This design comes from an exercise in tuning for small area and a short achievable clock period on the open sky130 flow, not from production work.
At most, simulation tests tie the RTL to the original design; equivalence was not proved.
Some runs may be left out. An edit can pass the tests and still lose a function that they never use.
Only the layout flow was run in run 2; the RTL was not checked for function there.

### design.v
module mul32 (
    input  wire         clk,
    input  wire [31:0]  A,
    input  wire [31:0]  B,
    output reg  [63:0]  C
);
    wire signed [32:0] a_signed = {1'b0, A};
    wire signed [33:0] b_signed_padded = {{1'b0, B}, 1'b0};
    wire signed [65:0] pp [0:16];
    reg signed [65:0] stage1_sum_reg;
    reg signed [65:0] pp_stage2_reg [9:16]; 
    genvar i;
    generate
        for (i = 0; i < 16; i = i + 1) begin : booth_pp_gen
            assign pp[i] = (b_signed_padded[2*i+2:2*i] == 3'b000) ? 66'd0 :
                           (b_signed_padded[2*i+2:2*i] == 3'b001) ? {{33{a_signed[32]}}, a_signed} << (2*i) :
                           (b_signed_padded[2*i+2:2*i] == 3'b010) ? {{33{a_signed[32]}}, a_signed} << (2*i) :
                           (b_signed_padded[2*i+2:2*i] == 3'b011) ? {{32{a_signed[32]}}, a_signed, 1'b0} << (2*i) :
                           (b_signed_padded[2*i+2:2*i] == 3'b100) ? -({{32{a_signed[32]}}, a_signed, 1'b0} << (2*i)) :
                           (b_signed_padded[2*i+2:2*i] == 3'b101) ? -({{33{a_signed[32]}}, a_signed} << (2*i)) :
                           (b_signed_padded[2*i+2:2*i] == 3'b110) ? -({{33{a_signed[32]}}, a_signed} << (2*i)) :
                           66'd0;
        end
    endgenerate
    wire signed [2:0] final_window = {b_signed_padded[33], b_signed_padded[33], b_signed_padded[32]};
    assign pp[16] = (final_window == 3'b000) ? 66'd0 :
                    (final_window == 3'b001) ? {{33{a_signed[32]}}, a_signed} << 32 :
                    (final_window == 3'b010) ? {{33{a_signed[32]}}, a_signed} << 32 :
                    (final_window == 3'b011) ? {{32{a_signed[32]}}, a_signed, 1'b0} << 32 :
                    (final_window == 3'b100) ? -({{32{a_signed[32]}}, a_signed, 1'b0} << 32) :
                    (final_window == 3'b101) ? -({{33{a_signed[32]}}, a_signed} << 32) :
                    (final_window == 3'b110) ? -({{33{a_signed[32]}}, a_signed} << 32) :
                    66'd0;
    always @(posedge clk) begin
        stage1_sum_reg <= pp[0] + pp[1] + pp[2] + pp[3] + pp[4] +
                          pp[5] + pp[6] + pp[7] + pp[8];
        pp_stage2_reg[9]  <= pp[9];
        pp_stage2_reg[10] <= pp[10];
        pp_stage2_reg[11] <= pp[11];
        pp_stage2_reg[12] <= pp[12];
        pp_stage2_reg[13] <= pp[13];
        pp_stage2_reg[14] <= pp[14];
        pp_stage2_reg[15] <= pp[15];
        pp_stage2_reg[16] <= pp[16];
    end
    always @(posedge clk) begin
        C <= (stage1_sum_reg + pp_stage2_reg[9]  + pp_stage2_reg[10] + 
                               pp_stage2_reg[11] + pp_stage2_reg[12] +
                               pp_stage2_reg[13] + pp_stage2_reg[14] + 
                               pp_stage2_reg[15] + pp_stage2_reg[16]);
    end
endmodule
### constraint.sdc
create_clock -name core_clock -period 10.5 [get_ports {clk}]
set_input_delay 2.1000 -clock core_clock [delete_from_list [all_inputs] [get_ports {clk}]]
set_output_delay 2.1000 -clock core_clock [all_outputs]
set_load 0.01 [all_outputs]
### run.sh
#!/bin/bash
# synth_recipe.tcl (not shown) runs the flow's synth.tcl, then flattens the netlist and writes it again
# the make line also repeats each setting of config.mk as NAME=value (left out here)
make -C /OpenROAD-flow-scripts/flow DESIGN_CONFIG=/design/flow/config.mk WORK_HOME=/design/flow/orfs CLKGATE_MAP_FILE= SYNTH_SCRIPT=/design/flow/synth_recipe.tcl finish
### config.mk
export PLATFORM = sky130hd
export DESIGN_NAME = mul32
export DESIGN_NICKNAME = mul32
export VERILOG_FILES = /design/flow/design.v
export SDC_FILE = /design/flow/constraint.sdc
export NUM_CORES = 4
export LEC_CHECK = 0
export CAP_MARGIN = 20
export CORE_MARGIN = 2
export CORE_UTILIZATION = 40
export SLEW_MARGIN = 20
### The metal 1 layer, run 1

The bar under the picture is 100 um long.
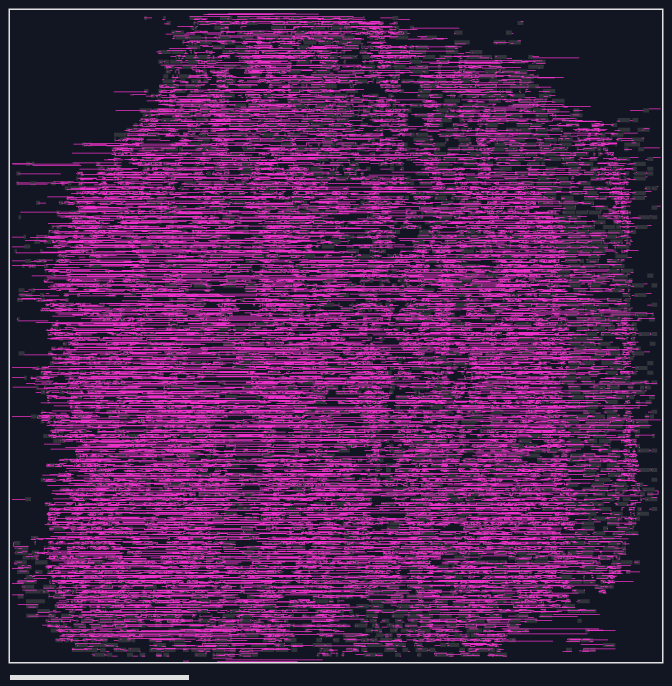
share of all routed wire = 41%
longest straight run = 116 um
wire length on this layer = 99.2 mm
main direction = horizontal

### Signal wires on met2, run 1

The bar under the picture is 100 um long.
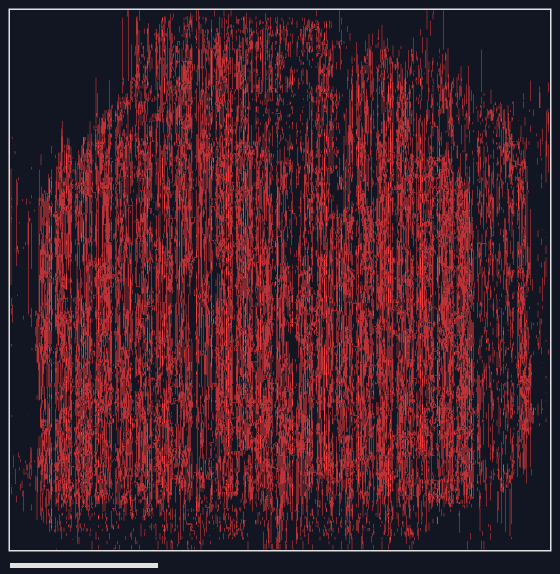
wire length on this layer = 102 mm
main direction = vertical
share of all routed wire = 42%
nets with wire on the layer = 5857

### Metal 3, run 1

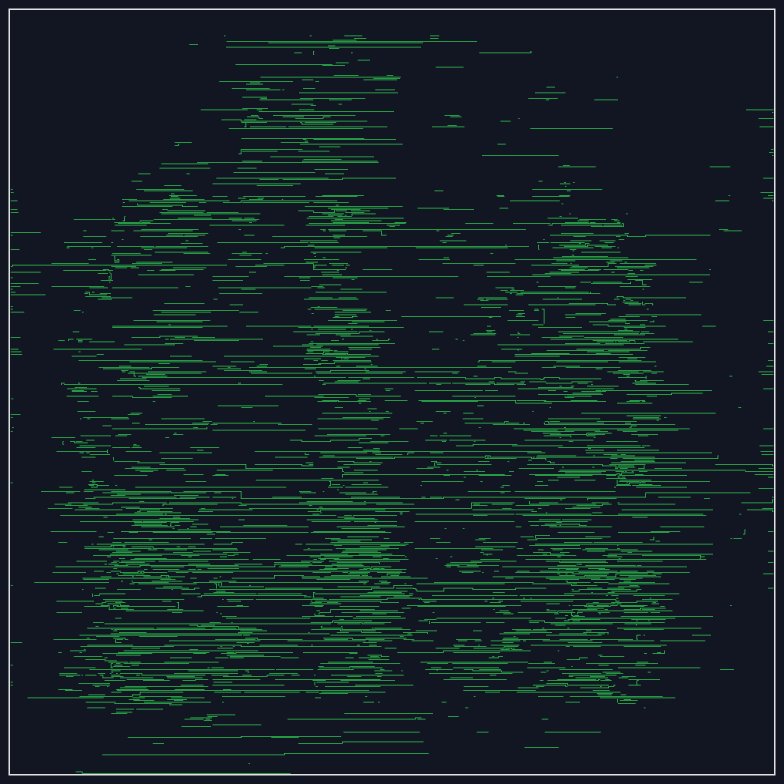
nets with wire on the layer = 940
main direction = horizontal
wire length on this layer = 29.5 mm
longest straight run = 137 um

==> impl_metrics.xml, run 1 <==
<?xml version="1.0" encoding="UTF-8"?>
<metrics>
  <group name="cts">
    <metric name="cts_tree" unit="">done</metric>
    <metric name="htreeDepth" unit="">2</metric>
    <metric name="clk_latency" unit="ns">0.66</metric>
    <metric name="cts_buffer_depth" unit="">3</metric>
  </group>
  <group name="outcome">
    <metric name="run_status" unit="">no timing/DRC/antenna violations</metric>
  </group>
  <group name="synth">
    <metric name="synth.yosys.seq_area_share" unit="%">16.9</metric>
    <metric name="post_synth.cell_area_avg" unit="um2">7.97</metric>
    <metric name="postSynth.asyncResetShare" unit="%">0</metric>
    <metric name="dominant_combinational_cell_family_by_area_after_synthesis" unit="">compound AO/OA/AOI/OAI gates</metric>
    <metric name="synth-xor-area-share" unit="%">3.50</metric>
    <metric name="synthMostInstantiatedCell" unit="">sky130_fd_sc_hd__clkbuf_1</metric>
    <metric name="synth.cell_area" unit="um2">52100</metric>
    <metric name="synth-compound-area-share" unit="%">29.0</metric>
    <metric name="synth_top_flop_cell" unit="">sky130_fd_sc_hd__dfxtp_1</metric>
    <metric name="synthAdderAreaFrac" unit="%">28.6</metric>
    <metric name="synth_edf_count" unit="">0</metric>
    <metric name="largest_area_contributor_in_the_netlist" unit="">sky130_fd_sc_hd__fa_1</metric>
  </group>
  <group name="worst_setup_path">
    <metric name="critical_path_required" unit="ns">11.08</metric>
    <metric name="timing.critical_path.buf_inv" unit="">8</metric>
    <metric name="worstReg2RegEnd" unit="">C[63]</metric>
    <metric name="r2r_slack" unit="ns">4.23</metric>
    <metric name="path_common_cell" unit="">sky130_fd_sc_hd__fa_1</metric>
    <metric name="worst-endpoint-arrival" unit="ns">10.70</metric>
    <metric name="cp.depth" unit="">29</metric>
    <metric name="standard_cell_with_the_maximum_stage_delay_on_the_critical_path" unit="">sky130_fd_sc_hd__or4_4</metric>
    <metric name="r2r_cells" unit="">13</metric>
    <metric name="critical_path.endpoint" unit="">stage1_sum_reg[62]</metric>
  </group>
  <group name="hold_path">
    <metric name="hold_start" unit="">stage1_sum_reg[10]</metric>
    <metric name="number_of_instances_on_the_worst_hold_path" unit="">0</metric>
  </group>
  <group name="finish">
    <metric name="inverters_excl_clock" unit="">577</metric>
    <metric name="multiInputGateArea" unit="um2">38600</metric>
    <metric name="clock_cell_area_share" unit="%">3.16</metric>
    <metric name="final_layout_size_suffix_gt1_share" unit="%">13.4</metric>
    <metric name="stdcell_area" unit="um2">59800</metric>
  </group>
  <group name="flow_run">
    <metric name="max_cap_viol_count" unit="">0</metric>
  </group>
  <group name="routing">
    <metric name="remaining_drcs" unit="">0</metric>
    <metric name="detailroute.wirelength.met2" unit="mm">102</metric>
    <metric name="routed_wirelength" unit="mm">244</metric>
    <metric name="wire_per_inst" unit="um">29.0</metric>
  </group>
  <group name="floorplanning">
    <metric name="floorplan.initialDensity" unit="%">40.3</metric>
    <metric name="top_level_ports" unit="">129</metric>
  </group>
  <group name="global_routing">
    <metric name="grt_util_met1" unit="%">49.3</metric>
    <metric name="grt_pass1_wl" unit="mm">353</metric>
    <metric name="gr-usage-all-layers" unit="%">35.9</metric>
  </group>
  <group name="placed_design">
    <metric name="detailed_place.area" unit="um2">57900</metric>
    <metric name="place.detailed.instances" unit="">8319</metric>
  </group>
  <group name="sta">
    <metric name="finClkSkew" unit="ns">0.0273</metric>
    <metric name="maxClockFrequency" unit="MHz">98.8</metric>
    <metric name="timing_max_transition_violations_final" unit="">0</metric>
    <metric name="setup_total_negative_slack" unit="ns">0</metric>
  </group>
</metrics>
### Metal 4, run 1

The bar under the picture is 100 um long.
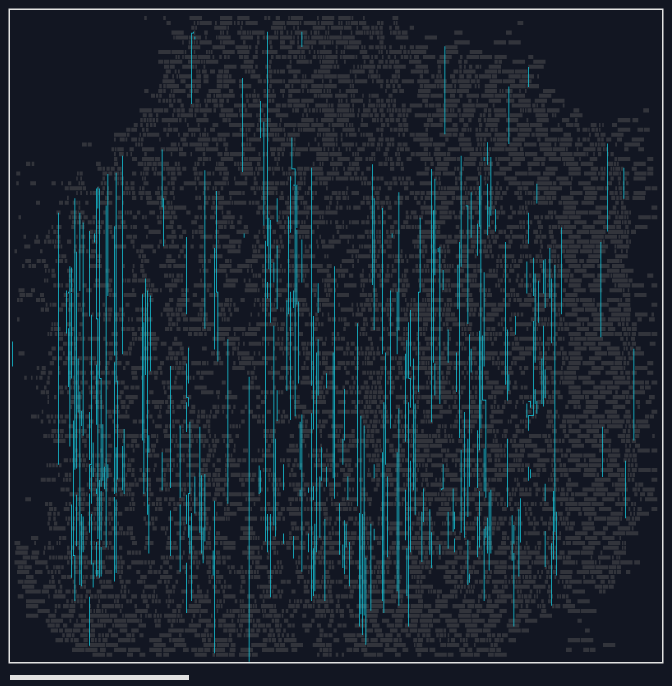

## Run 2: large edit since run 1, in outline
design.v: 52 -> 2044 lines; modules unchanged: 0
  mul32: edited, 52 -> 2034 lines
  mul32_fa: new, 10 lines
==> module mul32_fa as of run 2 <==
module mul32_fa (
    input  wire a,
    input  wire b,
    input  wire c,
    output wire s,
    output wire co
);
    assign s  = a ^ b ^ c;
    assign co = (a & b) | (a & c) | (b & c);
endmodule
--- a/config.mk
+++ b/config.mk
@@ -9,3 +9,5 @@
 export CORE_MARGIN = 2
 export CORE_UTILIZATION = 40
+export SETUP_SLACK_MARGIN = 5
 export SLEW_MARGIN = 20
+export SYNTH_HIERARCHICAL = 1
### Metal 4, run 2

The bar under the picture is 100 um long.
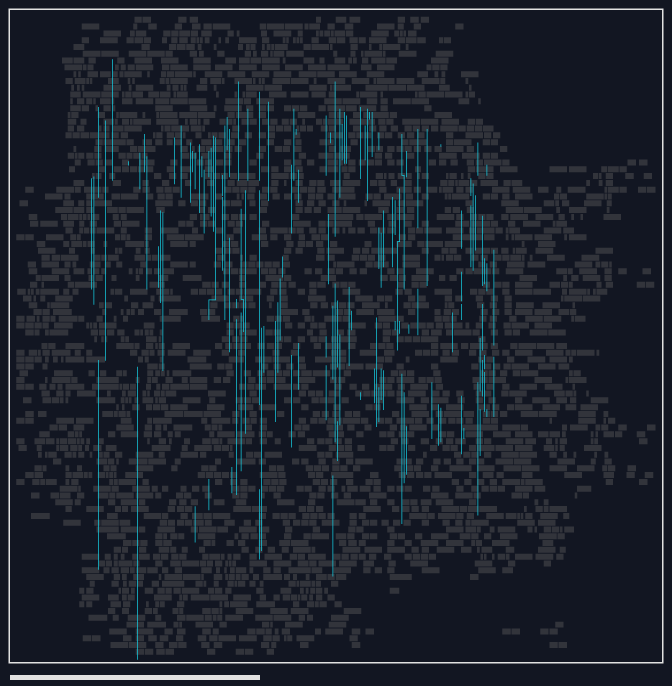
share of all routed wire = 3.9%
main direction = vertical

### Metal 3, run 2

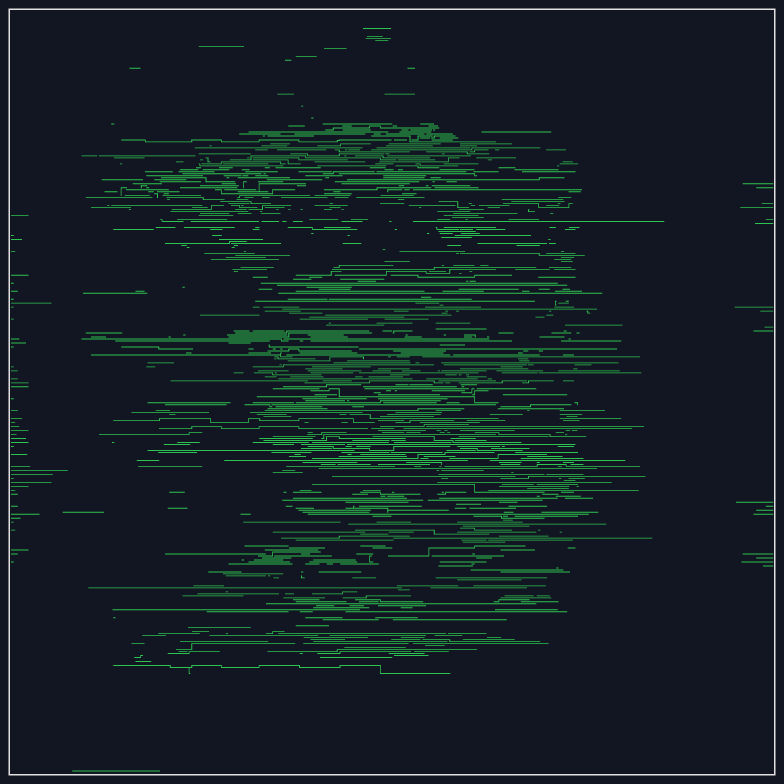
wire length on this layer = 13800 um
main direction = horizontal

==> run 2 against run 1 <==
Still clean on timing, DRC and antenna; via count fell by 56%; final cell count is 59% lower; fmax up 87%.
==> impl_metrics.xml, run 2 <==
<?xml version="1.0" encoding="UTF-8"?>
<metrics>
  <group name="synth">
    <metric name="largest_area_contributor_in_the_netlist" unit="">sky130_fd_sc_hd__fa_1</metric>
    <metric name="synth.yosys.seq_area_share" unit="%">14.8</metric>
    <metric name="post_synth.cell_area_avg" unit="um2">9.58</metric>
    <metric name="synth-compound-area-share" unit="%">28.0</metric>
    <metric name="synthAdderAreaFrac" unit="%">29.4</metric>
    <metric name="postSynth.asyncResetShare" unit="%">0</metric>
    <metric name="synth-xor-area-share" unit="%">15.3</metric>
    <metric name="synth_top_flop_cell" unit="">sky130_fd_sc_hd__dfxtp_1</metric>
    <metric name="synthMostInstantiatedCell" unit="">sky130_fd_sc_hd__xnor2_1</metric>
    <metric name="synth.cell_area" unit="um2">26400</metric>
    <metric name="dominant_combinational_cell_family_by_area_after_synthesis" unit="">adder cells</metric>
  </group>
  <group name="global_routing">
    <metric name="gr-usage-all-layers" unit="%">28.2</metric>
    <metric name="grt_util_met1" unit="%">36.6</metric>
    <metric name="grt_pass1_wl" unit="mm">147</metric>
  </group>
  <group name="finish">
    <metric name="multiInputGateArea" unit="um2">20600</metric>
    <metric name="clock_cell_area_share" unit="%">2.20</metric>
    <metric name="stdcell_area" unit="um2">28600</metric>
    <metric name="inverters_excl_clock" unit="">125</metric>
    <metric name="final_layout_size_suffix_gt1_share" unit="%">6.41</metric>
  </group>
  <group name="routing">
    <metric name="routed_wirelength" unit="mm">97.3</metric>
    <metric name="detailroute.wirelength.met2" unit="mm">41.1</metric>
    <metric name="remaining_drcs" unit="">0</metric>
  </group>
  <group name="cts">
    <metric name="cts_buffer_depth" unit="">2</metric>
    <metric name="htreeDepth" unit="">4</metric>
    <metric name="clk_latency" unit="ns">0.53</metric>
    <metric name="cts_tree" unit="">done</metric>
  </group>
  <group name="outcome">
    <metric name="run_status" unit="">no timing/DRC/antenna violations</metric>
  </group>
  <group name="worst_setup_path">
    <metric name="cp.depth" unit="">10</metric>
    <metric name="standard_cell_with_the_maximum_stage_delay_on_the_critical_path" unit="">sky130_fd_sc_hd__clkdlybuf4s50_1</metric>
    <metric name="timing.critical_path.buf_inv" unit="">2</metric>
    <metric name="critical_path_required" unit="ns">8.40</metric>
    <metric name="worstReg2RegEnd" unit="">g[5]</metric>
  </group>
  <group name="sta">
    <metric name="maxClockFrequency" unit="MHz">185</metric>
    <metric name="timing_max_transition_violations_final" unit="">0</metric>
  </group>
  <group name="hold_path">
    <metric name="hold_start" unit="">neg[0]</metric>
    <metric name="number_of_instances_on_the_worst_hold_path" unit="">2</metric>
  </group>
  <group name="floorplanning">
    <metric name="top_level_ports" unit="">129</metric>
  </group>
  <group name="placed_design">
    <metric name="place.detailed.instances" unit="">3452</metric>
  </group>
  <group name="flow_run">
    <metric name="max_cap_viol_count" unit="">0</metric>
  </group>
</metrics>
### Routing congestion map, run 2

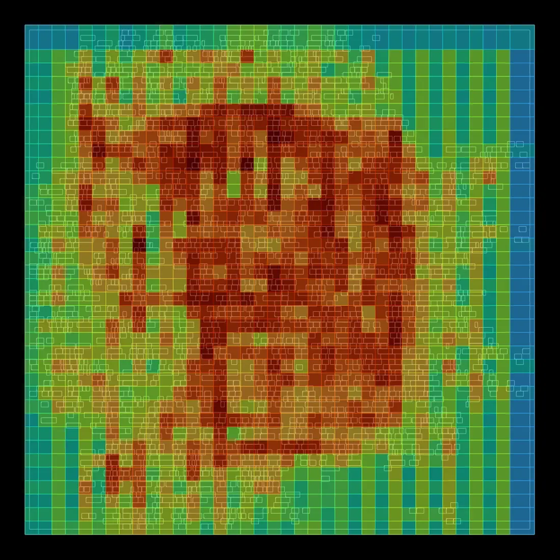
utilization after layout: 43.6%
DR WL/cell: 27.9 um
met2 track demand over resource in global routing: 41.6%
most utilized layer in the global route result: met2

### The metal 1 layer, run 2

The bar under the picture is 100 um long.
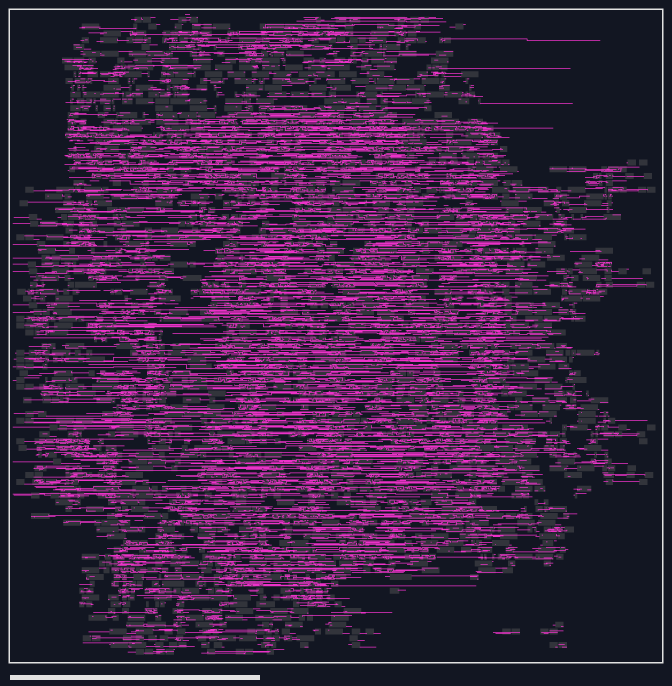

--- run 3 (diff from run 2) ---
--- a/design.v
+++ b/design.v
@@ -1859,60 +1859,32 @@
     wire [63:0] x = {pp383, c1048, c1046, c1044, c1042, c1040, c1038, c1036, c1034, c1032, c1030, c1028, c1026, c1024, c1022, c1020, c1018, c1016, c1014, c1012, c1010, c1008, c1006, c1004, c1002, c1000, c998, c996, c994, c992, c990, c988, c986, c984, c982, c980, c978, c976, c974, c972, c970, c968, c966, c964, c962, c960, c958, c956, c954, c952, c950, c948, c946, c944, c942, c940, c938, c936, c934, c932, s931, pp3, pp2, pp1};
     wire [63:0] y = {s1050, s1049, s1047, s1045, s1043, s1041, s1039, s1037, s1035, s1033, s1031, s1029, s1027, s1025, s1023, s1021, s1019, s1017, s1015, s1013, s1011, s1009, s1007, s1005, s1003, s1001, s999, s997, s995, s993, s991, s989, s987, s985, s983, s981, s979, s977, s975, s973, s971, s969, s967, s965, s963, s961, s959, s957, s955, s953, s951, s949, s947, s945, s943, s941, s939, s937, s935, s933, neg[1], 1'b0, 1'b0, neg[0]};
     reg  [63:0] s0;
-    reg  [11:0] g;
-    wire [16:0] bs0 = x[15:0] + y[15:0];
-    wire [4:0] bs1 = x[19:16] + y[19:16];
-    wire [4:0] bs2 = x[23:20] + y[23:20];
-    wire [4:0] bs3 = x[27:24] + y[27:24];
-    wire [4:0] bs4 = x[31:28] + y[31:28];
-    wire [4:0] bs5 = x[35:32] + y[35:32];
-    wire [4:0] bs6 = x[39:36] + y[39:36];
-    wire [4:0] bs7 = x[43:40] + y[43:40];
-    wire [4:0] bs8 = x[47:44] + y[47:44];
-    wire [4:0] bs9 = x[51:48] + y[51:48];
-    wire [4:0] bs10 = x[55:52] + y[55:52];
-    wire [4:0] bs11 = x[59:56] + y[59:56];
-    wire [4:0] bs12 = x[63:60] + y[63:60];
+    reg  [4:0] g;
+    wire [24:0] bs0 = x[23:0] + y[23:0];
+    wire [8:0] bs1 = x[31:24] + y[31:24];
+    wire [8:0] bs2 = x[39:32] + y[39:32];
+    wire [8:0] bs3 = x[47:40] + y[47:40];
+    wire [8:0] bs4 = x[55:48] + y[55:48];
+    wire [8:0] bs5 = x[63:56] + y[63:56];
     always @(posedge clk) begin
-        s0[15:0] <= bs0[15:0];
-        g[0] <= bs0[16];
-        s0[19:16] <= bs1[3:0];
-        g[1] <= bs1[4];
-        s0[23:20] <= bs2[3:0];
-        g[2] <= bs2[4];
-        s0[27:24] <= bs3[3:0];
-        g[3] <= bs3[4];
-        s0[31:28] <= bs4[3:0];
-        g[4] <= bs4[4];
-        s0[35:32] <= bs5[3:0];
-        g[5] <= bs5[4];
-        s0[39:36] <= bs6[3:0];
-        g[6] <= bs6[4];
-        s0[43:40] <= bs7[3:0];
-        g[7] <= bs7[4];
-        s0[47:44] <= bs8[3:0];
-        g[8] <= bs8[4];
-        s0[51:48] <= bs9[3:0];
-        g[9] <= bs9[4];
-        s0[55:52] <= bs10[3:0];
-        g[10] <= bs10[4];
-        s0[59:56] <= bs11[3:0];
-        g[11] <= bs11[4];
-        s0[63:60] <= bs12[3:0];
+        s0[23:0] <= bs0[23:0];
+        g[0] <= bs0[24];
+        s0[31:24] <= bs1[7:0];
+        g[1] <= bs1[8];
+        s0[39:32] <= bs2[7:0];
+        g[2] <= bs2[8];
+        s0[47:40] <= bs3[7:0];
+        g[3] <= bs3[8];
+        s0[55:48] <= bs4[7:0];
+        g[4] <= bs4[8];
+        s0[63:56] <= bs5[7:0];
     end
-    wire [11:0] p;
-    assign p[0] = &s0[15:0];
-    assign p[1] = &s0[19:16];
-    assign p[2] = &s0[23:20];
-    assign p[3] = &s0[27:24];
-    assign p[4] = &s0[31:28];
-    assign p[5] = &s0[35:32];
-    assign p[6] = &s0[39:36];
-    assign p[7] = &s0[43:40];
-    assign p[8] = &s0[47:44];
-    assign p[9] = &s0[51:48];
-    assign p[10] = &s0[55:52];
-    assign p[11] = &s0[59:56];
+    wire [4:0] p;
+    assign p[0] = &s0[23:0];
+    assign p[1] = &s0[31:24];
+    assign p[2] = &s0[39:32];
+    assign p[3] = &s0[47:40];
+    assign p[4] = &s0[55:48];
     wire g1_1 = g[1] | (p[1] & g[0]);
     wire g1_2 = g[2] | (p[2] & g[1]);
     wire p1_2 = p[2] & p[1];
@@ -1920,117 +1892,59 @@
     wire p1_3 = p[3] & p[2];
     wire g1_4 = g[4] | (p[4] & g[3]);
     wire p1_4 = p[4] & p[3];
-    wire g1_5 = g[5] | (p[5] & g[4]);
-    wire p1_5 = p[5] & p[4];
-    wire g1_6 = g[6] | (p[6] & g[5]);
-    wire p1_6 = p[6] & p[5];
-    wire g1_7 = g[7] | (p[7] & g[6]);
-    wire p1_7 = p[7] & p[6];
-    wire g1_8 = g[8] | (p[8] & g[7]);
-    wire p1_8 = p[8] & p[7];
-    wire g1_9 = g[9] | (p[9] & g[8]);
-    wire p1_9 = p[9] & p[8];
-    wire g1_10 = g[10] | (p[10] & g[9]);
-    wire p1_10 = p[10] & p[9];
-    wire g1_11 = g[11] | (p[11] & g[10]);
-    wire p1_11 = p[11] & p[10];
     wire g2_2 = g1_2 | (p1_2 & g[0]);
     wire g2_3 = g1_3 | (p1_3 & g1_1);
     wire g2_4 = g1_4 | (p1_4 & g1_2);
     wire p2_4 = p1_4 & p1_2;
-    wire g2_5 = g1_5 | (p1_5 & g1_3);
-    wire p2_5 = p1_5 & p1_3;
-    wire g2_6 = g1_6 | (p1_6 & g1_4);
-    wire p2_6 = p1_6 & p1_4;
-    wire g2_7 = g1_7 | (p1_7 & g1_5);
-    wire p2_7 = p1_7 & p1_5;
-    wire g2_8 = g1_8 | (p1_8 & g1_6);
-    wire p2_8 = p1_8 & p1_6;
-    wire g2_9 = g1_9 | (p1_9 & g1_7);
-    wire p2_9 = p1_9 & p1_7;
-    wire g2_10 = g1_10 | (p1_10 & g1_8);
-    wire p2_10 = p1_10 & p1_8;
-    wire g2_11 = g1_11 | (p1_11 & g1_9);
-    wire p2_11 = p1_11 & p1_9;
     wire g3_4 = g2_4 | (p2_4 & g[0]);
-    wire g3_5 = g2_5 | (p2_5 & g1_1);
-    wire g3_6 = g2_6 | (p2_6 & g2_2);
-    wire g3_7 = g2_7 | (p2_7 & g2_3);
-    wire g3_8 = g2_8 | (p2_8 & g2_4);
-    wire p3_8 = p2_8 & p2_4;
-    wire g3_9 = g2_9 | (p2_9 & g2_5);
-    wire p3_9 = p2_9 & p2_5;
-    wire g3_10 = g2_10 | (p2_10 & g2_6);
-    wire p3_10 = p2_10 & p2_6;
-    wire g3_11 = g2_11 | (p2_11 & g2_7);
-    wire p3_11 = p2_11 & p2_7;
-    wire g4_8 = g3_8 | (p3_8 & g[0]);
-    wire g4_9 = g3_9 | (p3_9 & g1_1);
-    wire g4_10 = g3_10 | (p3_10 & g2_2);
-    wire g4_11 = g3_11 | (p3_11 & g2_3);
-    wire [12:0] cin;
+    wire [5:0] cin;
     assign cin[0] = 1'b0;
     assign cin[1] = g[0];
     assign cin[2] = g1_1;
     assign cin[3] = g2_2;
     assign cin[4] = g2_3;
     assign cin[5] = g3_4;
-    assign cin[6] = g3_5;
-    assign cin[7] = g3_6;
-    assign cin[8] = g3_7;
-    assign cin[9] = g4_8;
-    assign cin[10] = g4_9;
-    assign cin[11] = g4_10;
-    assign cin[12] = g4_11;
-    assign C[15:0] = s0[15:0];
-    assign C[16] = s0[16] ^ cin[1];
-    assign C[17] = s0[17] ^ (cin[1] & (&s0[16:16]));
-    assign C[18] = s0[18] ^ (cin[1] & (&s0[17:16]));
-    assign C[19] = s0[19] ^ (cin[1] & (&s0[18:16]));
-    assign C[20] = s0[20] ^ cin[2];
-    assign C[21] = s0[21] ^ (cin[2] & (&s0[20:20]));
-    assign C[22] = s0[22] ^ (cin[2] & (&s0[21:20]));
-    assign C[23] = s0[23] ^ (cin[2] & (&s0[22:20]));
-    assign C[24] = s0[24] ^ cin[3];
-    assign C[25] = s0[25] ^ (cin[3] & (&s0[24:24]));
-    assign C[26] = s0[26] ^ (cin[3] & (&s0[25:24]));
-    assign C[27] = s0[27] ^ (cin[3] & (&s0[26:24]));
-    assign C[28] = s0[28] ^ cin[4];
-    assign C[29] = s0[29] ^ (cin[4] & (&s0[28:28]));
-    assign C[30] = s0[30] ^ (cin[4] & (&s0[29:28]));
-    assign C[31] = s0[31] ^ (cin[4] & (&s0[30:28]));
-    assign C[32] = s0[32] ^ cin[5];
-    assign C[33] = s0[33] ^ (cin[5] & (&s0[32:32]));
-    assign C[34] = s0[34] ^ (cin[5] & (&s0[33:32]));
-    assign C[35] = s0[35] ^ (cin[5] & (&s0[34:32]));
-    assign C[36] = s0[36] ^ cin[6];
-    assign C[37] = s0[37] ^ (cin[6] & (&s0[36:36]));
-    assign C[38] = s0[38] ^ (cin[6] & (&s0[37:36]));
-    assign C[39] = s0[39] ^ (cin[6] & (&s0[38:36]));
-    assign C[40] = s0[40] ^ cin[7];
-    assign C[41] = s0[41] ^ (cin[7] & (&s0[40:40]));
-    assign C[42] = s0[42] ^ (cin[7] & (&s0[41:40]));
-    assign C[43] = s0[43] ^ (cin[7] & (&s0[42:40]));
-    assign C[44] = s0[44] ^ cin[8];
-    assign C[45] = s0[45] ^ (cin[8] & (&s0[44:44]));
-    assign C[46] = s0[46] ^ (cin[8] & (&s0[45:44]));
-    assign C[47] = s0[47] ^ (cin[8] & (&s0[46:44]));
-    assign C[48] = s0[48] ^ cin[9];
-    assign C[49] = s0[49] ^ (cin[9] & (&s0[48:48]));
-    assign C[50] = s0[50] ^ (cin[9] & (&s0[49:48]));
-    assign C[51] = s0[51] ^ (cin[9] & (&s0[50:48]));
-    assign C[52] = s0[52] ^ cin[10];
-    assign C[53] = s0[53] ^ (cin[10] & (&s0[52:52]));
-    assign C[54] = s0[54] ^ (cin[10] & (&s0[53:52]));
-    assign C[55] = s0[55] ^ (cin[10] & (&s0[54:52]));
-    assign C[56] = s0[56] ^ cin[11];
-    assign C[57] = s0[57] ^ (cin[11] & (&s0[56:56]));
-    assign C[58] = s0[58] ^ (cin[11] & (&s0[57:56]));
-    assign C[59] = s0[59] ^ (cin[11] & (&s0[58:56]));
-    assign C[60] = s0[60] ^ cin[12];
-    assign C[61] = s0[61] ^ (cin[12] & (&s0[60:60]));
-    assign C[62] = s0[62] ^ (cin[12] & (&s0[61:60]));
-    assign C[63] = s0[63] ^ (cin[12] & (&s0[62:60]));
+    assign C[23:0] = s0[23:0];
+    assign C[24] = s0[24] ^ cin[1];
+    assign C[25] = s0[25] ^ (cin[1] & (&s0[24:24]));
+    assign C[26] = s0[26] ^ (cin[1] & (&s0[25:24]));
+    assign C[27] = s0[27] ^ (cin[1] & (&s0[26:24]));
+    assign C[28] = s0[28] ^ (cin[1] & (&s0[27:24]));
+    assign C[29] = s0[29] ^ (cin[1] & (&s0[28:24]));
+    assign C[30] = s0[30] ^ (cin[1] & (&s0[29:24]));
+    assign C[31] = s0[31] ^ (cin[1] & (&s0[30:24]));
+    assign C[32] = s0[32] ^ cin[2];
+    assign C[33] = s0[33] ^ (cin[2] & (&s0[32:32]));
+    assign C[34] = s0[34] ^ (cin[2] & (&s0[33:32]));
+    assign C[35] = s0[35] ^ (cin[2] & (&s0[34:32]));
+    assign C[36] = s0[36] ^ (cin[2] & (&s0[35:32]));
+    assign C[37] = s0[37] ^ (cin[2] & (&s0[36:32]));
+    assign C[38] = s0[38] ^ (cin[2] & (&s0[37:32]));
+    assign C[39] = s0[39] ^ (cin[2] & (&s0[38:32]));
+    assign C[40] = s0[40] ^ cin[3];
+    assign C[41] = s0[41] ^ (cin[3] & (&s0[40:40]));
+    assign C[42] = s0[42] ^ (cin[3] & (&s0[41:40]));
+    assign C[43] = s0[43] ^ (cin[3] & (&s0[42:40]));
+    assign C[44] = s0[44] ^ (cin[3] & (&s0[43:40]));
+    assign C[45] = s0[45] ^ (cin[3] & (&s0[44:40]));
+    assign C[46] = s0[46] ^ (cin[3] & (&s0[45:40]));
+    assign C[47] = s0[47] ^ (cin[3] & (&s0[46:40]));
+    assign C[48] = s0[48] ^ cin[4];
+    assign C[49] = s0[49] ^ (cin[4] & (&s0[48:48]));
+    assign C[50] = s0[50] ^ (cin[4] & (&s0[49:48]));
+    assign C[51] = s0[51] ^ (cin[4] & (&s0[50:48]));
+    assign C[52] = s0[52] ^ (cin[4] & (&s0[51:48]));
+    assign C[53] = s0[53] ^ (cin[4] & (&s0[52:48]));
+    assign C[54] = s0[54] ^ (cin[4] & (&s0[53:48]));
+    assign C[55] = s0[55] ^ (cin[4] & (&s0[54:48]));
+    assign C[56] = s0[56] ^ cin[5];
+    assign C[57] = s0[57] ^ (cin[5] & (&s0[56:56]));
+    assign C[58] = s0[58] ^ (cin[5] & (&s0[57:56]));
+    assign C[59] = s0[59] ^ (cin[5] & (&s0[58:56]));
+    assign C[60] = s0[60] ^ (cin[5] & (&s0[59:56]));
+    assign C[61] = s0[61] ^ (cin[5] & (&s0[60:56]));
+    assign C[62] = s0[62] ^ (cin[5] & (&s0[61:56]));
+    assign C[63] = s0[63] ^ (cin[5] & (&s0[62:56]));
 endmodule
 module mul32_fa (
     input  wire a,
### The metal 1 layer, run 3

The bar under the picture is 100 um long.
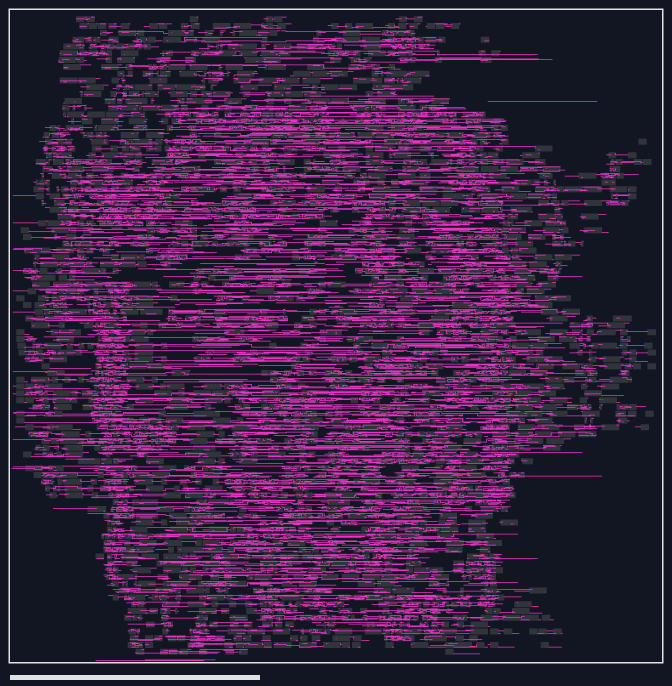
nets with wire on the layer = 2910
share of all routed wire = 41%

### Metal 3, run 3

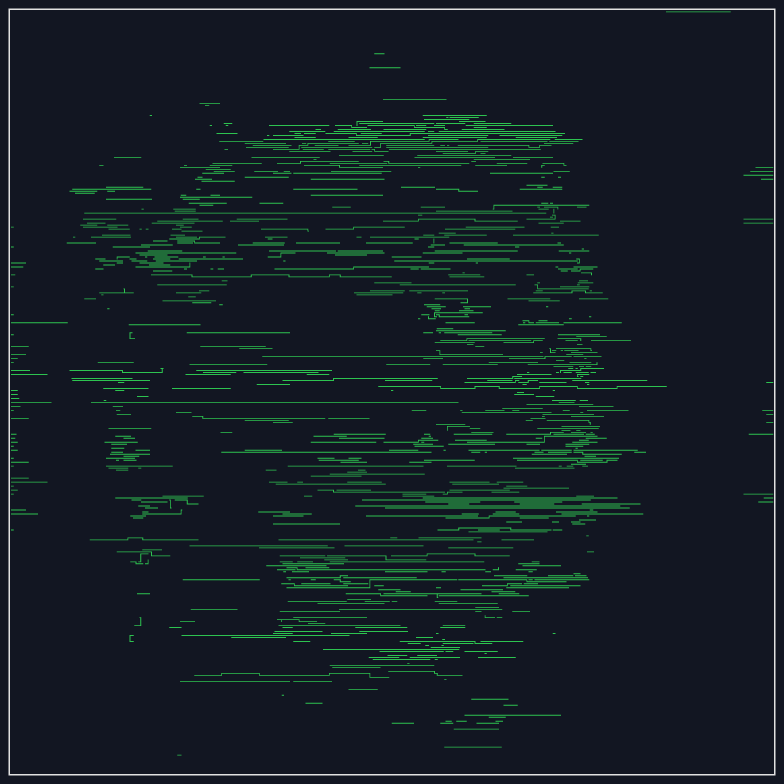
nets with wire on the layer = 360
wire length on this layer = 9840 um

### Metal 4, run 3

The bar under the picture is 100 um long.
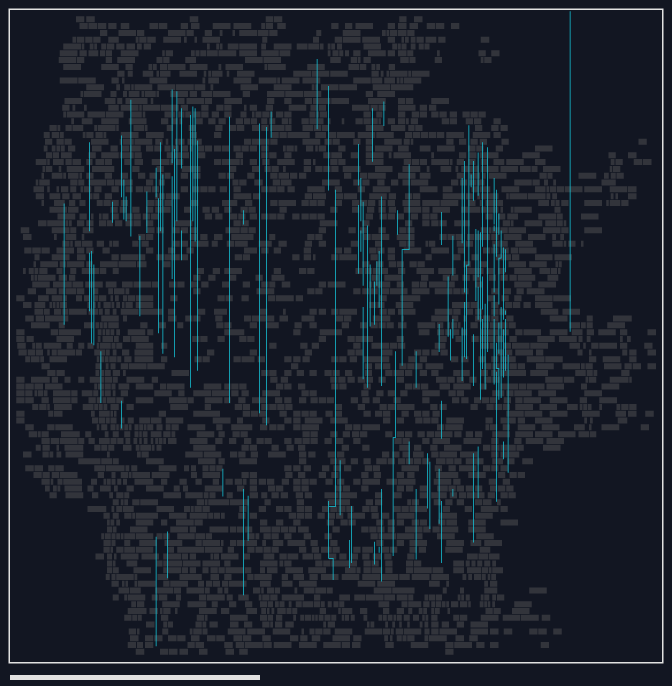
nets with wire on the layer = 92
main direction = vertical
wire length on this layer = 3870 um
share of all routed wire = 4.2%
longest straight run = 128 um

==> run 3 against run 2 <==
Clock-buffer cell count stayed put; still clean; critical endpoint is now C[63]; synthesized cell count is 1.3% higher; setup slack better by 0.14 ns; critical path depth stayed put.
==> impl_metrics.xml, run 3 <==
<?xml version="1.0" encoding="UTF-8"?>
<metrics>
  <group name="sta">
    <metric name="maxClockFrequency" unit="MHz">190</metric>
    <metric name="setup_total_negative_slack" unit="ns">0</metric>
    <metric name="finClkSkew" unit="ns">0.0145</metric>
  </group>
  <group name="finish">
    <metric name="inverters_excl_clock" unit="">117</metric>
    <metric name="final_layout_size_suffix_gt1_share" unit="%">6.72</metric>
    <metric name="final_util" unit="%">43.8</metric>
    <metric name="clock_cell_area_share" unit="%">2.23</metric>
  </group>
  <group name="synth">
    <metric name="synthMostInstantiatedCell" unit="">sky130_fd_sc_hd__xnor2_1</metric>
    <metric name="synth_top_flop_cell" unit="">sky130_fd_sc_hd__dfxtp_1</metric>
    <metric name="synth.cell_area" unit="um2">26400</metric>
    <metric name="synth_edf_count" unit="">0</metric>
    <metric name="dominant_combinational_cell_family_by_area_after_synthesis" unit="">adder cells</metric>
    <metric name="synth-xor-area-share" unit="%">15.6</metric>
    <metric name="synth.yosys.seq_area_share" unit="%">14.3</metric>
  </group>
  <group name="worst_setup_path">
    <metric name="r2r_cells" unit="">16</metric>
    <metric name="timing.critical_path.buf_inv" unit="">2</metric>
    <metric name="r2r_slack" unit="ns">5.24</metric>
    <metric name="standard_cell_with_the_maximum_stage_delay_on_the_critical_path" unit="">sky130_fd_sc_hd__clkdlybuf4s50_1</metric>
    <metric name="cp.depth" unit="">10</metric>
    <metric name="critical_path_required" unit="ns">8.40</metric>
    <metric name="worstReg2RegEnd" unit="">s0[39]</metric>
  </group>
  <group name="outcome">
    <metric name="run_status" unit="">no timing/DRC/antenna violations</metric>
  </group>
  <group name="global_routing">
    <metric name="grt_util_met1" unit="%">36.0</metric>
    <metric name="met2_track_demand_over_resource_in_global_routing" unit="%">41.3</metric>
    <metric name="gr-usage-all-layers" unit="%">27.0</metric>
  </group>
  <group name="cts">
    <metric name="cts_buffer_depth" unit="">2</metric>
    <metric name="clk_latency" unit="ns">0.52</metric>
  </group>
  <group name="placed_design">
    <metric name="detailed_place.area" unit="um2">27900</metric>
  </group>
  <group name="routing">
    <metric name="routed_wirelength" unit="mm">91.7</metric>
    <metric name="remaining_drcs" unit="">0</metric>
    <metric name="wire_per_inst" unit="um">26.0</metric>
  </group>
  <group name="hold_path">
    <metric name="hold_start" unit="">neg[0]</metric>
    <metric name="number_of_instances_on_the_worst_hold_path" unit="">2</metric>
  </group>
  <group name="flow_run">
    <metric name="max_cap_viol_count" unit="">0</metric>
  </group>
</metrics>
### Signal wires on met2, run 3

The bar under the picture is 100 um long.
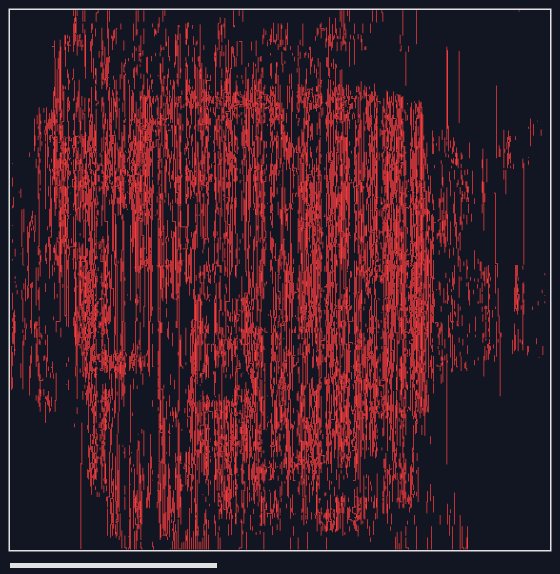

--- run 4 (diff from run 3) ---
==> flow/run.sh (new file) <==
#!/bin/bash
# The standard layout, with plain buffers (buf_2) on the ports instead of the
# delay-cell buffers ORFS picks by default. Everything else is the standard flow's flow.
set -euo pipefail
bash standard.sh "BUFFER_PORTS_ARGS=-buffer_cell sky130_fd_sc_hd__buf_2" finish > standard_flow.log 2>&1
==> standard.sh (new file) <==
#!/bin/bash
# synth_recipe.tcl (not shown) runs the flow's synth.tcl, then flattens the netlist and writes it again
# the make line also repeats each setting of config.mk as NAME=value (left out here)
make -C /OpenROAD-flow-scripts/flow DESIGN_CONFIG=/design/flow/config.mk WORK_HOME=/design/flow/orfs CLKGATE_MAP_FILE= SYNTH_SCRIPT=/design/flow/synth_recipe.tcl "${@:-finish}"
--- a/config.mk
+++ b/config.mk
@@ -7,7 +7,7 @@
 export LEC_CHECK = 0
 export CAP_MARGIN = 20
 export CORE_MARGIN = 2
-export CORE_UTILIZATION = 40
+export CORE_UTILIZATION = 70
 export SETUP_SLACK_MARGIN = 5
 export SLEW_MARGIN = 20
 export SYNTH_HIERARCHICAL = 1
removed: run.sh
### Signal wires on met2, run 4

The bar under the picture is 50 um long.
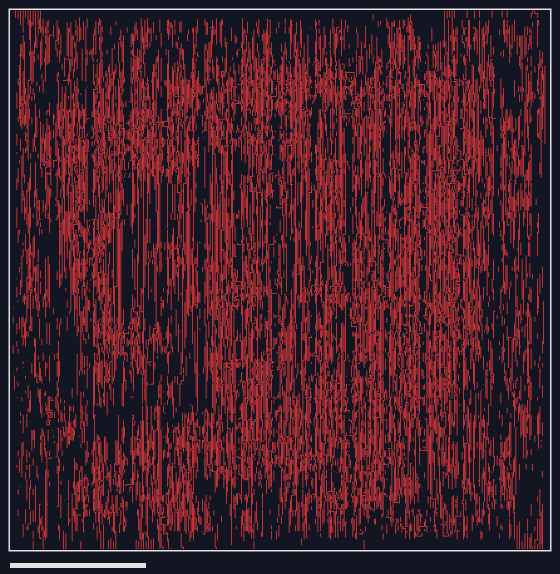
wire length on this layer = 36.3 mm
longest straight run = 78.2 um
main direction = vertical

### Metal 3, run 4

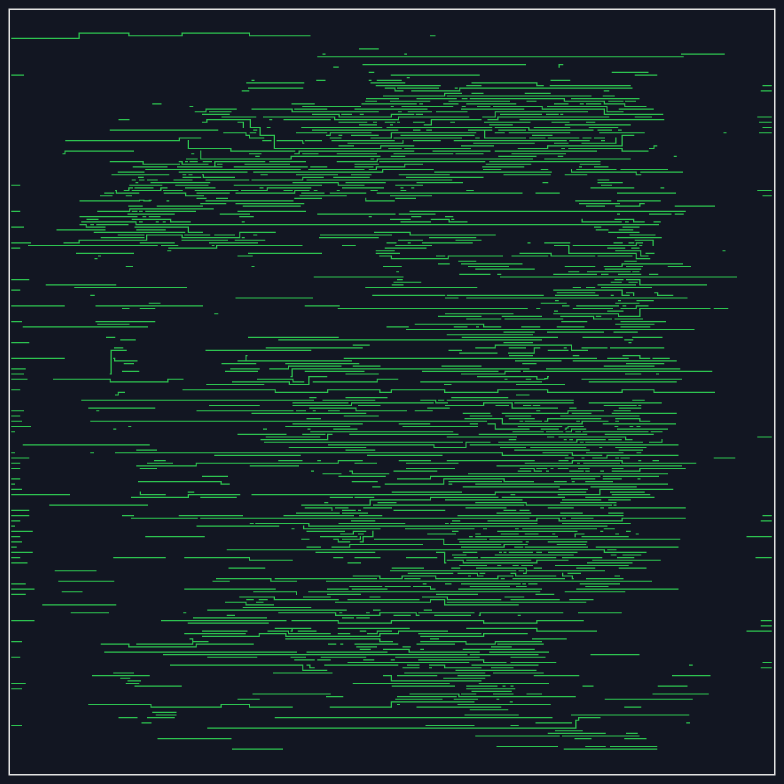
wire length on this layer = 14100 um
nets with wire on the layer = 458

==> run 4 against run 3 <==
Global-route usage rose by 19 points; critical path type is now reg -> reg; still clean on timing, DRC and antenna; hold slack got worse by 0.12 ns; clock skew is 0.0095 ns higher; critical endpoint is now s0[39]; synthesized cell count unchanged; die area is 42% lower; critical path depth rose by 6.
==> impl_metrics.xml, run 4 <==
<?xml version="1.0" encoding="UTF-8"?>
<metrics>
  <group name="worst_setup_path">
    <metric name="standard_cell_with_the_maximum_stage_delay_on_the_critical_path" unit="">sky130_fd_sc_hd__dfxtp_1</metric>
    <metric name="path_common_cell" unit="">sky130_fd_sc_hd__fa_1</metric>
    <metric name="worst-endpoint-arrival" unit="ns">5.82</metric>
    <metric name="critical_path_required" unit="ns">10.93</metric>
    <metric name="cp.depth" unit="">16</metric>
    <metric name="worstReg2RegEnd" unit="">s0[39]</metric>
    <metric name="r2r_slack" unit="ns">5.10</metric>
    <metric name="r2r_cells" unit="">16</metric>
    <metric name="critical_path.endpoint" unit="">s0[39]</metric>
  </group>
  <group name="sta">
    <metric name="timing_max_transition_violations_final" unit="">0</metric>
    <metric name="setup_total_negative_slack" unit="ns">0</metric>
  </group>
  <group name="global_routing">
    <metric name="met2_track_demand_over_resource_in_global_routing" unit="%">65.1</metric>
    <metric name="grt_pass1_wl" unit="mm">138</metric>
    <metric name="grt_most_used_layer" unit="">met2</metric>
    <metric name="gr-usage-all-layers" unit="%">46.3</metric>
  </group>
  <group name="floorplanning">
    <metric name="floorplan.initialDensity" unit="%">70.5</metric>
  </group>
  <group name="finish">
    <metric name="clock_cell_area_share" unit="%">2.21</metric>
    <metric name="multiInputGateArea" unit="um2">20700</metric>
    <metric name="inverters_excl_clock" unit="">117</metric>
    <metric name="final_util" unit="%">73.5</metric>
  </group>
  <group name="flow_run">
    <metric name="max_cap_viol_count" unit="">0</metric>
  </group>
  <group name="cts">
    <metric name="cts_buffer_depth" unit="">2</metric>
    <metric name="htreeDepth" unit="">4</metric>
    <metric name="clk_latency" unit="ns">0.51</metric>
  </group>
  <group name="synth">
    <metric name="synth-xor-area-share" unit="%">15.6</metric>
    <metric name="synth_top_flop_cell" unit="">sky130_fd_sc_hd__dfxtp_1</metric>
    <metric name="postSynth.asyncResetShare" unit="%">0</metric>
    <metric name="synth.yosys.seq_area_share" unit="%">14.3</metric>
    <metric name="synth_edf_count" unit="">0</metric>
    <metric name="synth-compound-area-share" unit="%">28.5</metric>
    <metric name="synth.cell_area" unit="um2">26400</metric>
  </group>
  <group name="routing">
    <metric name="remaining_drcs" unit="">0</metric>
    <metric name="wire_per_inst" unit="um">28.2</metric>
  </group>
  <group name="hold_path">
    <metric name="hold_start" unit="">neg[1]</metric>
    <metric name="number_of_instances_on_the_worst_hold_path" unit="">2</metric>
  </group>
  <group name="outcome">
    <metric name="run_status" unit="">no timing/DRC/antenna violations</metric>
  </group>
</metrics>
### The metal 1 layer, run 4

The bar under the picture is 50 um long.
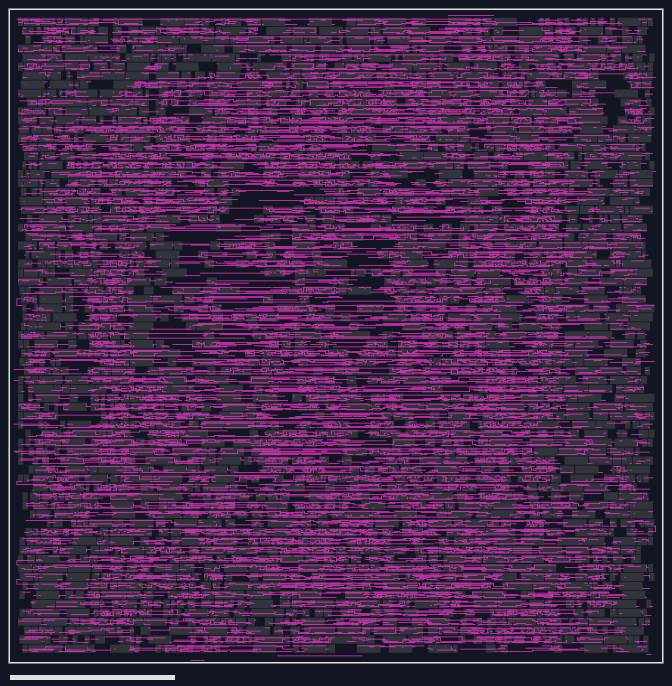
wire length on this layer = 33.6 mm
main direction = horizontal

### Routing congestion map, run 4

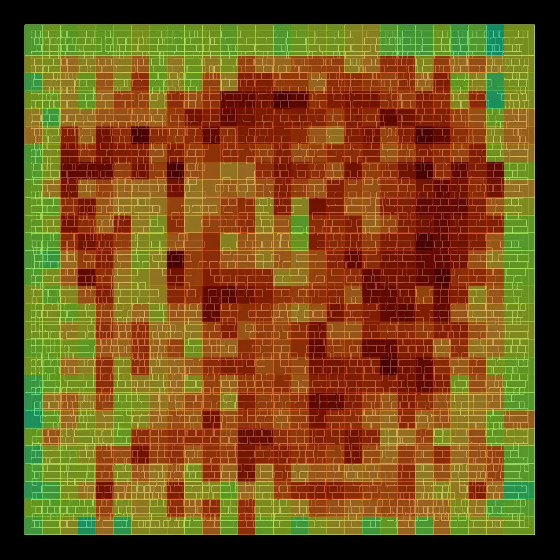

--- run 5 (diff from run 4) ---
--- a/config.mk
+++ b/config.mk
@@ -7,7 +7,7 @@
 export LEC_CHECK = 0
 export CAP_MARGIN = 20
 export CORE_MARGIN = 2
-export CORE_UTILIZATION = 70
+export CORE_UTILIZATION = 60
 export SETUP_SLACK_MARGIN = 5
 export SLEW_MARGIN = 20
 export SYNTH_HIERARCHICAL = 1
### Routing congestion map, run 5

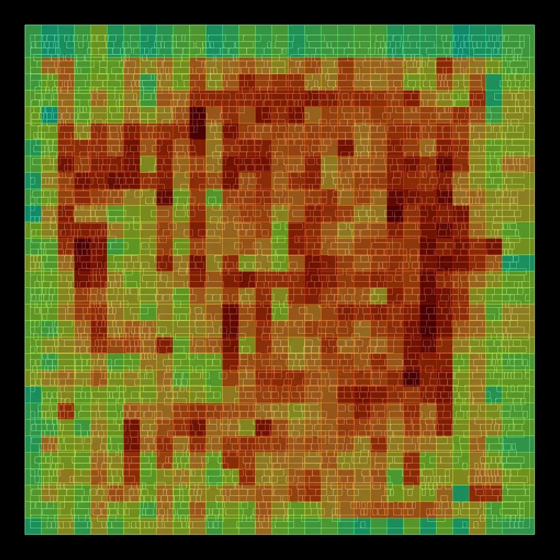
utilization after layout: 63.9%
GRT met3 Usage: 12.2%

### Metal 4, run 5

The bar under the picture is 50 um long.
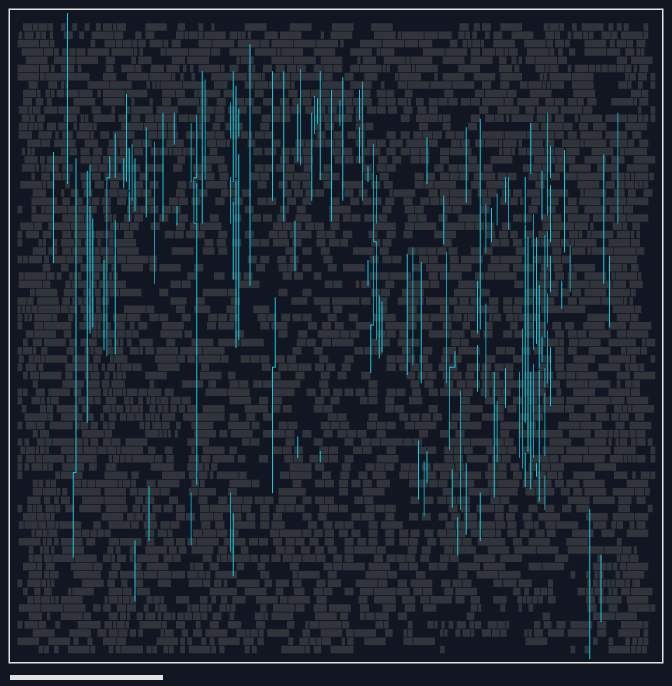
wire length on this layer = 3650 um
nets with wire on the layer = 86
main direction = vertical
longest straight run = 103 um

### Signal wires on met2, run 5

The bar under the picture is 50 um long.
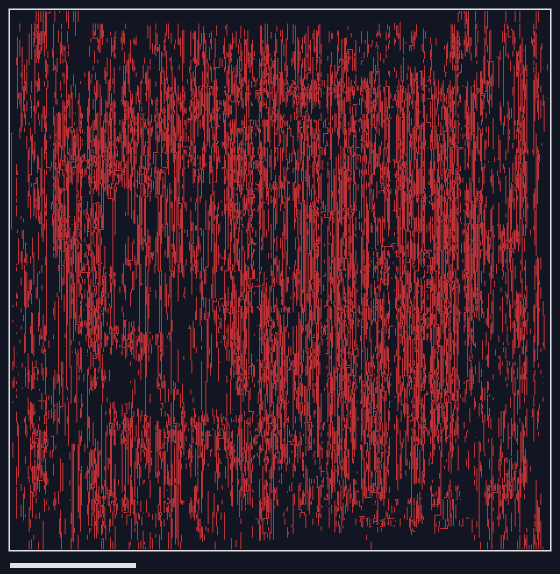
nets with wire on the layer = 2561
main direction = vertical
wire length on this layer = 37.1 mm
share of all routed wire = 42%

==> run 5 against run 4 <==
Clock-buffer cell count down 1; hold slack improved by 0.17 ns; highest routed layer is now met4; register-to-register slack worse by 0.04 ns; critical endpoint is now g[3]; synthesized cell count did not move; via count decreased by 4.0%; synthesized area unchanged; clock skew grew 0.0013 ns; cell area grew 0.48%.
==> impl_metrics.xml, run 5 <==
<?xml version="1.0" encoding="UTF-8"?>
<metrics>
  <group name="synth">
    <metric name="largest_area_contributor_in_the_netlist" unit="">sky130_fd_sc_hd__fa_1</metric>
    <metric name="dominant_combinational_cell_family_by_area_after_synthesis" unit="">adder cells</metric>
    <metric name="synthAdderAreaFrac" unit="%">28.6</metric>
    <metric name="synth.cell_area" unit="um2">26400</metric>
    <metric name="synth_edf_count" unit="">0</metric>
    <metric name="synth.yosys.seq_area_share" unit="%">14.3</metric>
    <metric name="post_synth.cell_area_avg" unit="um2">9.44</metric>
  </group>
  <group name="worst_setup_path">
    <metric name="cp.depth" unit="">20</metric>
    <metric name="path_common_cell" unit="">sky130_fd_sc_hd__fa_1</metric>
    <metric name="standard_cell_with_the_maximum_stage_delay_on_the_critical_path" unit="">sky130_fd_sc_hd__a221oi_1</metric>
    <metric name="worstReg2RegEnd" unit="">g[3]</metric>
    <metric name="r2r_cells" unit="">20</metric>
  </group>
  <group name="hold_path">
    <metric name="number_of_instances_on_the_worst_hold_path" unit="">4</metric>
  </group>
  <group name="finish">
    <metric name="multiInputGateArea" unit="um2">20700</metric>
    <metric name="stdcell_area" unit="um2">27600</metric>
  </group>
  <group name="cts">
    <metric name="cts_tree" unit="">done</metric>
    <metric name="htreeDepth" unit="">4</metric>
  </group>
  <group name="global_routing">
    <metric name="grt_most_used_layer" unit="">met2</metric>
    <metric name="gr-usage-all-layers" unit="%">38.9</metric>
    <metric name="met2_track_demand_over_resource_in_global_routing" unit="%">56.2</metric>
    <metric name="grt_util_met1" unit="%">54.3</metric>
    <metric name="grt_pass1_wl" unit="mm">135</metric>
  </group>
  <group name="routing">
    <metric name="detailroute.wirelength.met2" unit="mm">37.1</metric>
    <metric name="routed_wirelength" unit="mm">88.1</metric>
    <metric name="remaining_drcs" unit="">0</metric>
  </group>
  <group name="outcome">
    <metric name="run_status" unit="">no timing/DRC/antenna violations</metric>
  </group>
  <group name="sta">
    <metric name="timing_max_transition_violations_final" unit="">0</metric>
  </group>
  <group name="placed_design">
    <metric name="place.detailed.instances" unit="">3214</metric>
  </group>
</metrics>
### Metal 3, run 5

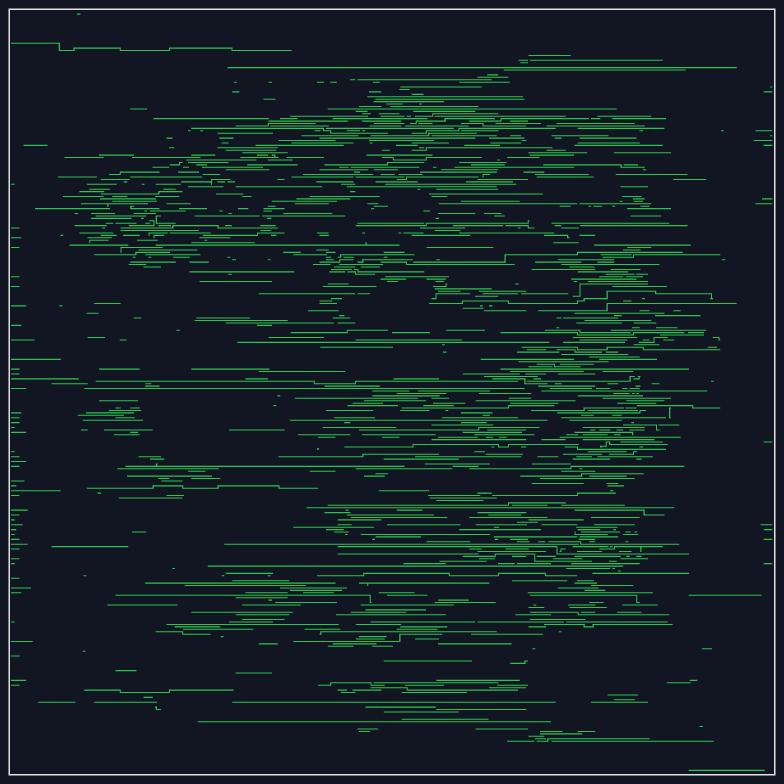

--- run 6 (diff from run 5) ---
--- a/config.mk
+++ b/config.mk
@@ -7,7 +7,7 @@
 export LEC_CHECK = 0
 export CAP_MARGIN = 20
 export CORE_MARGIN = 2
-export CORE_UTILIZATION = 60
+export CORE_UTILIZATION = 40
 export SETUP_SLACK_MARGIN = 5
 export SLEW_MARGIN = 20
 export SYNTH_HIERARCHICAL = 1
### Metal 3, run 6

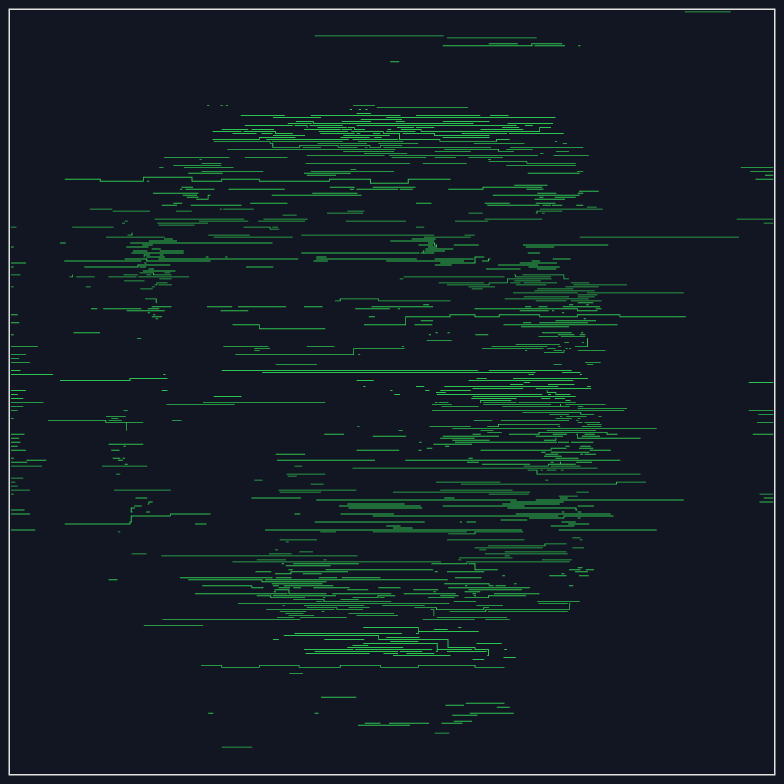
longest straight run = 92.9 um
main direction = horizontal
share of all routed wire = 11%

### The metal 1 layer, run 6

The bar under the picture is 100 um long.
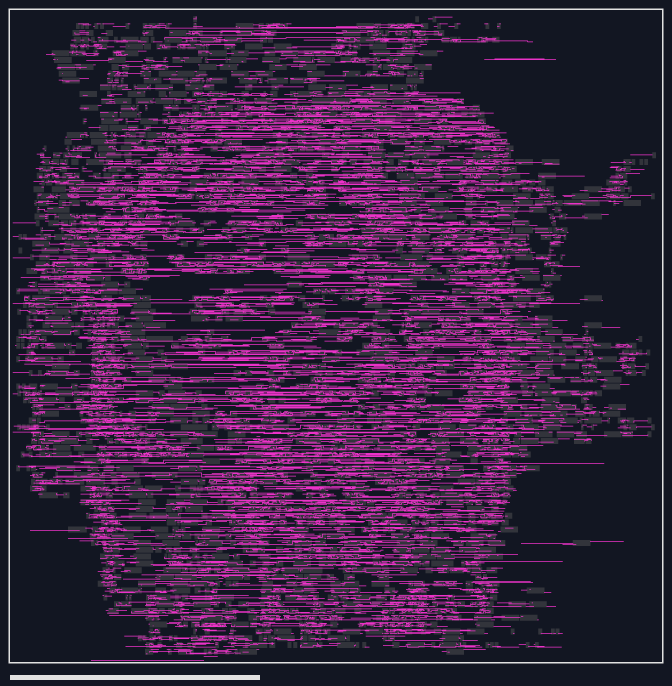
wire length on this layer = 37.9 mm
longest straight run = 83.0 um
nets with wire on the layer = 2886
main direction = horizontal

### Routing congestion map, run 6

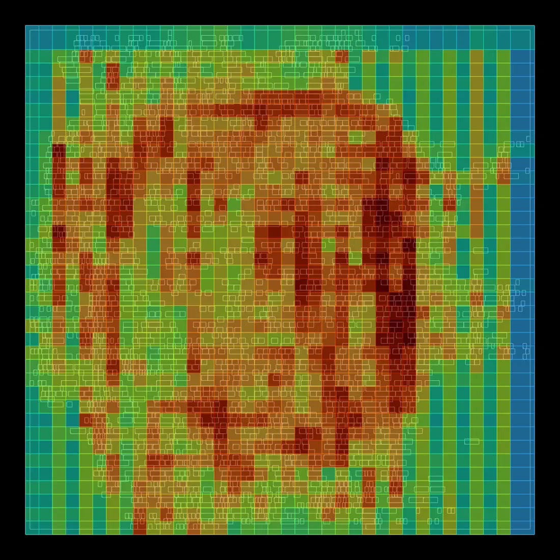
met1 capacity usage during global routing: 36.1%
utilization after layout: 42.8%

==> run 6 against run 5 <==
Setup slack gained 0.16 ns; non-clock buffer count grew 3; via count shrank 1.1%; fmax grew 3.0%; clock-buffer cell count is the same; utilization shrank 21 points; synthesized cell count is the same; hold slack lost 0.028 ns.
==> impl_metrics.xml, run 6 <==
<?xml version="1.0" encoding="UTF-8"?>
<metrics>
  <group name="outcome">
    <metric name="run_status" unit="">no timing/DRC/antenna violations</metric>
  </group>
  <group name="placed_design">
    <metric name="detailed_place.area" unit="um2">27300</metric>
  </group>
  <group name="worst_setup_path">
    <metric name="critical_path_required" unit="ns">10.95</metric>
    <metric name="worst-endpoint-arrival" unit="ns">5.74</metric>
    <metric name="timing.critical_path.buf_inv" unit="">2</metric>
    <metric name="r2r_cells" unit="">19</metric>
    <metric name="path_common_cell" unit="">sky130_fd_sc_hd__fa_1</metric>
    <metric name="worstReg2RegEnd" unit="">g[2]</metric>
    <metric name="critical_path.endpoint" unit="">g[2]</metric>
    <metric name="r2r_slack" unit="ns">5.21</metric>
    <metric name="standard_cell_with_the_maximum_stage_delay_on_the_critical_path" unit="">sky130_fd_sc_hd__dfxtp_1</metric>
  </group>
  <group name="finish">
    <metric name="clock_cell_area_share" unit="%">2.29</metric>
    <metric name="multiInputGateArea" unit="um2">20700</metric>
  </group>
  <group name="synth">
    <metric name="synth_edf_count" unit="">0</metric>
    <metric name="synth.cell_area" unit="um2">26400</metric>
    <metric name="post_synth.cell_area_avg" unit="um2">9.44</metric>
    <metric name="dominant_combinational_cell_family_by_area_after_synthesis" unit="">adder cells</metric>
    <metric name="synthAdderAreaFrac" unit="%">28.6</metric>
    <metric name="synth-compound-area-share" unit="%">28.5</metric>
    <metric name="synth.yosys.seq_area_share" unit="%">14.3</metric>
    <metric name="synthMostInstantiatedCell" unit="">sky130_fd_sc_hd__xnor2_1</metric>
    <metric name="synth-xor-area-share" unit="%">15.6</metric>
  </group>
  <group name="global_routing">
    <metric name="grt_util_met3" unit="%">6.93</metric>
    <metric name="grt_most_used_layer" unit="">met2</metric>
    <metric name="met2_track_demand_over_resource_in_global_routing" unit="%">41.3</metric>
  </group>
  <group name="sta">
    <metric name="timing_max_transition_violations_final" unit="">0</metric>
    <metric name="setup_total_negative_slack" unit="ns">0</metric>
  </group>
  <group name="cts">
    <metric name="htreeDepth" unit="">4</metric>
  </group>
  <group name="routing">
    <metric name="routed_wirelength" unit="mm">92.1</metric>
    <metric name="wire_per_inst" unit="um">26.1</metric>
  </group>
  <group name="hold_path">
    <metric name="number_of_instances_on_the_worst_hold_path" unit="">2</metric>
    <metric name="hold_start" unit="">neg[0]</metric>
  </group>
  <group name="floorplanning">
    <metric name="top_level_ports" unit="">129</metric>
    <metric name="floorplan.initialDensity" unit="%">40.3</metric>
  </group>
  <group name="flow_run">
    <metric name="max_cap_viol_count" unit="">0</metric>
  </group>
</metrics>
### Metal 4, run 6

The bar under the picture is 100 um long.
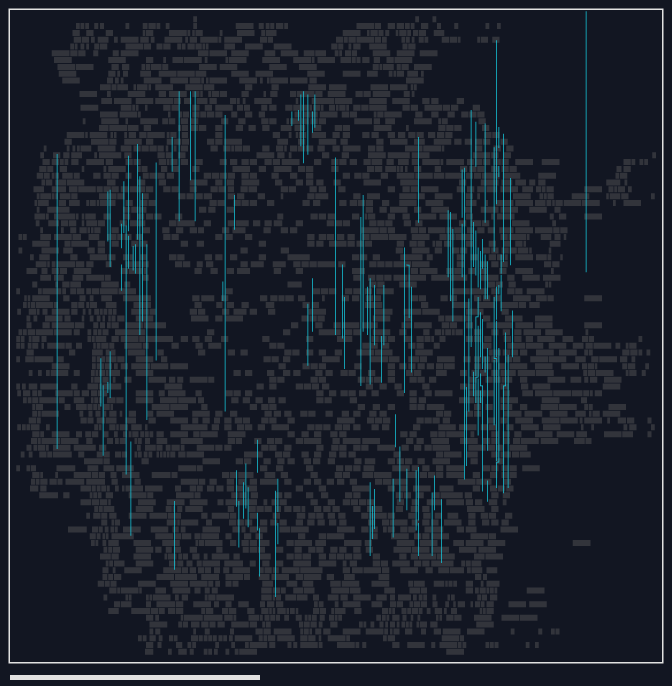

==> run 7: too many edits to list; what changed since run 6 <==
design.v: 1958 -> 2815 lines; modules unchanged: 0
  mul32: edited, 1948 -> 2811 lines
  mul32_fa: edited, 10 -> 4 lines
==> module mul32_fa as of run 7 <==
module mul32_fa (input wire a, input wire b, input wire c, output wire s, output wire co);
    assign s = a ^ b ^ c;
    assign co = (a & b) | (a & c) | (b & c);
endmodule
==> run.sh (new file) <==
#!/bin/bash
# synth_recipe.tcl (not shown) runs the flow's synth.tcl, then flattens the netlist and writes it again
# the make line also repeats each setting of config.mk as NAME=value (left out here)
make -C /OpenROAD-flow-scripts/flow DESIGN_CONFIG=/design/flow/config.mk WORK_HOME=/design/flow/orfs CLKGATE_MAP_FILE= SYNTH_SCRIPT=/design/flow/synth_recipe.tcl finish
removed: flow/run.sh
removed: standard.sh
### Metal 4, run 7

The bar under the picture is 100 um long.
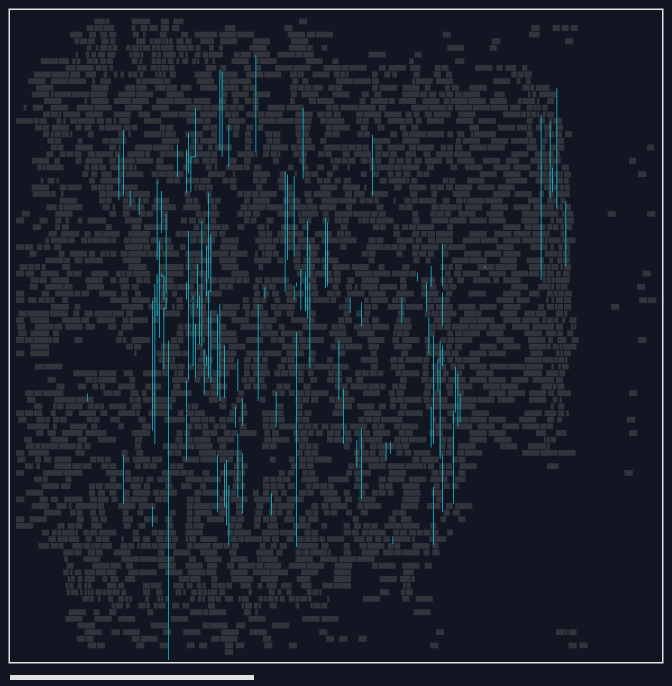
share of all routed wire = 2.8%
wire length on this layer = 2540 um
main direction = vertical
longest straight run = 131 um

### Metal 3, run 7

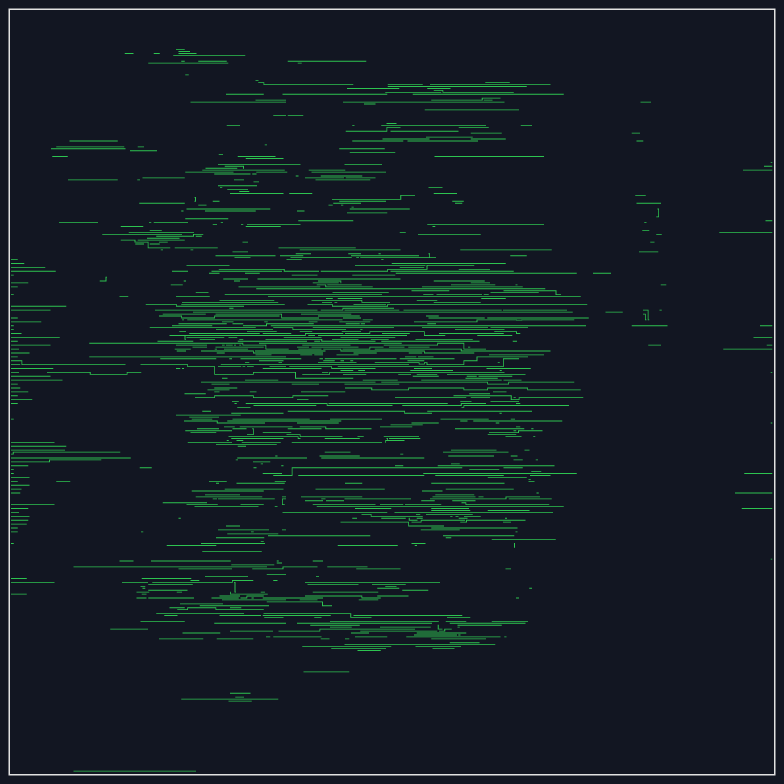
share of all routed wire = 12%
longest straight run = 133 um

### The metal 1 layer, run 7

The bar under the picture is 100 um long.
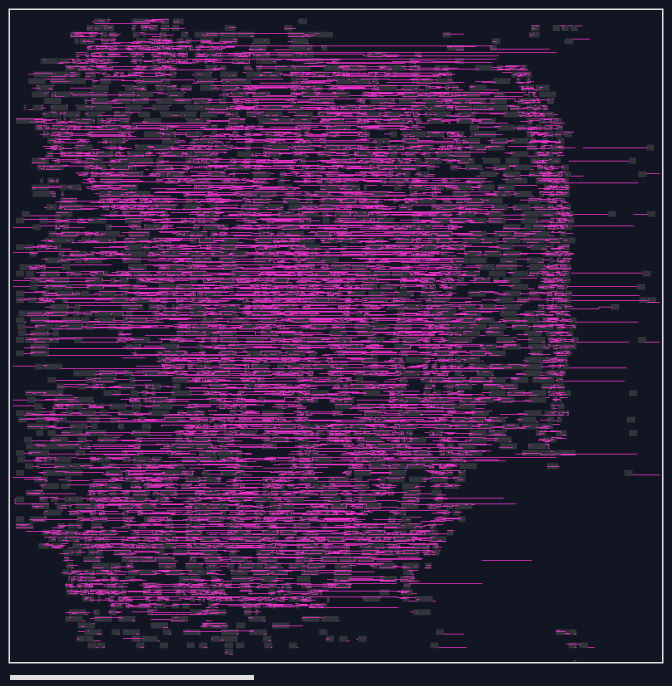
wire length on this layer = 37.0 mm
longest straight run = 128 um

==> run 7 against run 6 <==
Setup slack got worse by 0.16 ns; clock skew is 0.0014 ns higher; hold slack worse by 0.20 ns; die area rose by 4.9%; critical path depth down 6; sequential share of layout area shrank 1.1 points; final cell count decreased by 0.51%; largest cell class unchanged; highest routed layer is now met5.
==> impl_metrics.xml, run 7 <==
<?xml version="1.0" encoding="UTF-8"?>
<metrics>
  <group name="routing">
    <metric name="routed_wirelength" unit="mm">91.3</metric>
    <metric name="detailroute.wirelength.met2" unit="mm">40.5</metric>
    <metric name="remaining_drcs" unit="">0</metric>
    <metric name="wire_per_inst" unit="um">26.0</metric>
  </group>
  <group name="synth">
    <metric name="synthMostInstantiatedCell" unit="">sky130_fd_sc_hd__xnor2_1</metric>
    <metric name="dominant_combinational_cell_family_by_area_after_synthesis" unit="">adder cells</metric>
    <metric name="post_synth.cell_area_avg" unit="um2">10.4</metric>
    <metric name="synth.yosys.seq_area_share" unit="%">13.4</metric>
    <metric name="largest_area_contributor_in_the_netlist" unit="">sky130_fd_sc_hd__fa_1</metric>
    <metric name="synthAdderAreaFrac" unit="%">39.6</metric>
    <metric name="synth-compound-area-share" unit="%">18.4</metric>
    <metric name="synth.cell_area" unit="um2">27700</metric>
    <metric name="postSynth.asyncResetShare" unit="%">0</metric>
    <metric name="synth_edf_count" unit="">0</metric>
  </group>
  <group name="flow_run">
    <metric name="max_cap_viol_count" unit="">0</metric>
  </group>
  <group name="worst_setup_path">
    <metric name="critical_path.endpoint" unit="">C[57]</metric>
    <metric name="timing.critical_path.buf_inv" unit="">4</metric>
    <metric name="cp.depth" unit="">13</metric>
    <metric name="worstReg2RegEnd" unit="">rlo[23]</metric>
    <metric name="r2r_cells" unit="">15</metric>
    <metric name="r2r_slack" unit="ns">5.09</metric>
    <metric name="worst-endpoint-arrival" unit="ns">3.34</metric>
    <metric name="critical_path_required" unit="ns">8.40</metric>
    <metric name="path_common_cell" unit="">sky130_fd_sc_hd__buf_4</metric>
  </group>
  <group name="finish">
    <metric name="clock_cell_area_share" unit="%">1.92</metric>
    <metric name="stdcell_area" unit="um2">30500</metric>
    <metric name="multiInputGateArea" unit="um2">22800</metric>
    <metric name="data_buffer_area_share" unit="%">6.44</metric>
  </group>
  <group name="sta">
    <metric name="setup_total_negative_slack" unit="ns">0</metric>
    <metric name="timing_max_transition_violations_final" unit="">0</metric>
    <metric name="finClkSkew" unit="ns">0.0198</metric>
  </group>
  <group name="global_routing">
    <metric name="grt_most_used_layer" unit="">met2</metric>
    <metric name="met2_track_demand_over_resource_in_global_routing" unit="%">39.7</metric>
    <metric name="grt_pass1_wl" unit="mm">141</metric>
    <metric name="grt_util_met3" unit="%">8.34</metric>
  </group>
  <group name="cts">
    <metric name="clk_latency" unit="ns">0.50</metric>
    <metric name="htreeDepth" unit="">4</metric>
    <metric name="cts_tree" unit="">done</metric>
    <metric name="cts_buffer_depth" unit="">2</metric>
  </group>
  <group name="floorplanning">
    <metric name="floorplan.initialDensity" unit="%">40.4</metric>
    <metric name="top_level_ports" unit="">129</metric>
  </group>
  <group name="hold_path">
    <metric name="number_of_instances_on_the_worst_hold_path" unit="">1</metric>
    <metric name="hold_start" unit="">neg[0]</metric>
  </group>
  <group name="outcome">
    <metric name="run_status" unit="">no timing/DRC/antenna violations</metric>
  </group>
</metrics>
### Signal wires on met2, run 7

The bar under the picture is 100 um long.
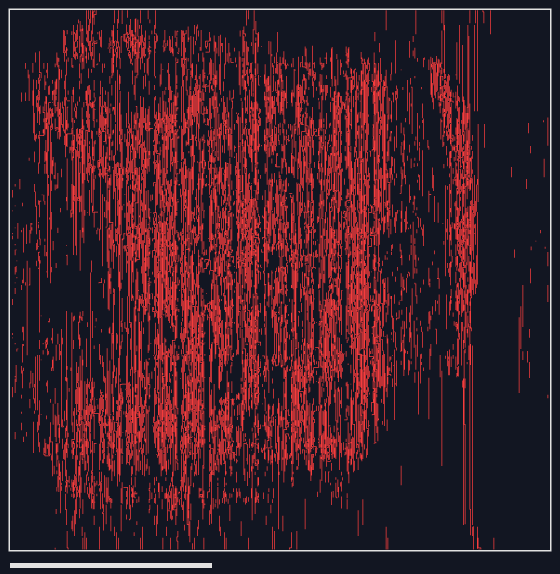

==> run 8: too many edits to list; what changed since run 7 <==
design.v: 2815 -> 3469 lines; modules unchanged: 0
  mul32: edited, 2811 -> 3459 lines
  mul32_fa: edited, 4 -> 10 lines
==> module mul32_fa as of run 8 <==
module mul32_fa (
    input  wire a,
    input  wire b,
    input  wire c,
    output wire s,
    output wire co
);
    assign s  = a ^ b ^ c;
    assign co = (a & b) | (a & c) | (b & c);
endmodule
==> flow/run.sh (new file) <==
#!/bin/bash
# The standard layout, with plain buffers (buf_2) on the ports instead of the
# delay-cell buffers ORFS picks by default. Everything else is the standard flow's flow.
set -euo pipefail
bash standard.sh "BUFFER_PORTS_ARGS=-buffer_cell sky130_fd_sc_hd__buf_2" finish > standard_flow.log 2>&1
==> standard.sh (new file) <==
#!/bin/bash
# synth_recipe.tcl (not shown) runs the flow's synth.tcl, then flattens the netlist and writes it again
# the make line also repeats each setting of config.mk as NAME=value (left out here)
make -C /OpenROAD-flow-scripts/flow DESIGN_CONFIG=/design/flow/config.mk WORK_HOME=/design/flow/orfs CLKGATE_MAP_FILE= SYNTH_SCRIPT=/design/flow/synth_recipe.tcl "${@:-finish}"
removed: run.sh
### Signal wires on met2, run 8

The bar under the picture is 50 um long.
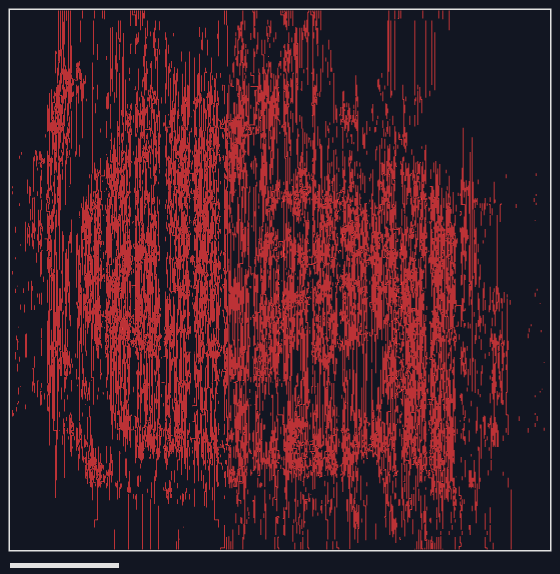
longest straight run = 117 um
share of all routed wire = 43%

### Routing congestion map, run 8

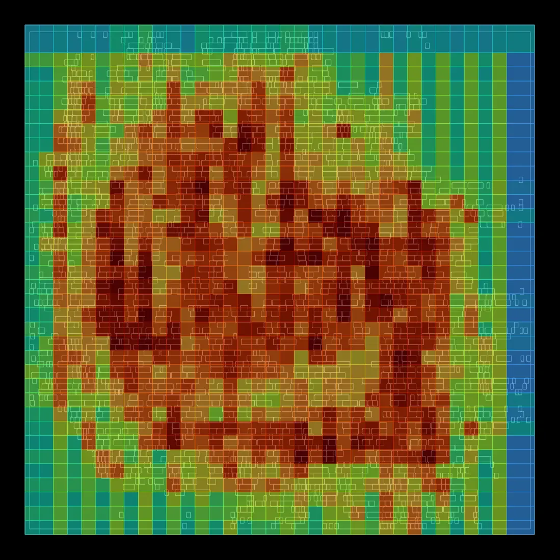
met2 track demand over resource in global routing: 46.8%
met1 capacity usage during global routing: 37.9%
DR WL/cell: 33.3 um
GRT Util Overall: 31.3%

==> run 8 against run 7 <==
Fmax increased by 0.73%; sequential cell count increased by 1; cell area decreased by 15%; hold slack got worse by 0.16 ns; routed wire length increased by 5.4%; sequential share of layout area increased by 2.2 points; clock skew increased by 0.00073 ns; critical endpoint is now s0[39]; highest routed layer unchanged.
==> impl_metrics.xml, run 8 <==
<?xml version="1.0" encoding="UTF-8"?>
<metrics>
  <group name="finish">
    <metric name="stdcell_area" unit="um2">25900</metric>
    <metric name="final_layout_size_suffix_gt1_share" unit="%">14.0</metric>
    <metric name="inverters_excl_clock" unit="">77</metric>
    <metric name="final_util" unit="%">43.8</metric>
    <metric name="multiInputGateArea" unit="um2">18900</metric>
    <metric name="clock_cell_area_share" unit="%">2.34</metric>
  </group>
  <group name="worst_setup_path">
    <metric name="worst-endpoint-arrival" unit="ns">5.78</metric>
    <metric name="critical_path.endpoint" unit="">s0[39]</metric>
    <metric name="standard_cell_with_the_maximum_stage_delay_on_the_critical_path" unit="">sky130_fd_sc_hd__fa_1</metric>
    <metric name="cp.depth" unit="">14</metric>
  </group>
  <group name="floorplanning">
    <metric name="floorplan.initialDensity" unit="%">40.4</metric>
    <metric name="top_level_ports" unit="">129</metric>
  </group>
  <group name="hold_path">
    <metric name="hold_start" unit="">s1[0]</metric>
  </group>
  <group name="routing">
    <metric name="routed_wirelength" unit="mm">96.2</metric>
  </group>
  <group name="synth">
    <metric name="dominant_combinational_cell_family_by_area_after_synthesis" unit="">adder cells</metric>
    <metric name="postSynth.asyncResetShare" unit="%">0</metric>
    <metric name="synth-compound-area-share" unit="%">26.6</metric>
    <metric name="largest_area_contributor_in_the_netlist" unit="">sky130_fd_sc_hd__fa_1</metric>
    <metric name="synth.yosys.seq_area_share" unit="%">15.6</metric>
  </group>
  <group name="flow_run">
    <metric name="max_cap_viol_count" unit="">0</metric>
  </group>
  <group name="cts">
    <metric name="clk_latency" unit="ns">0.50</metric>
  </group>
  <group name="global_routing">
    <metric name="grt_util_met3" unit="%">12.3</metric>
  </group>
  <group name="sta">
    <metric name="finClkSkew" unit="ns">0.0206</metric>
  </group>
  <group name="placed_design">
    <metric name="place.detailed.instances" unit="">2856</metric>
  </group>
  <group name="outcome">
    <metric name="run_status" unit="">no timing/DRC/antenna violations</metric>
  </group>
</metrics>
### Metal 3, run 8

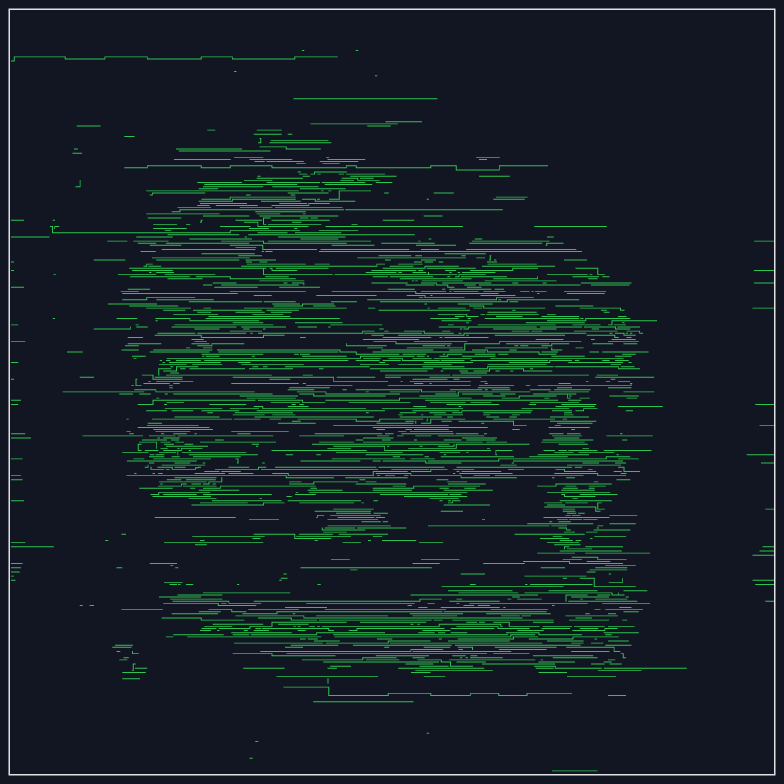
main direction = horizontal
nets with wire on the layer = 407
share of all routed wire = 16%
wire length on this layer = 15100 um


==> notes/layouts.md <==
Pictures saved along the way, in no particular order.

Routing congestion map.
(a)
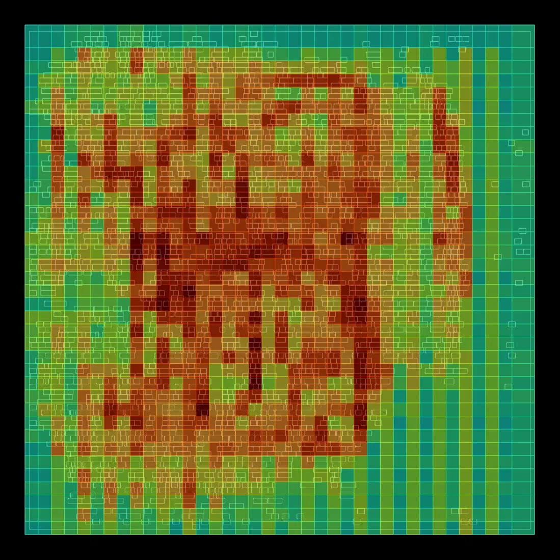
(b)
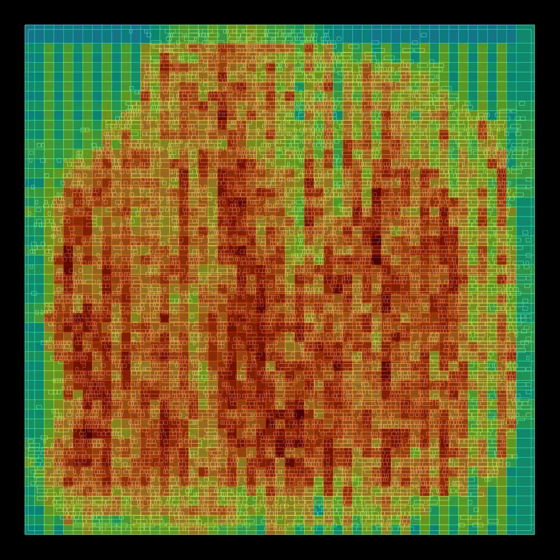
(c)
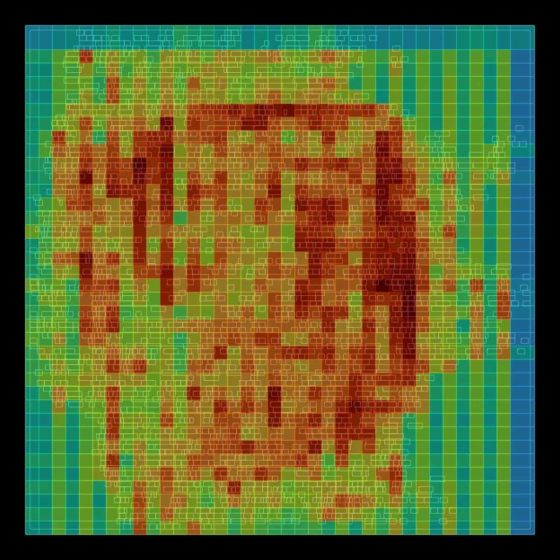
| picture | from |
|---|---|
| (c) | run 3 |
| (b) | run 1 |
| (a) | run 7 |
Of these, highest track usage: (b)

-- separate check: timing with driven ports --
Ports are ideal in the flow. The routed layouts listed here were re-timed in OpenROAD.
Step 1: set_driving_cell puts a clkbuf_16 on clk and a buf_2 on each other input, an assumption about the parent block.
Step 2 also shifts input and output timing later by t, the mid clock arrival at the registers, as if the neighbouring blocks saw the same clock.
Slacks: ideal ports / drivers / drivers and shift; pairs: ideal ports / drivers.
run | t, ns | slack for setup (ns) | worst setup path after step 2
run 1 | 0.721 | 0.376 / 0.420 / -0.301 | input to register
run 2 | 0.577 | 5.086 / 5.026 / 5.238 | input to register
run 3 | 0.573 | 5.226 / 5.165 / 5.237 | register to register
run 4 | 0.555 | 5.103 / 5.090 / 5.103 | register to register
run 5 | 0.554 | 5.058 / 5.058 / 5.058 | register to register
run 6 | 0.573 | 5.215 / 5.209 / 5.215 | register to register
run 7 | 0.553 | 5.059 / 4.998 / 5.087 | register to register
run 8 | 0.554 | 5.099 / 5.099 / 4.778 | input to register
Met with ideal ports but missed after step 2: setup timing in run 1. For run 1, which loses most, drivers alone change the setup slack by +0.044 ns; drivers and shift together by -0.677 ns.
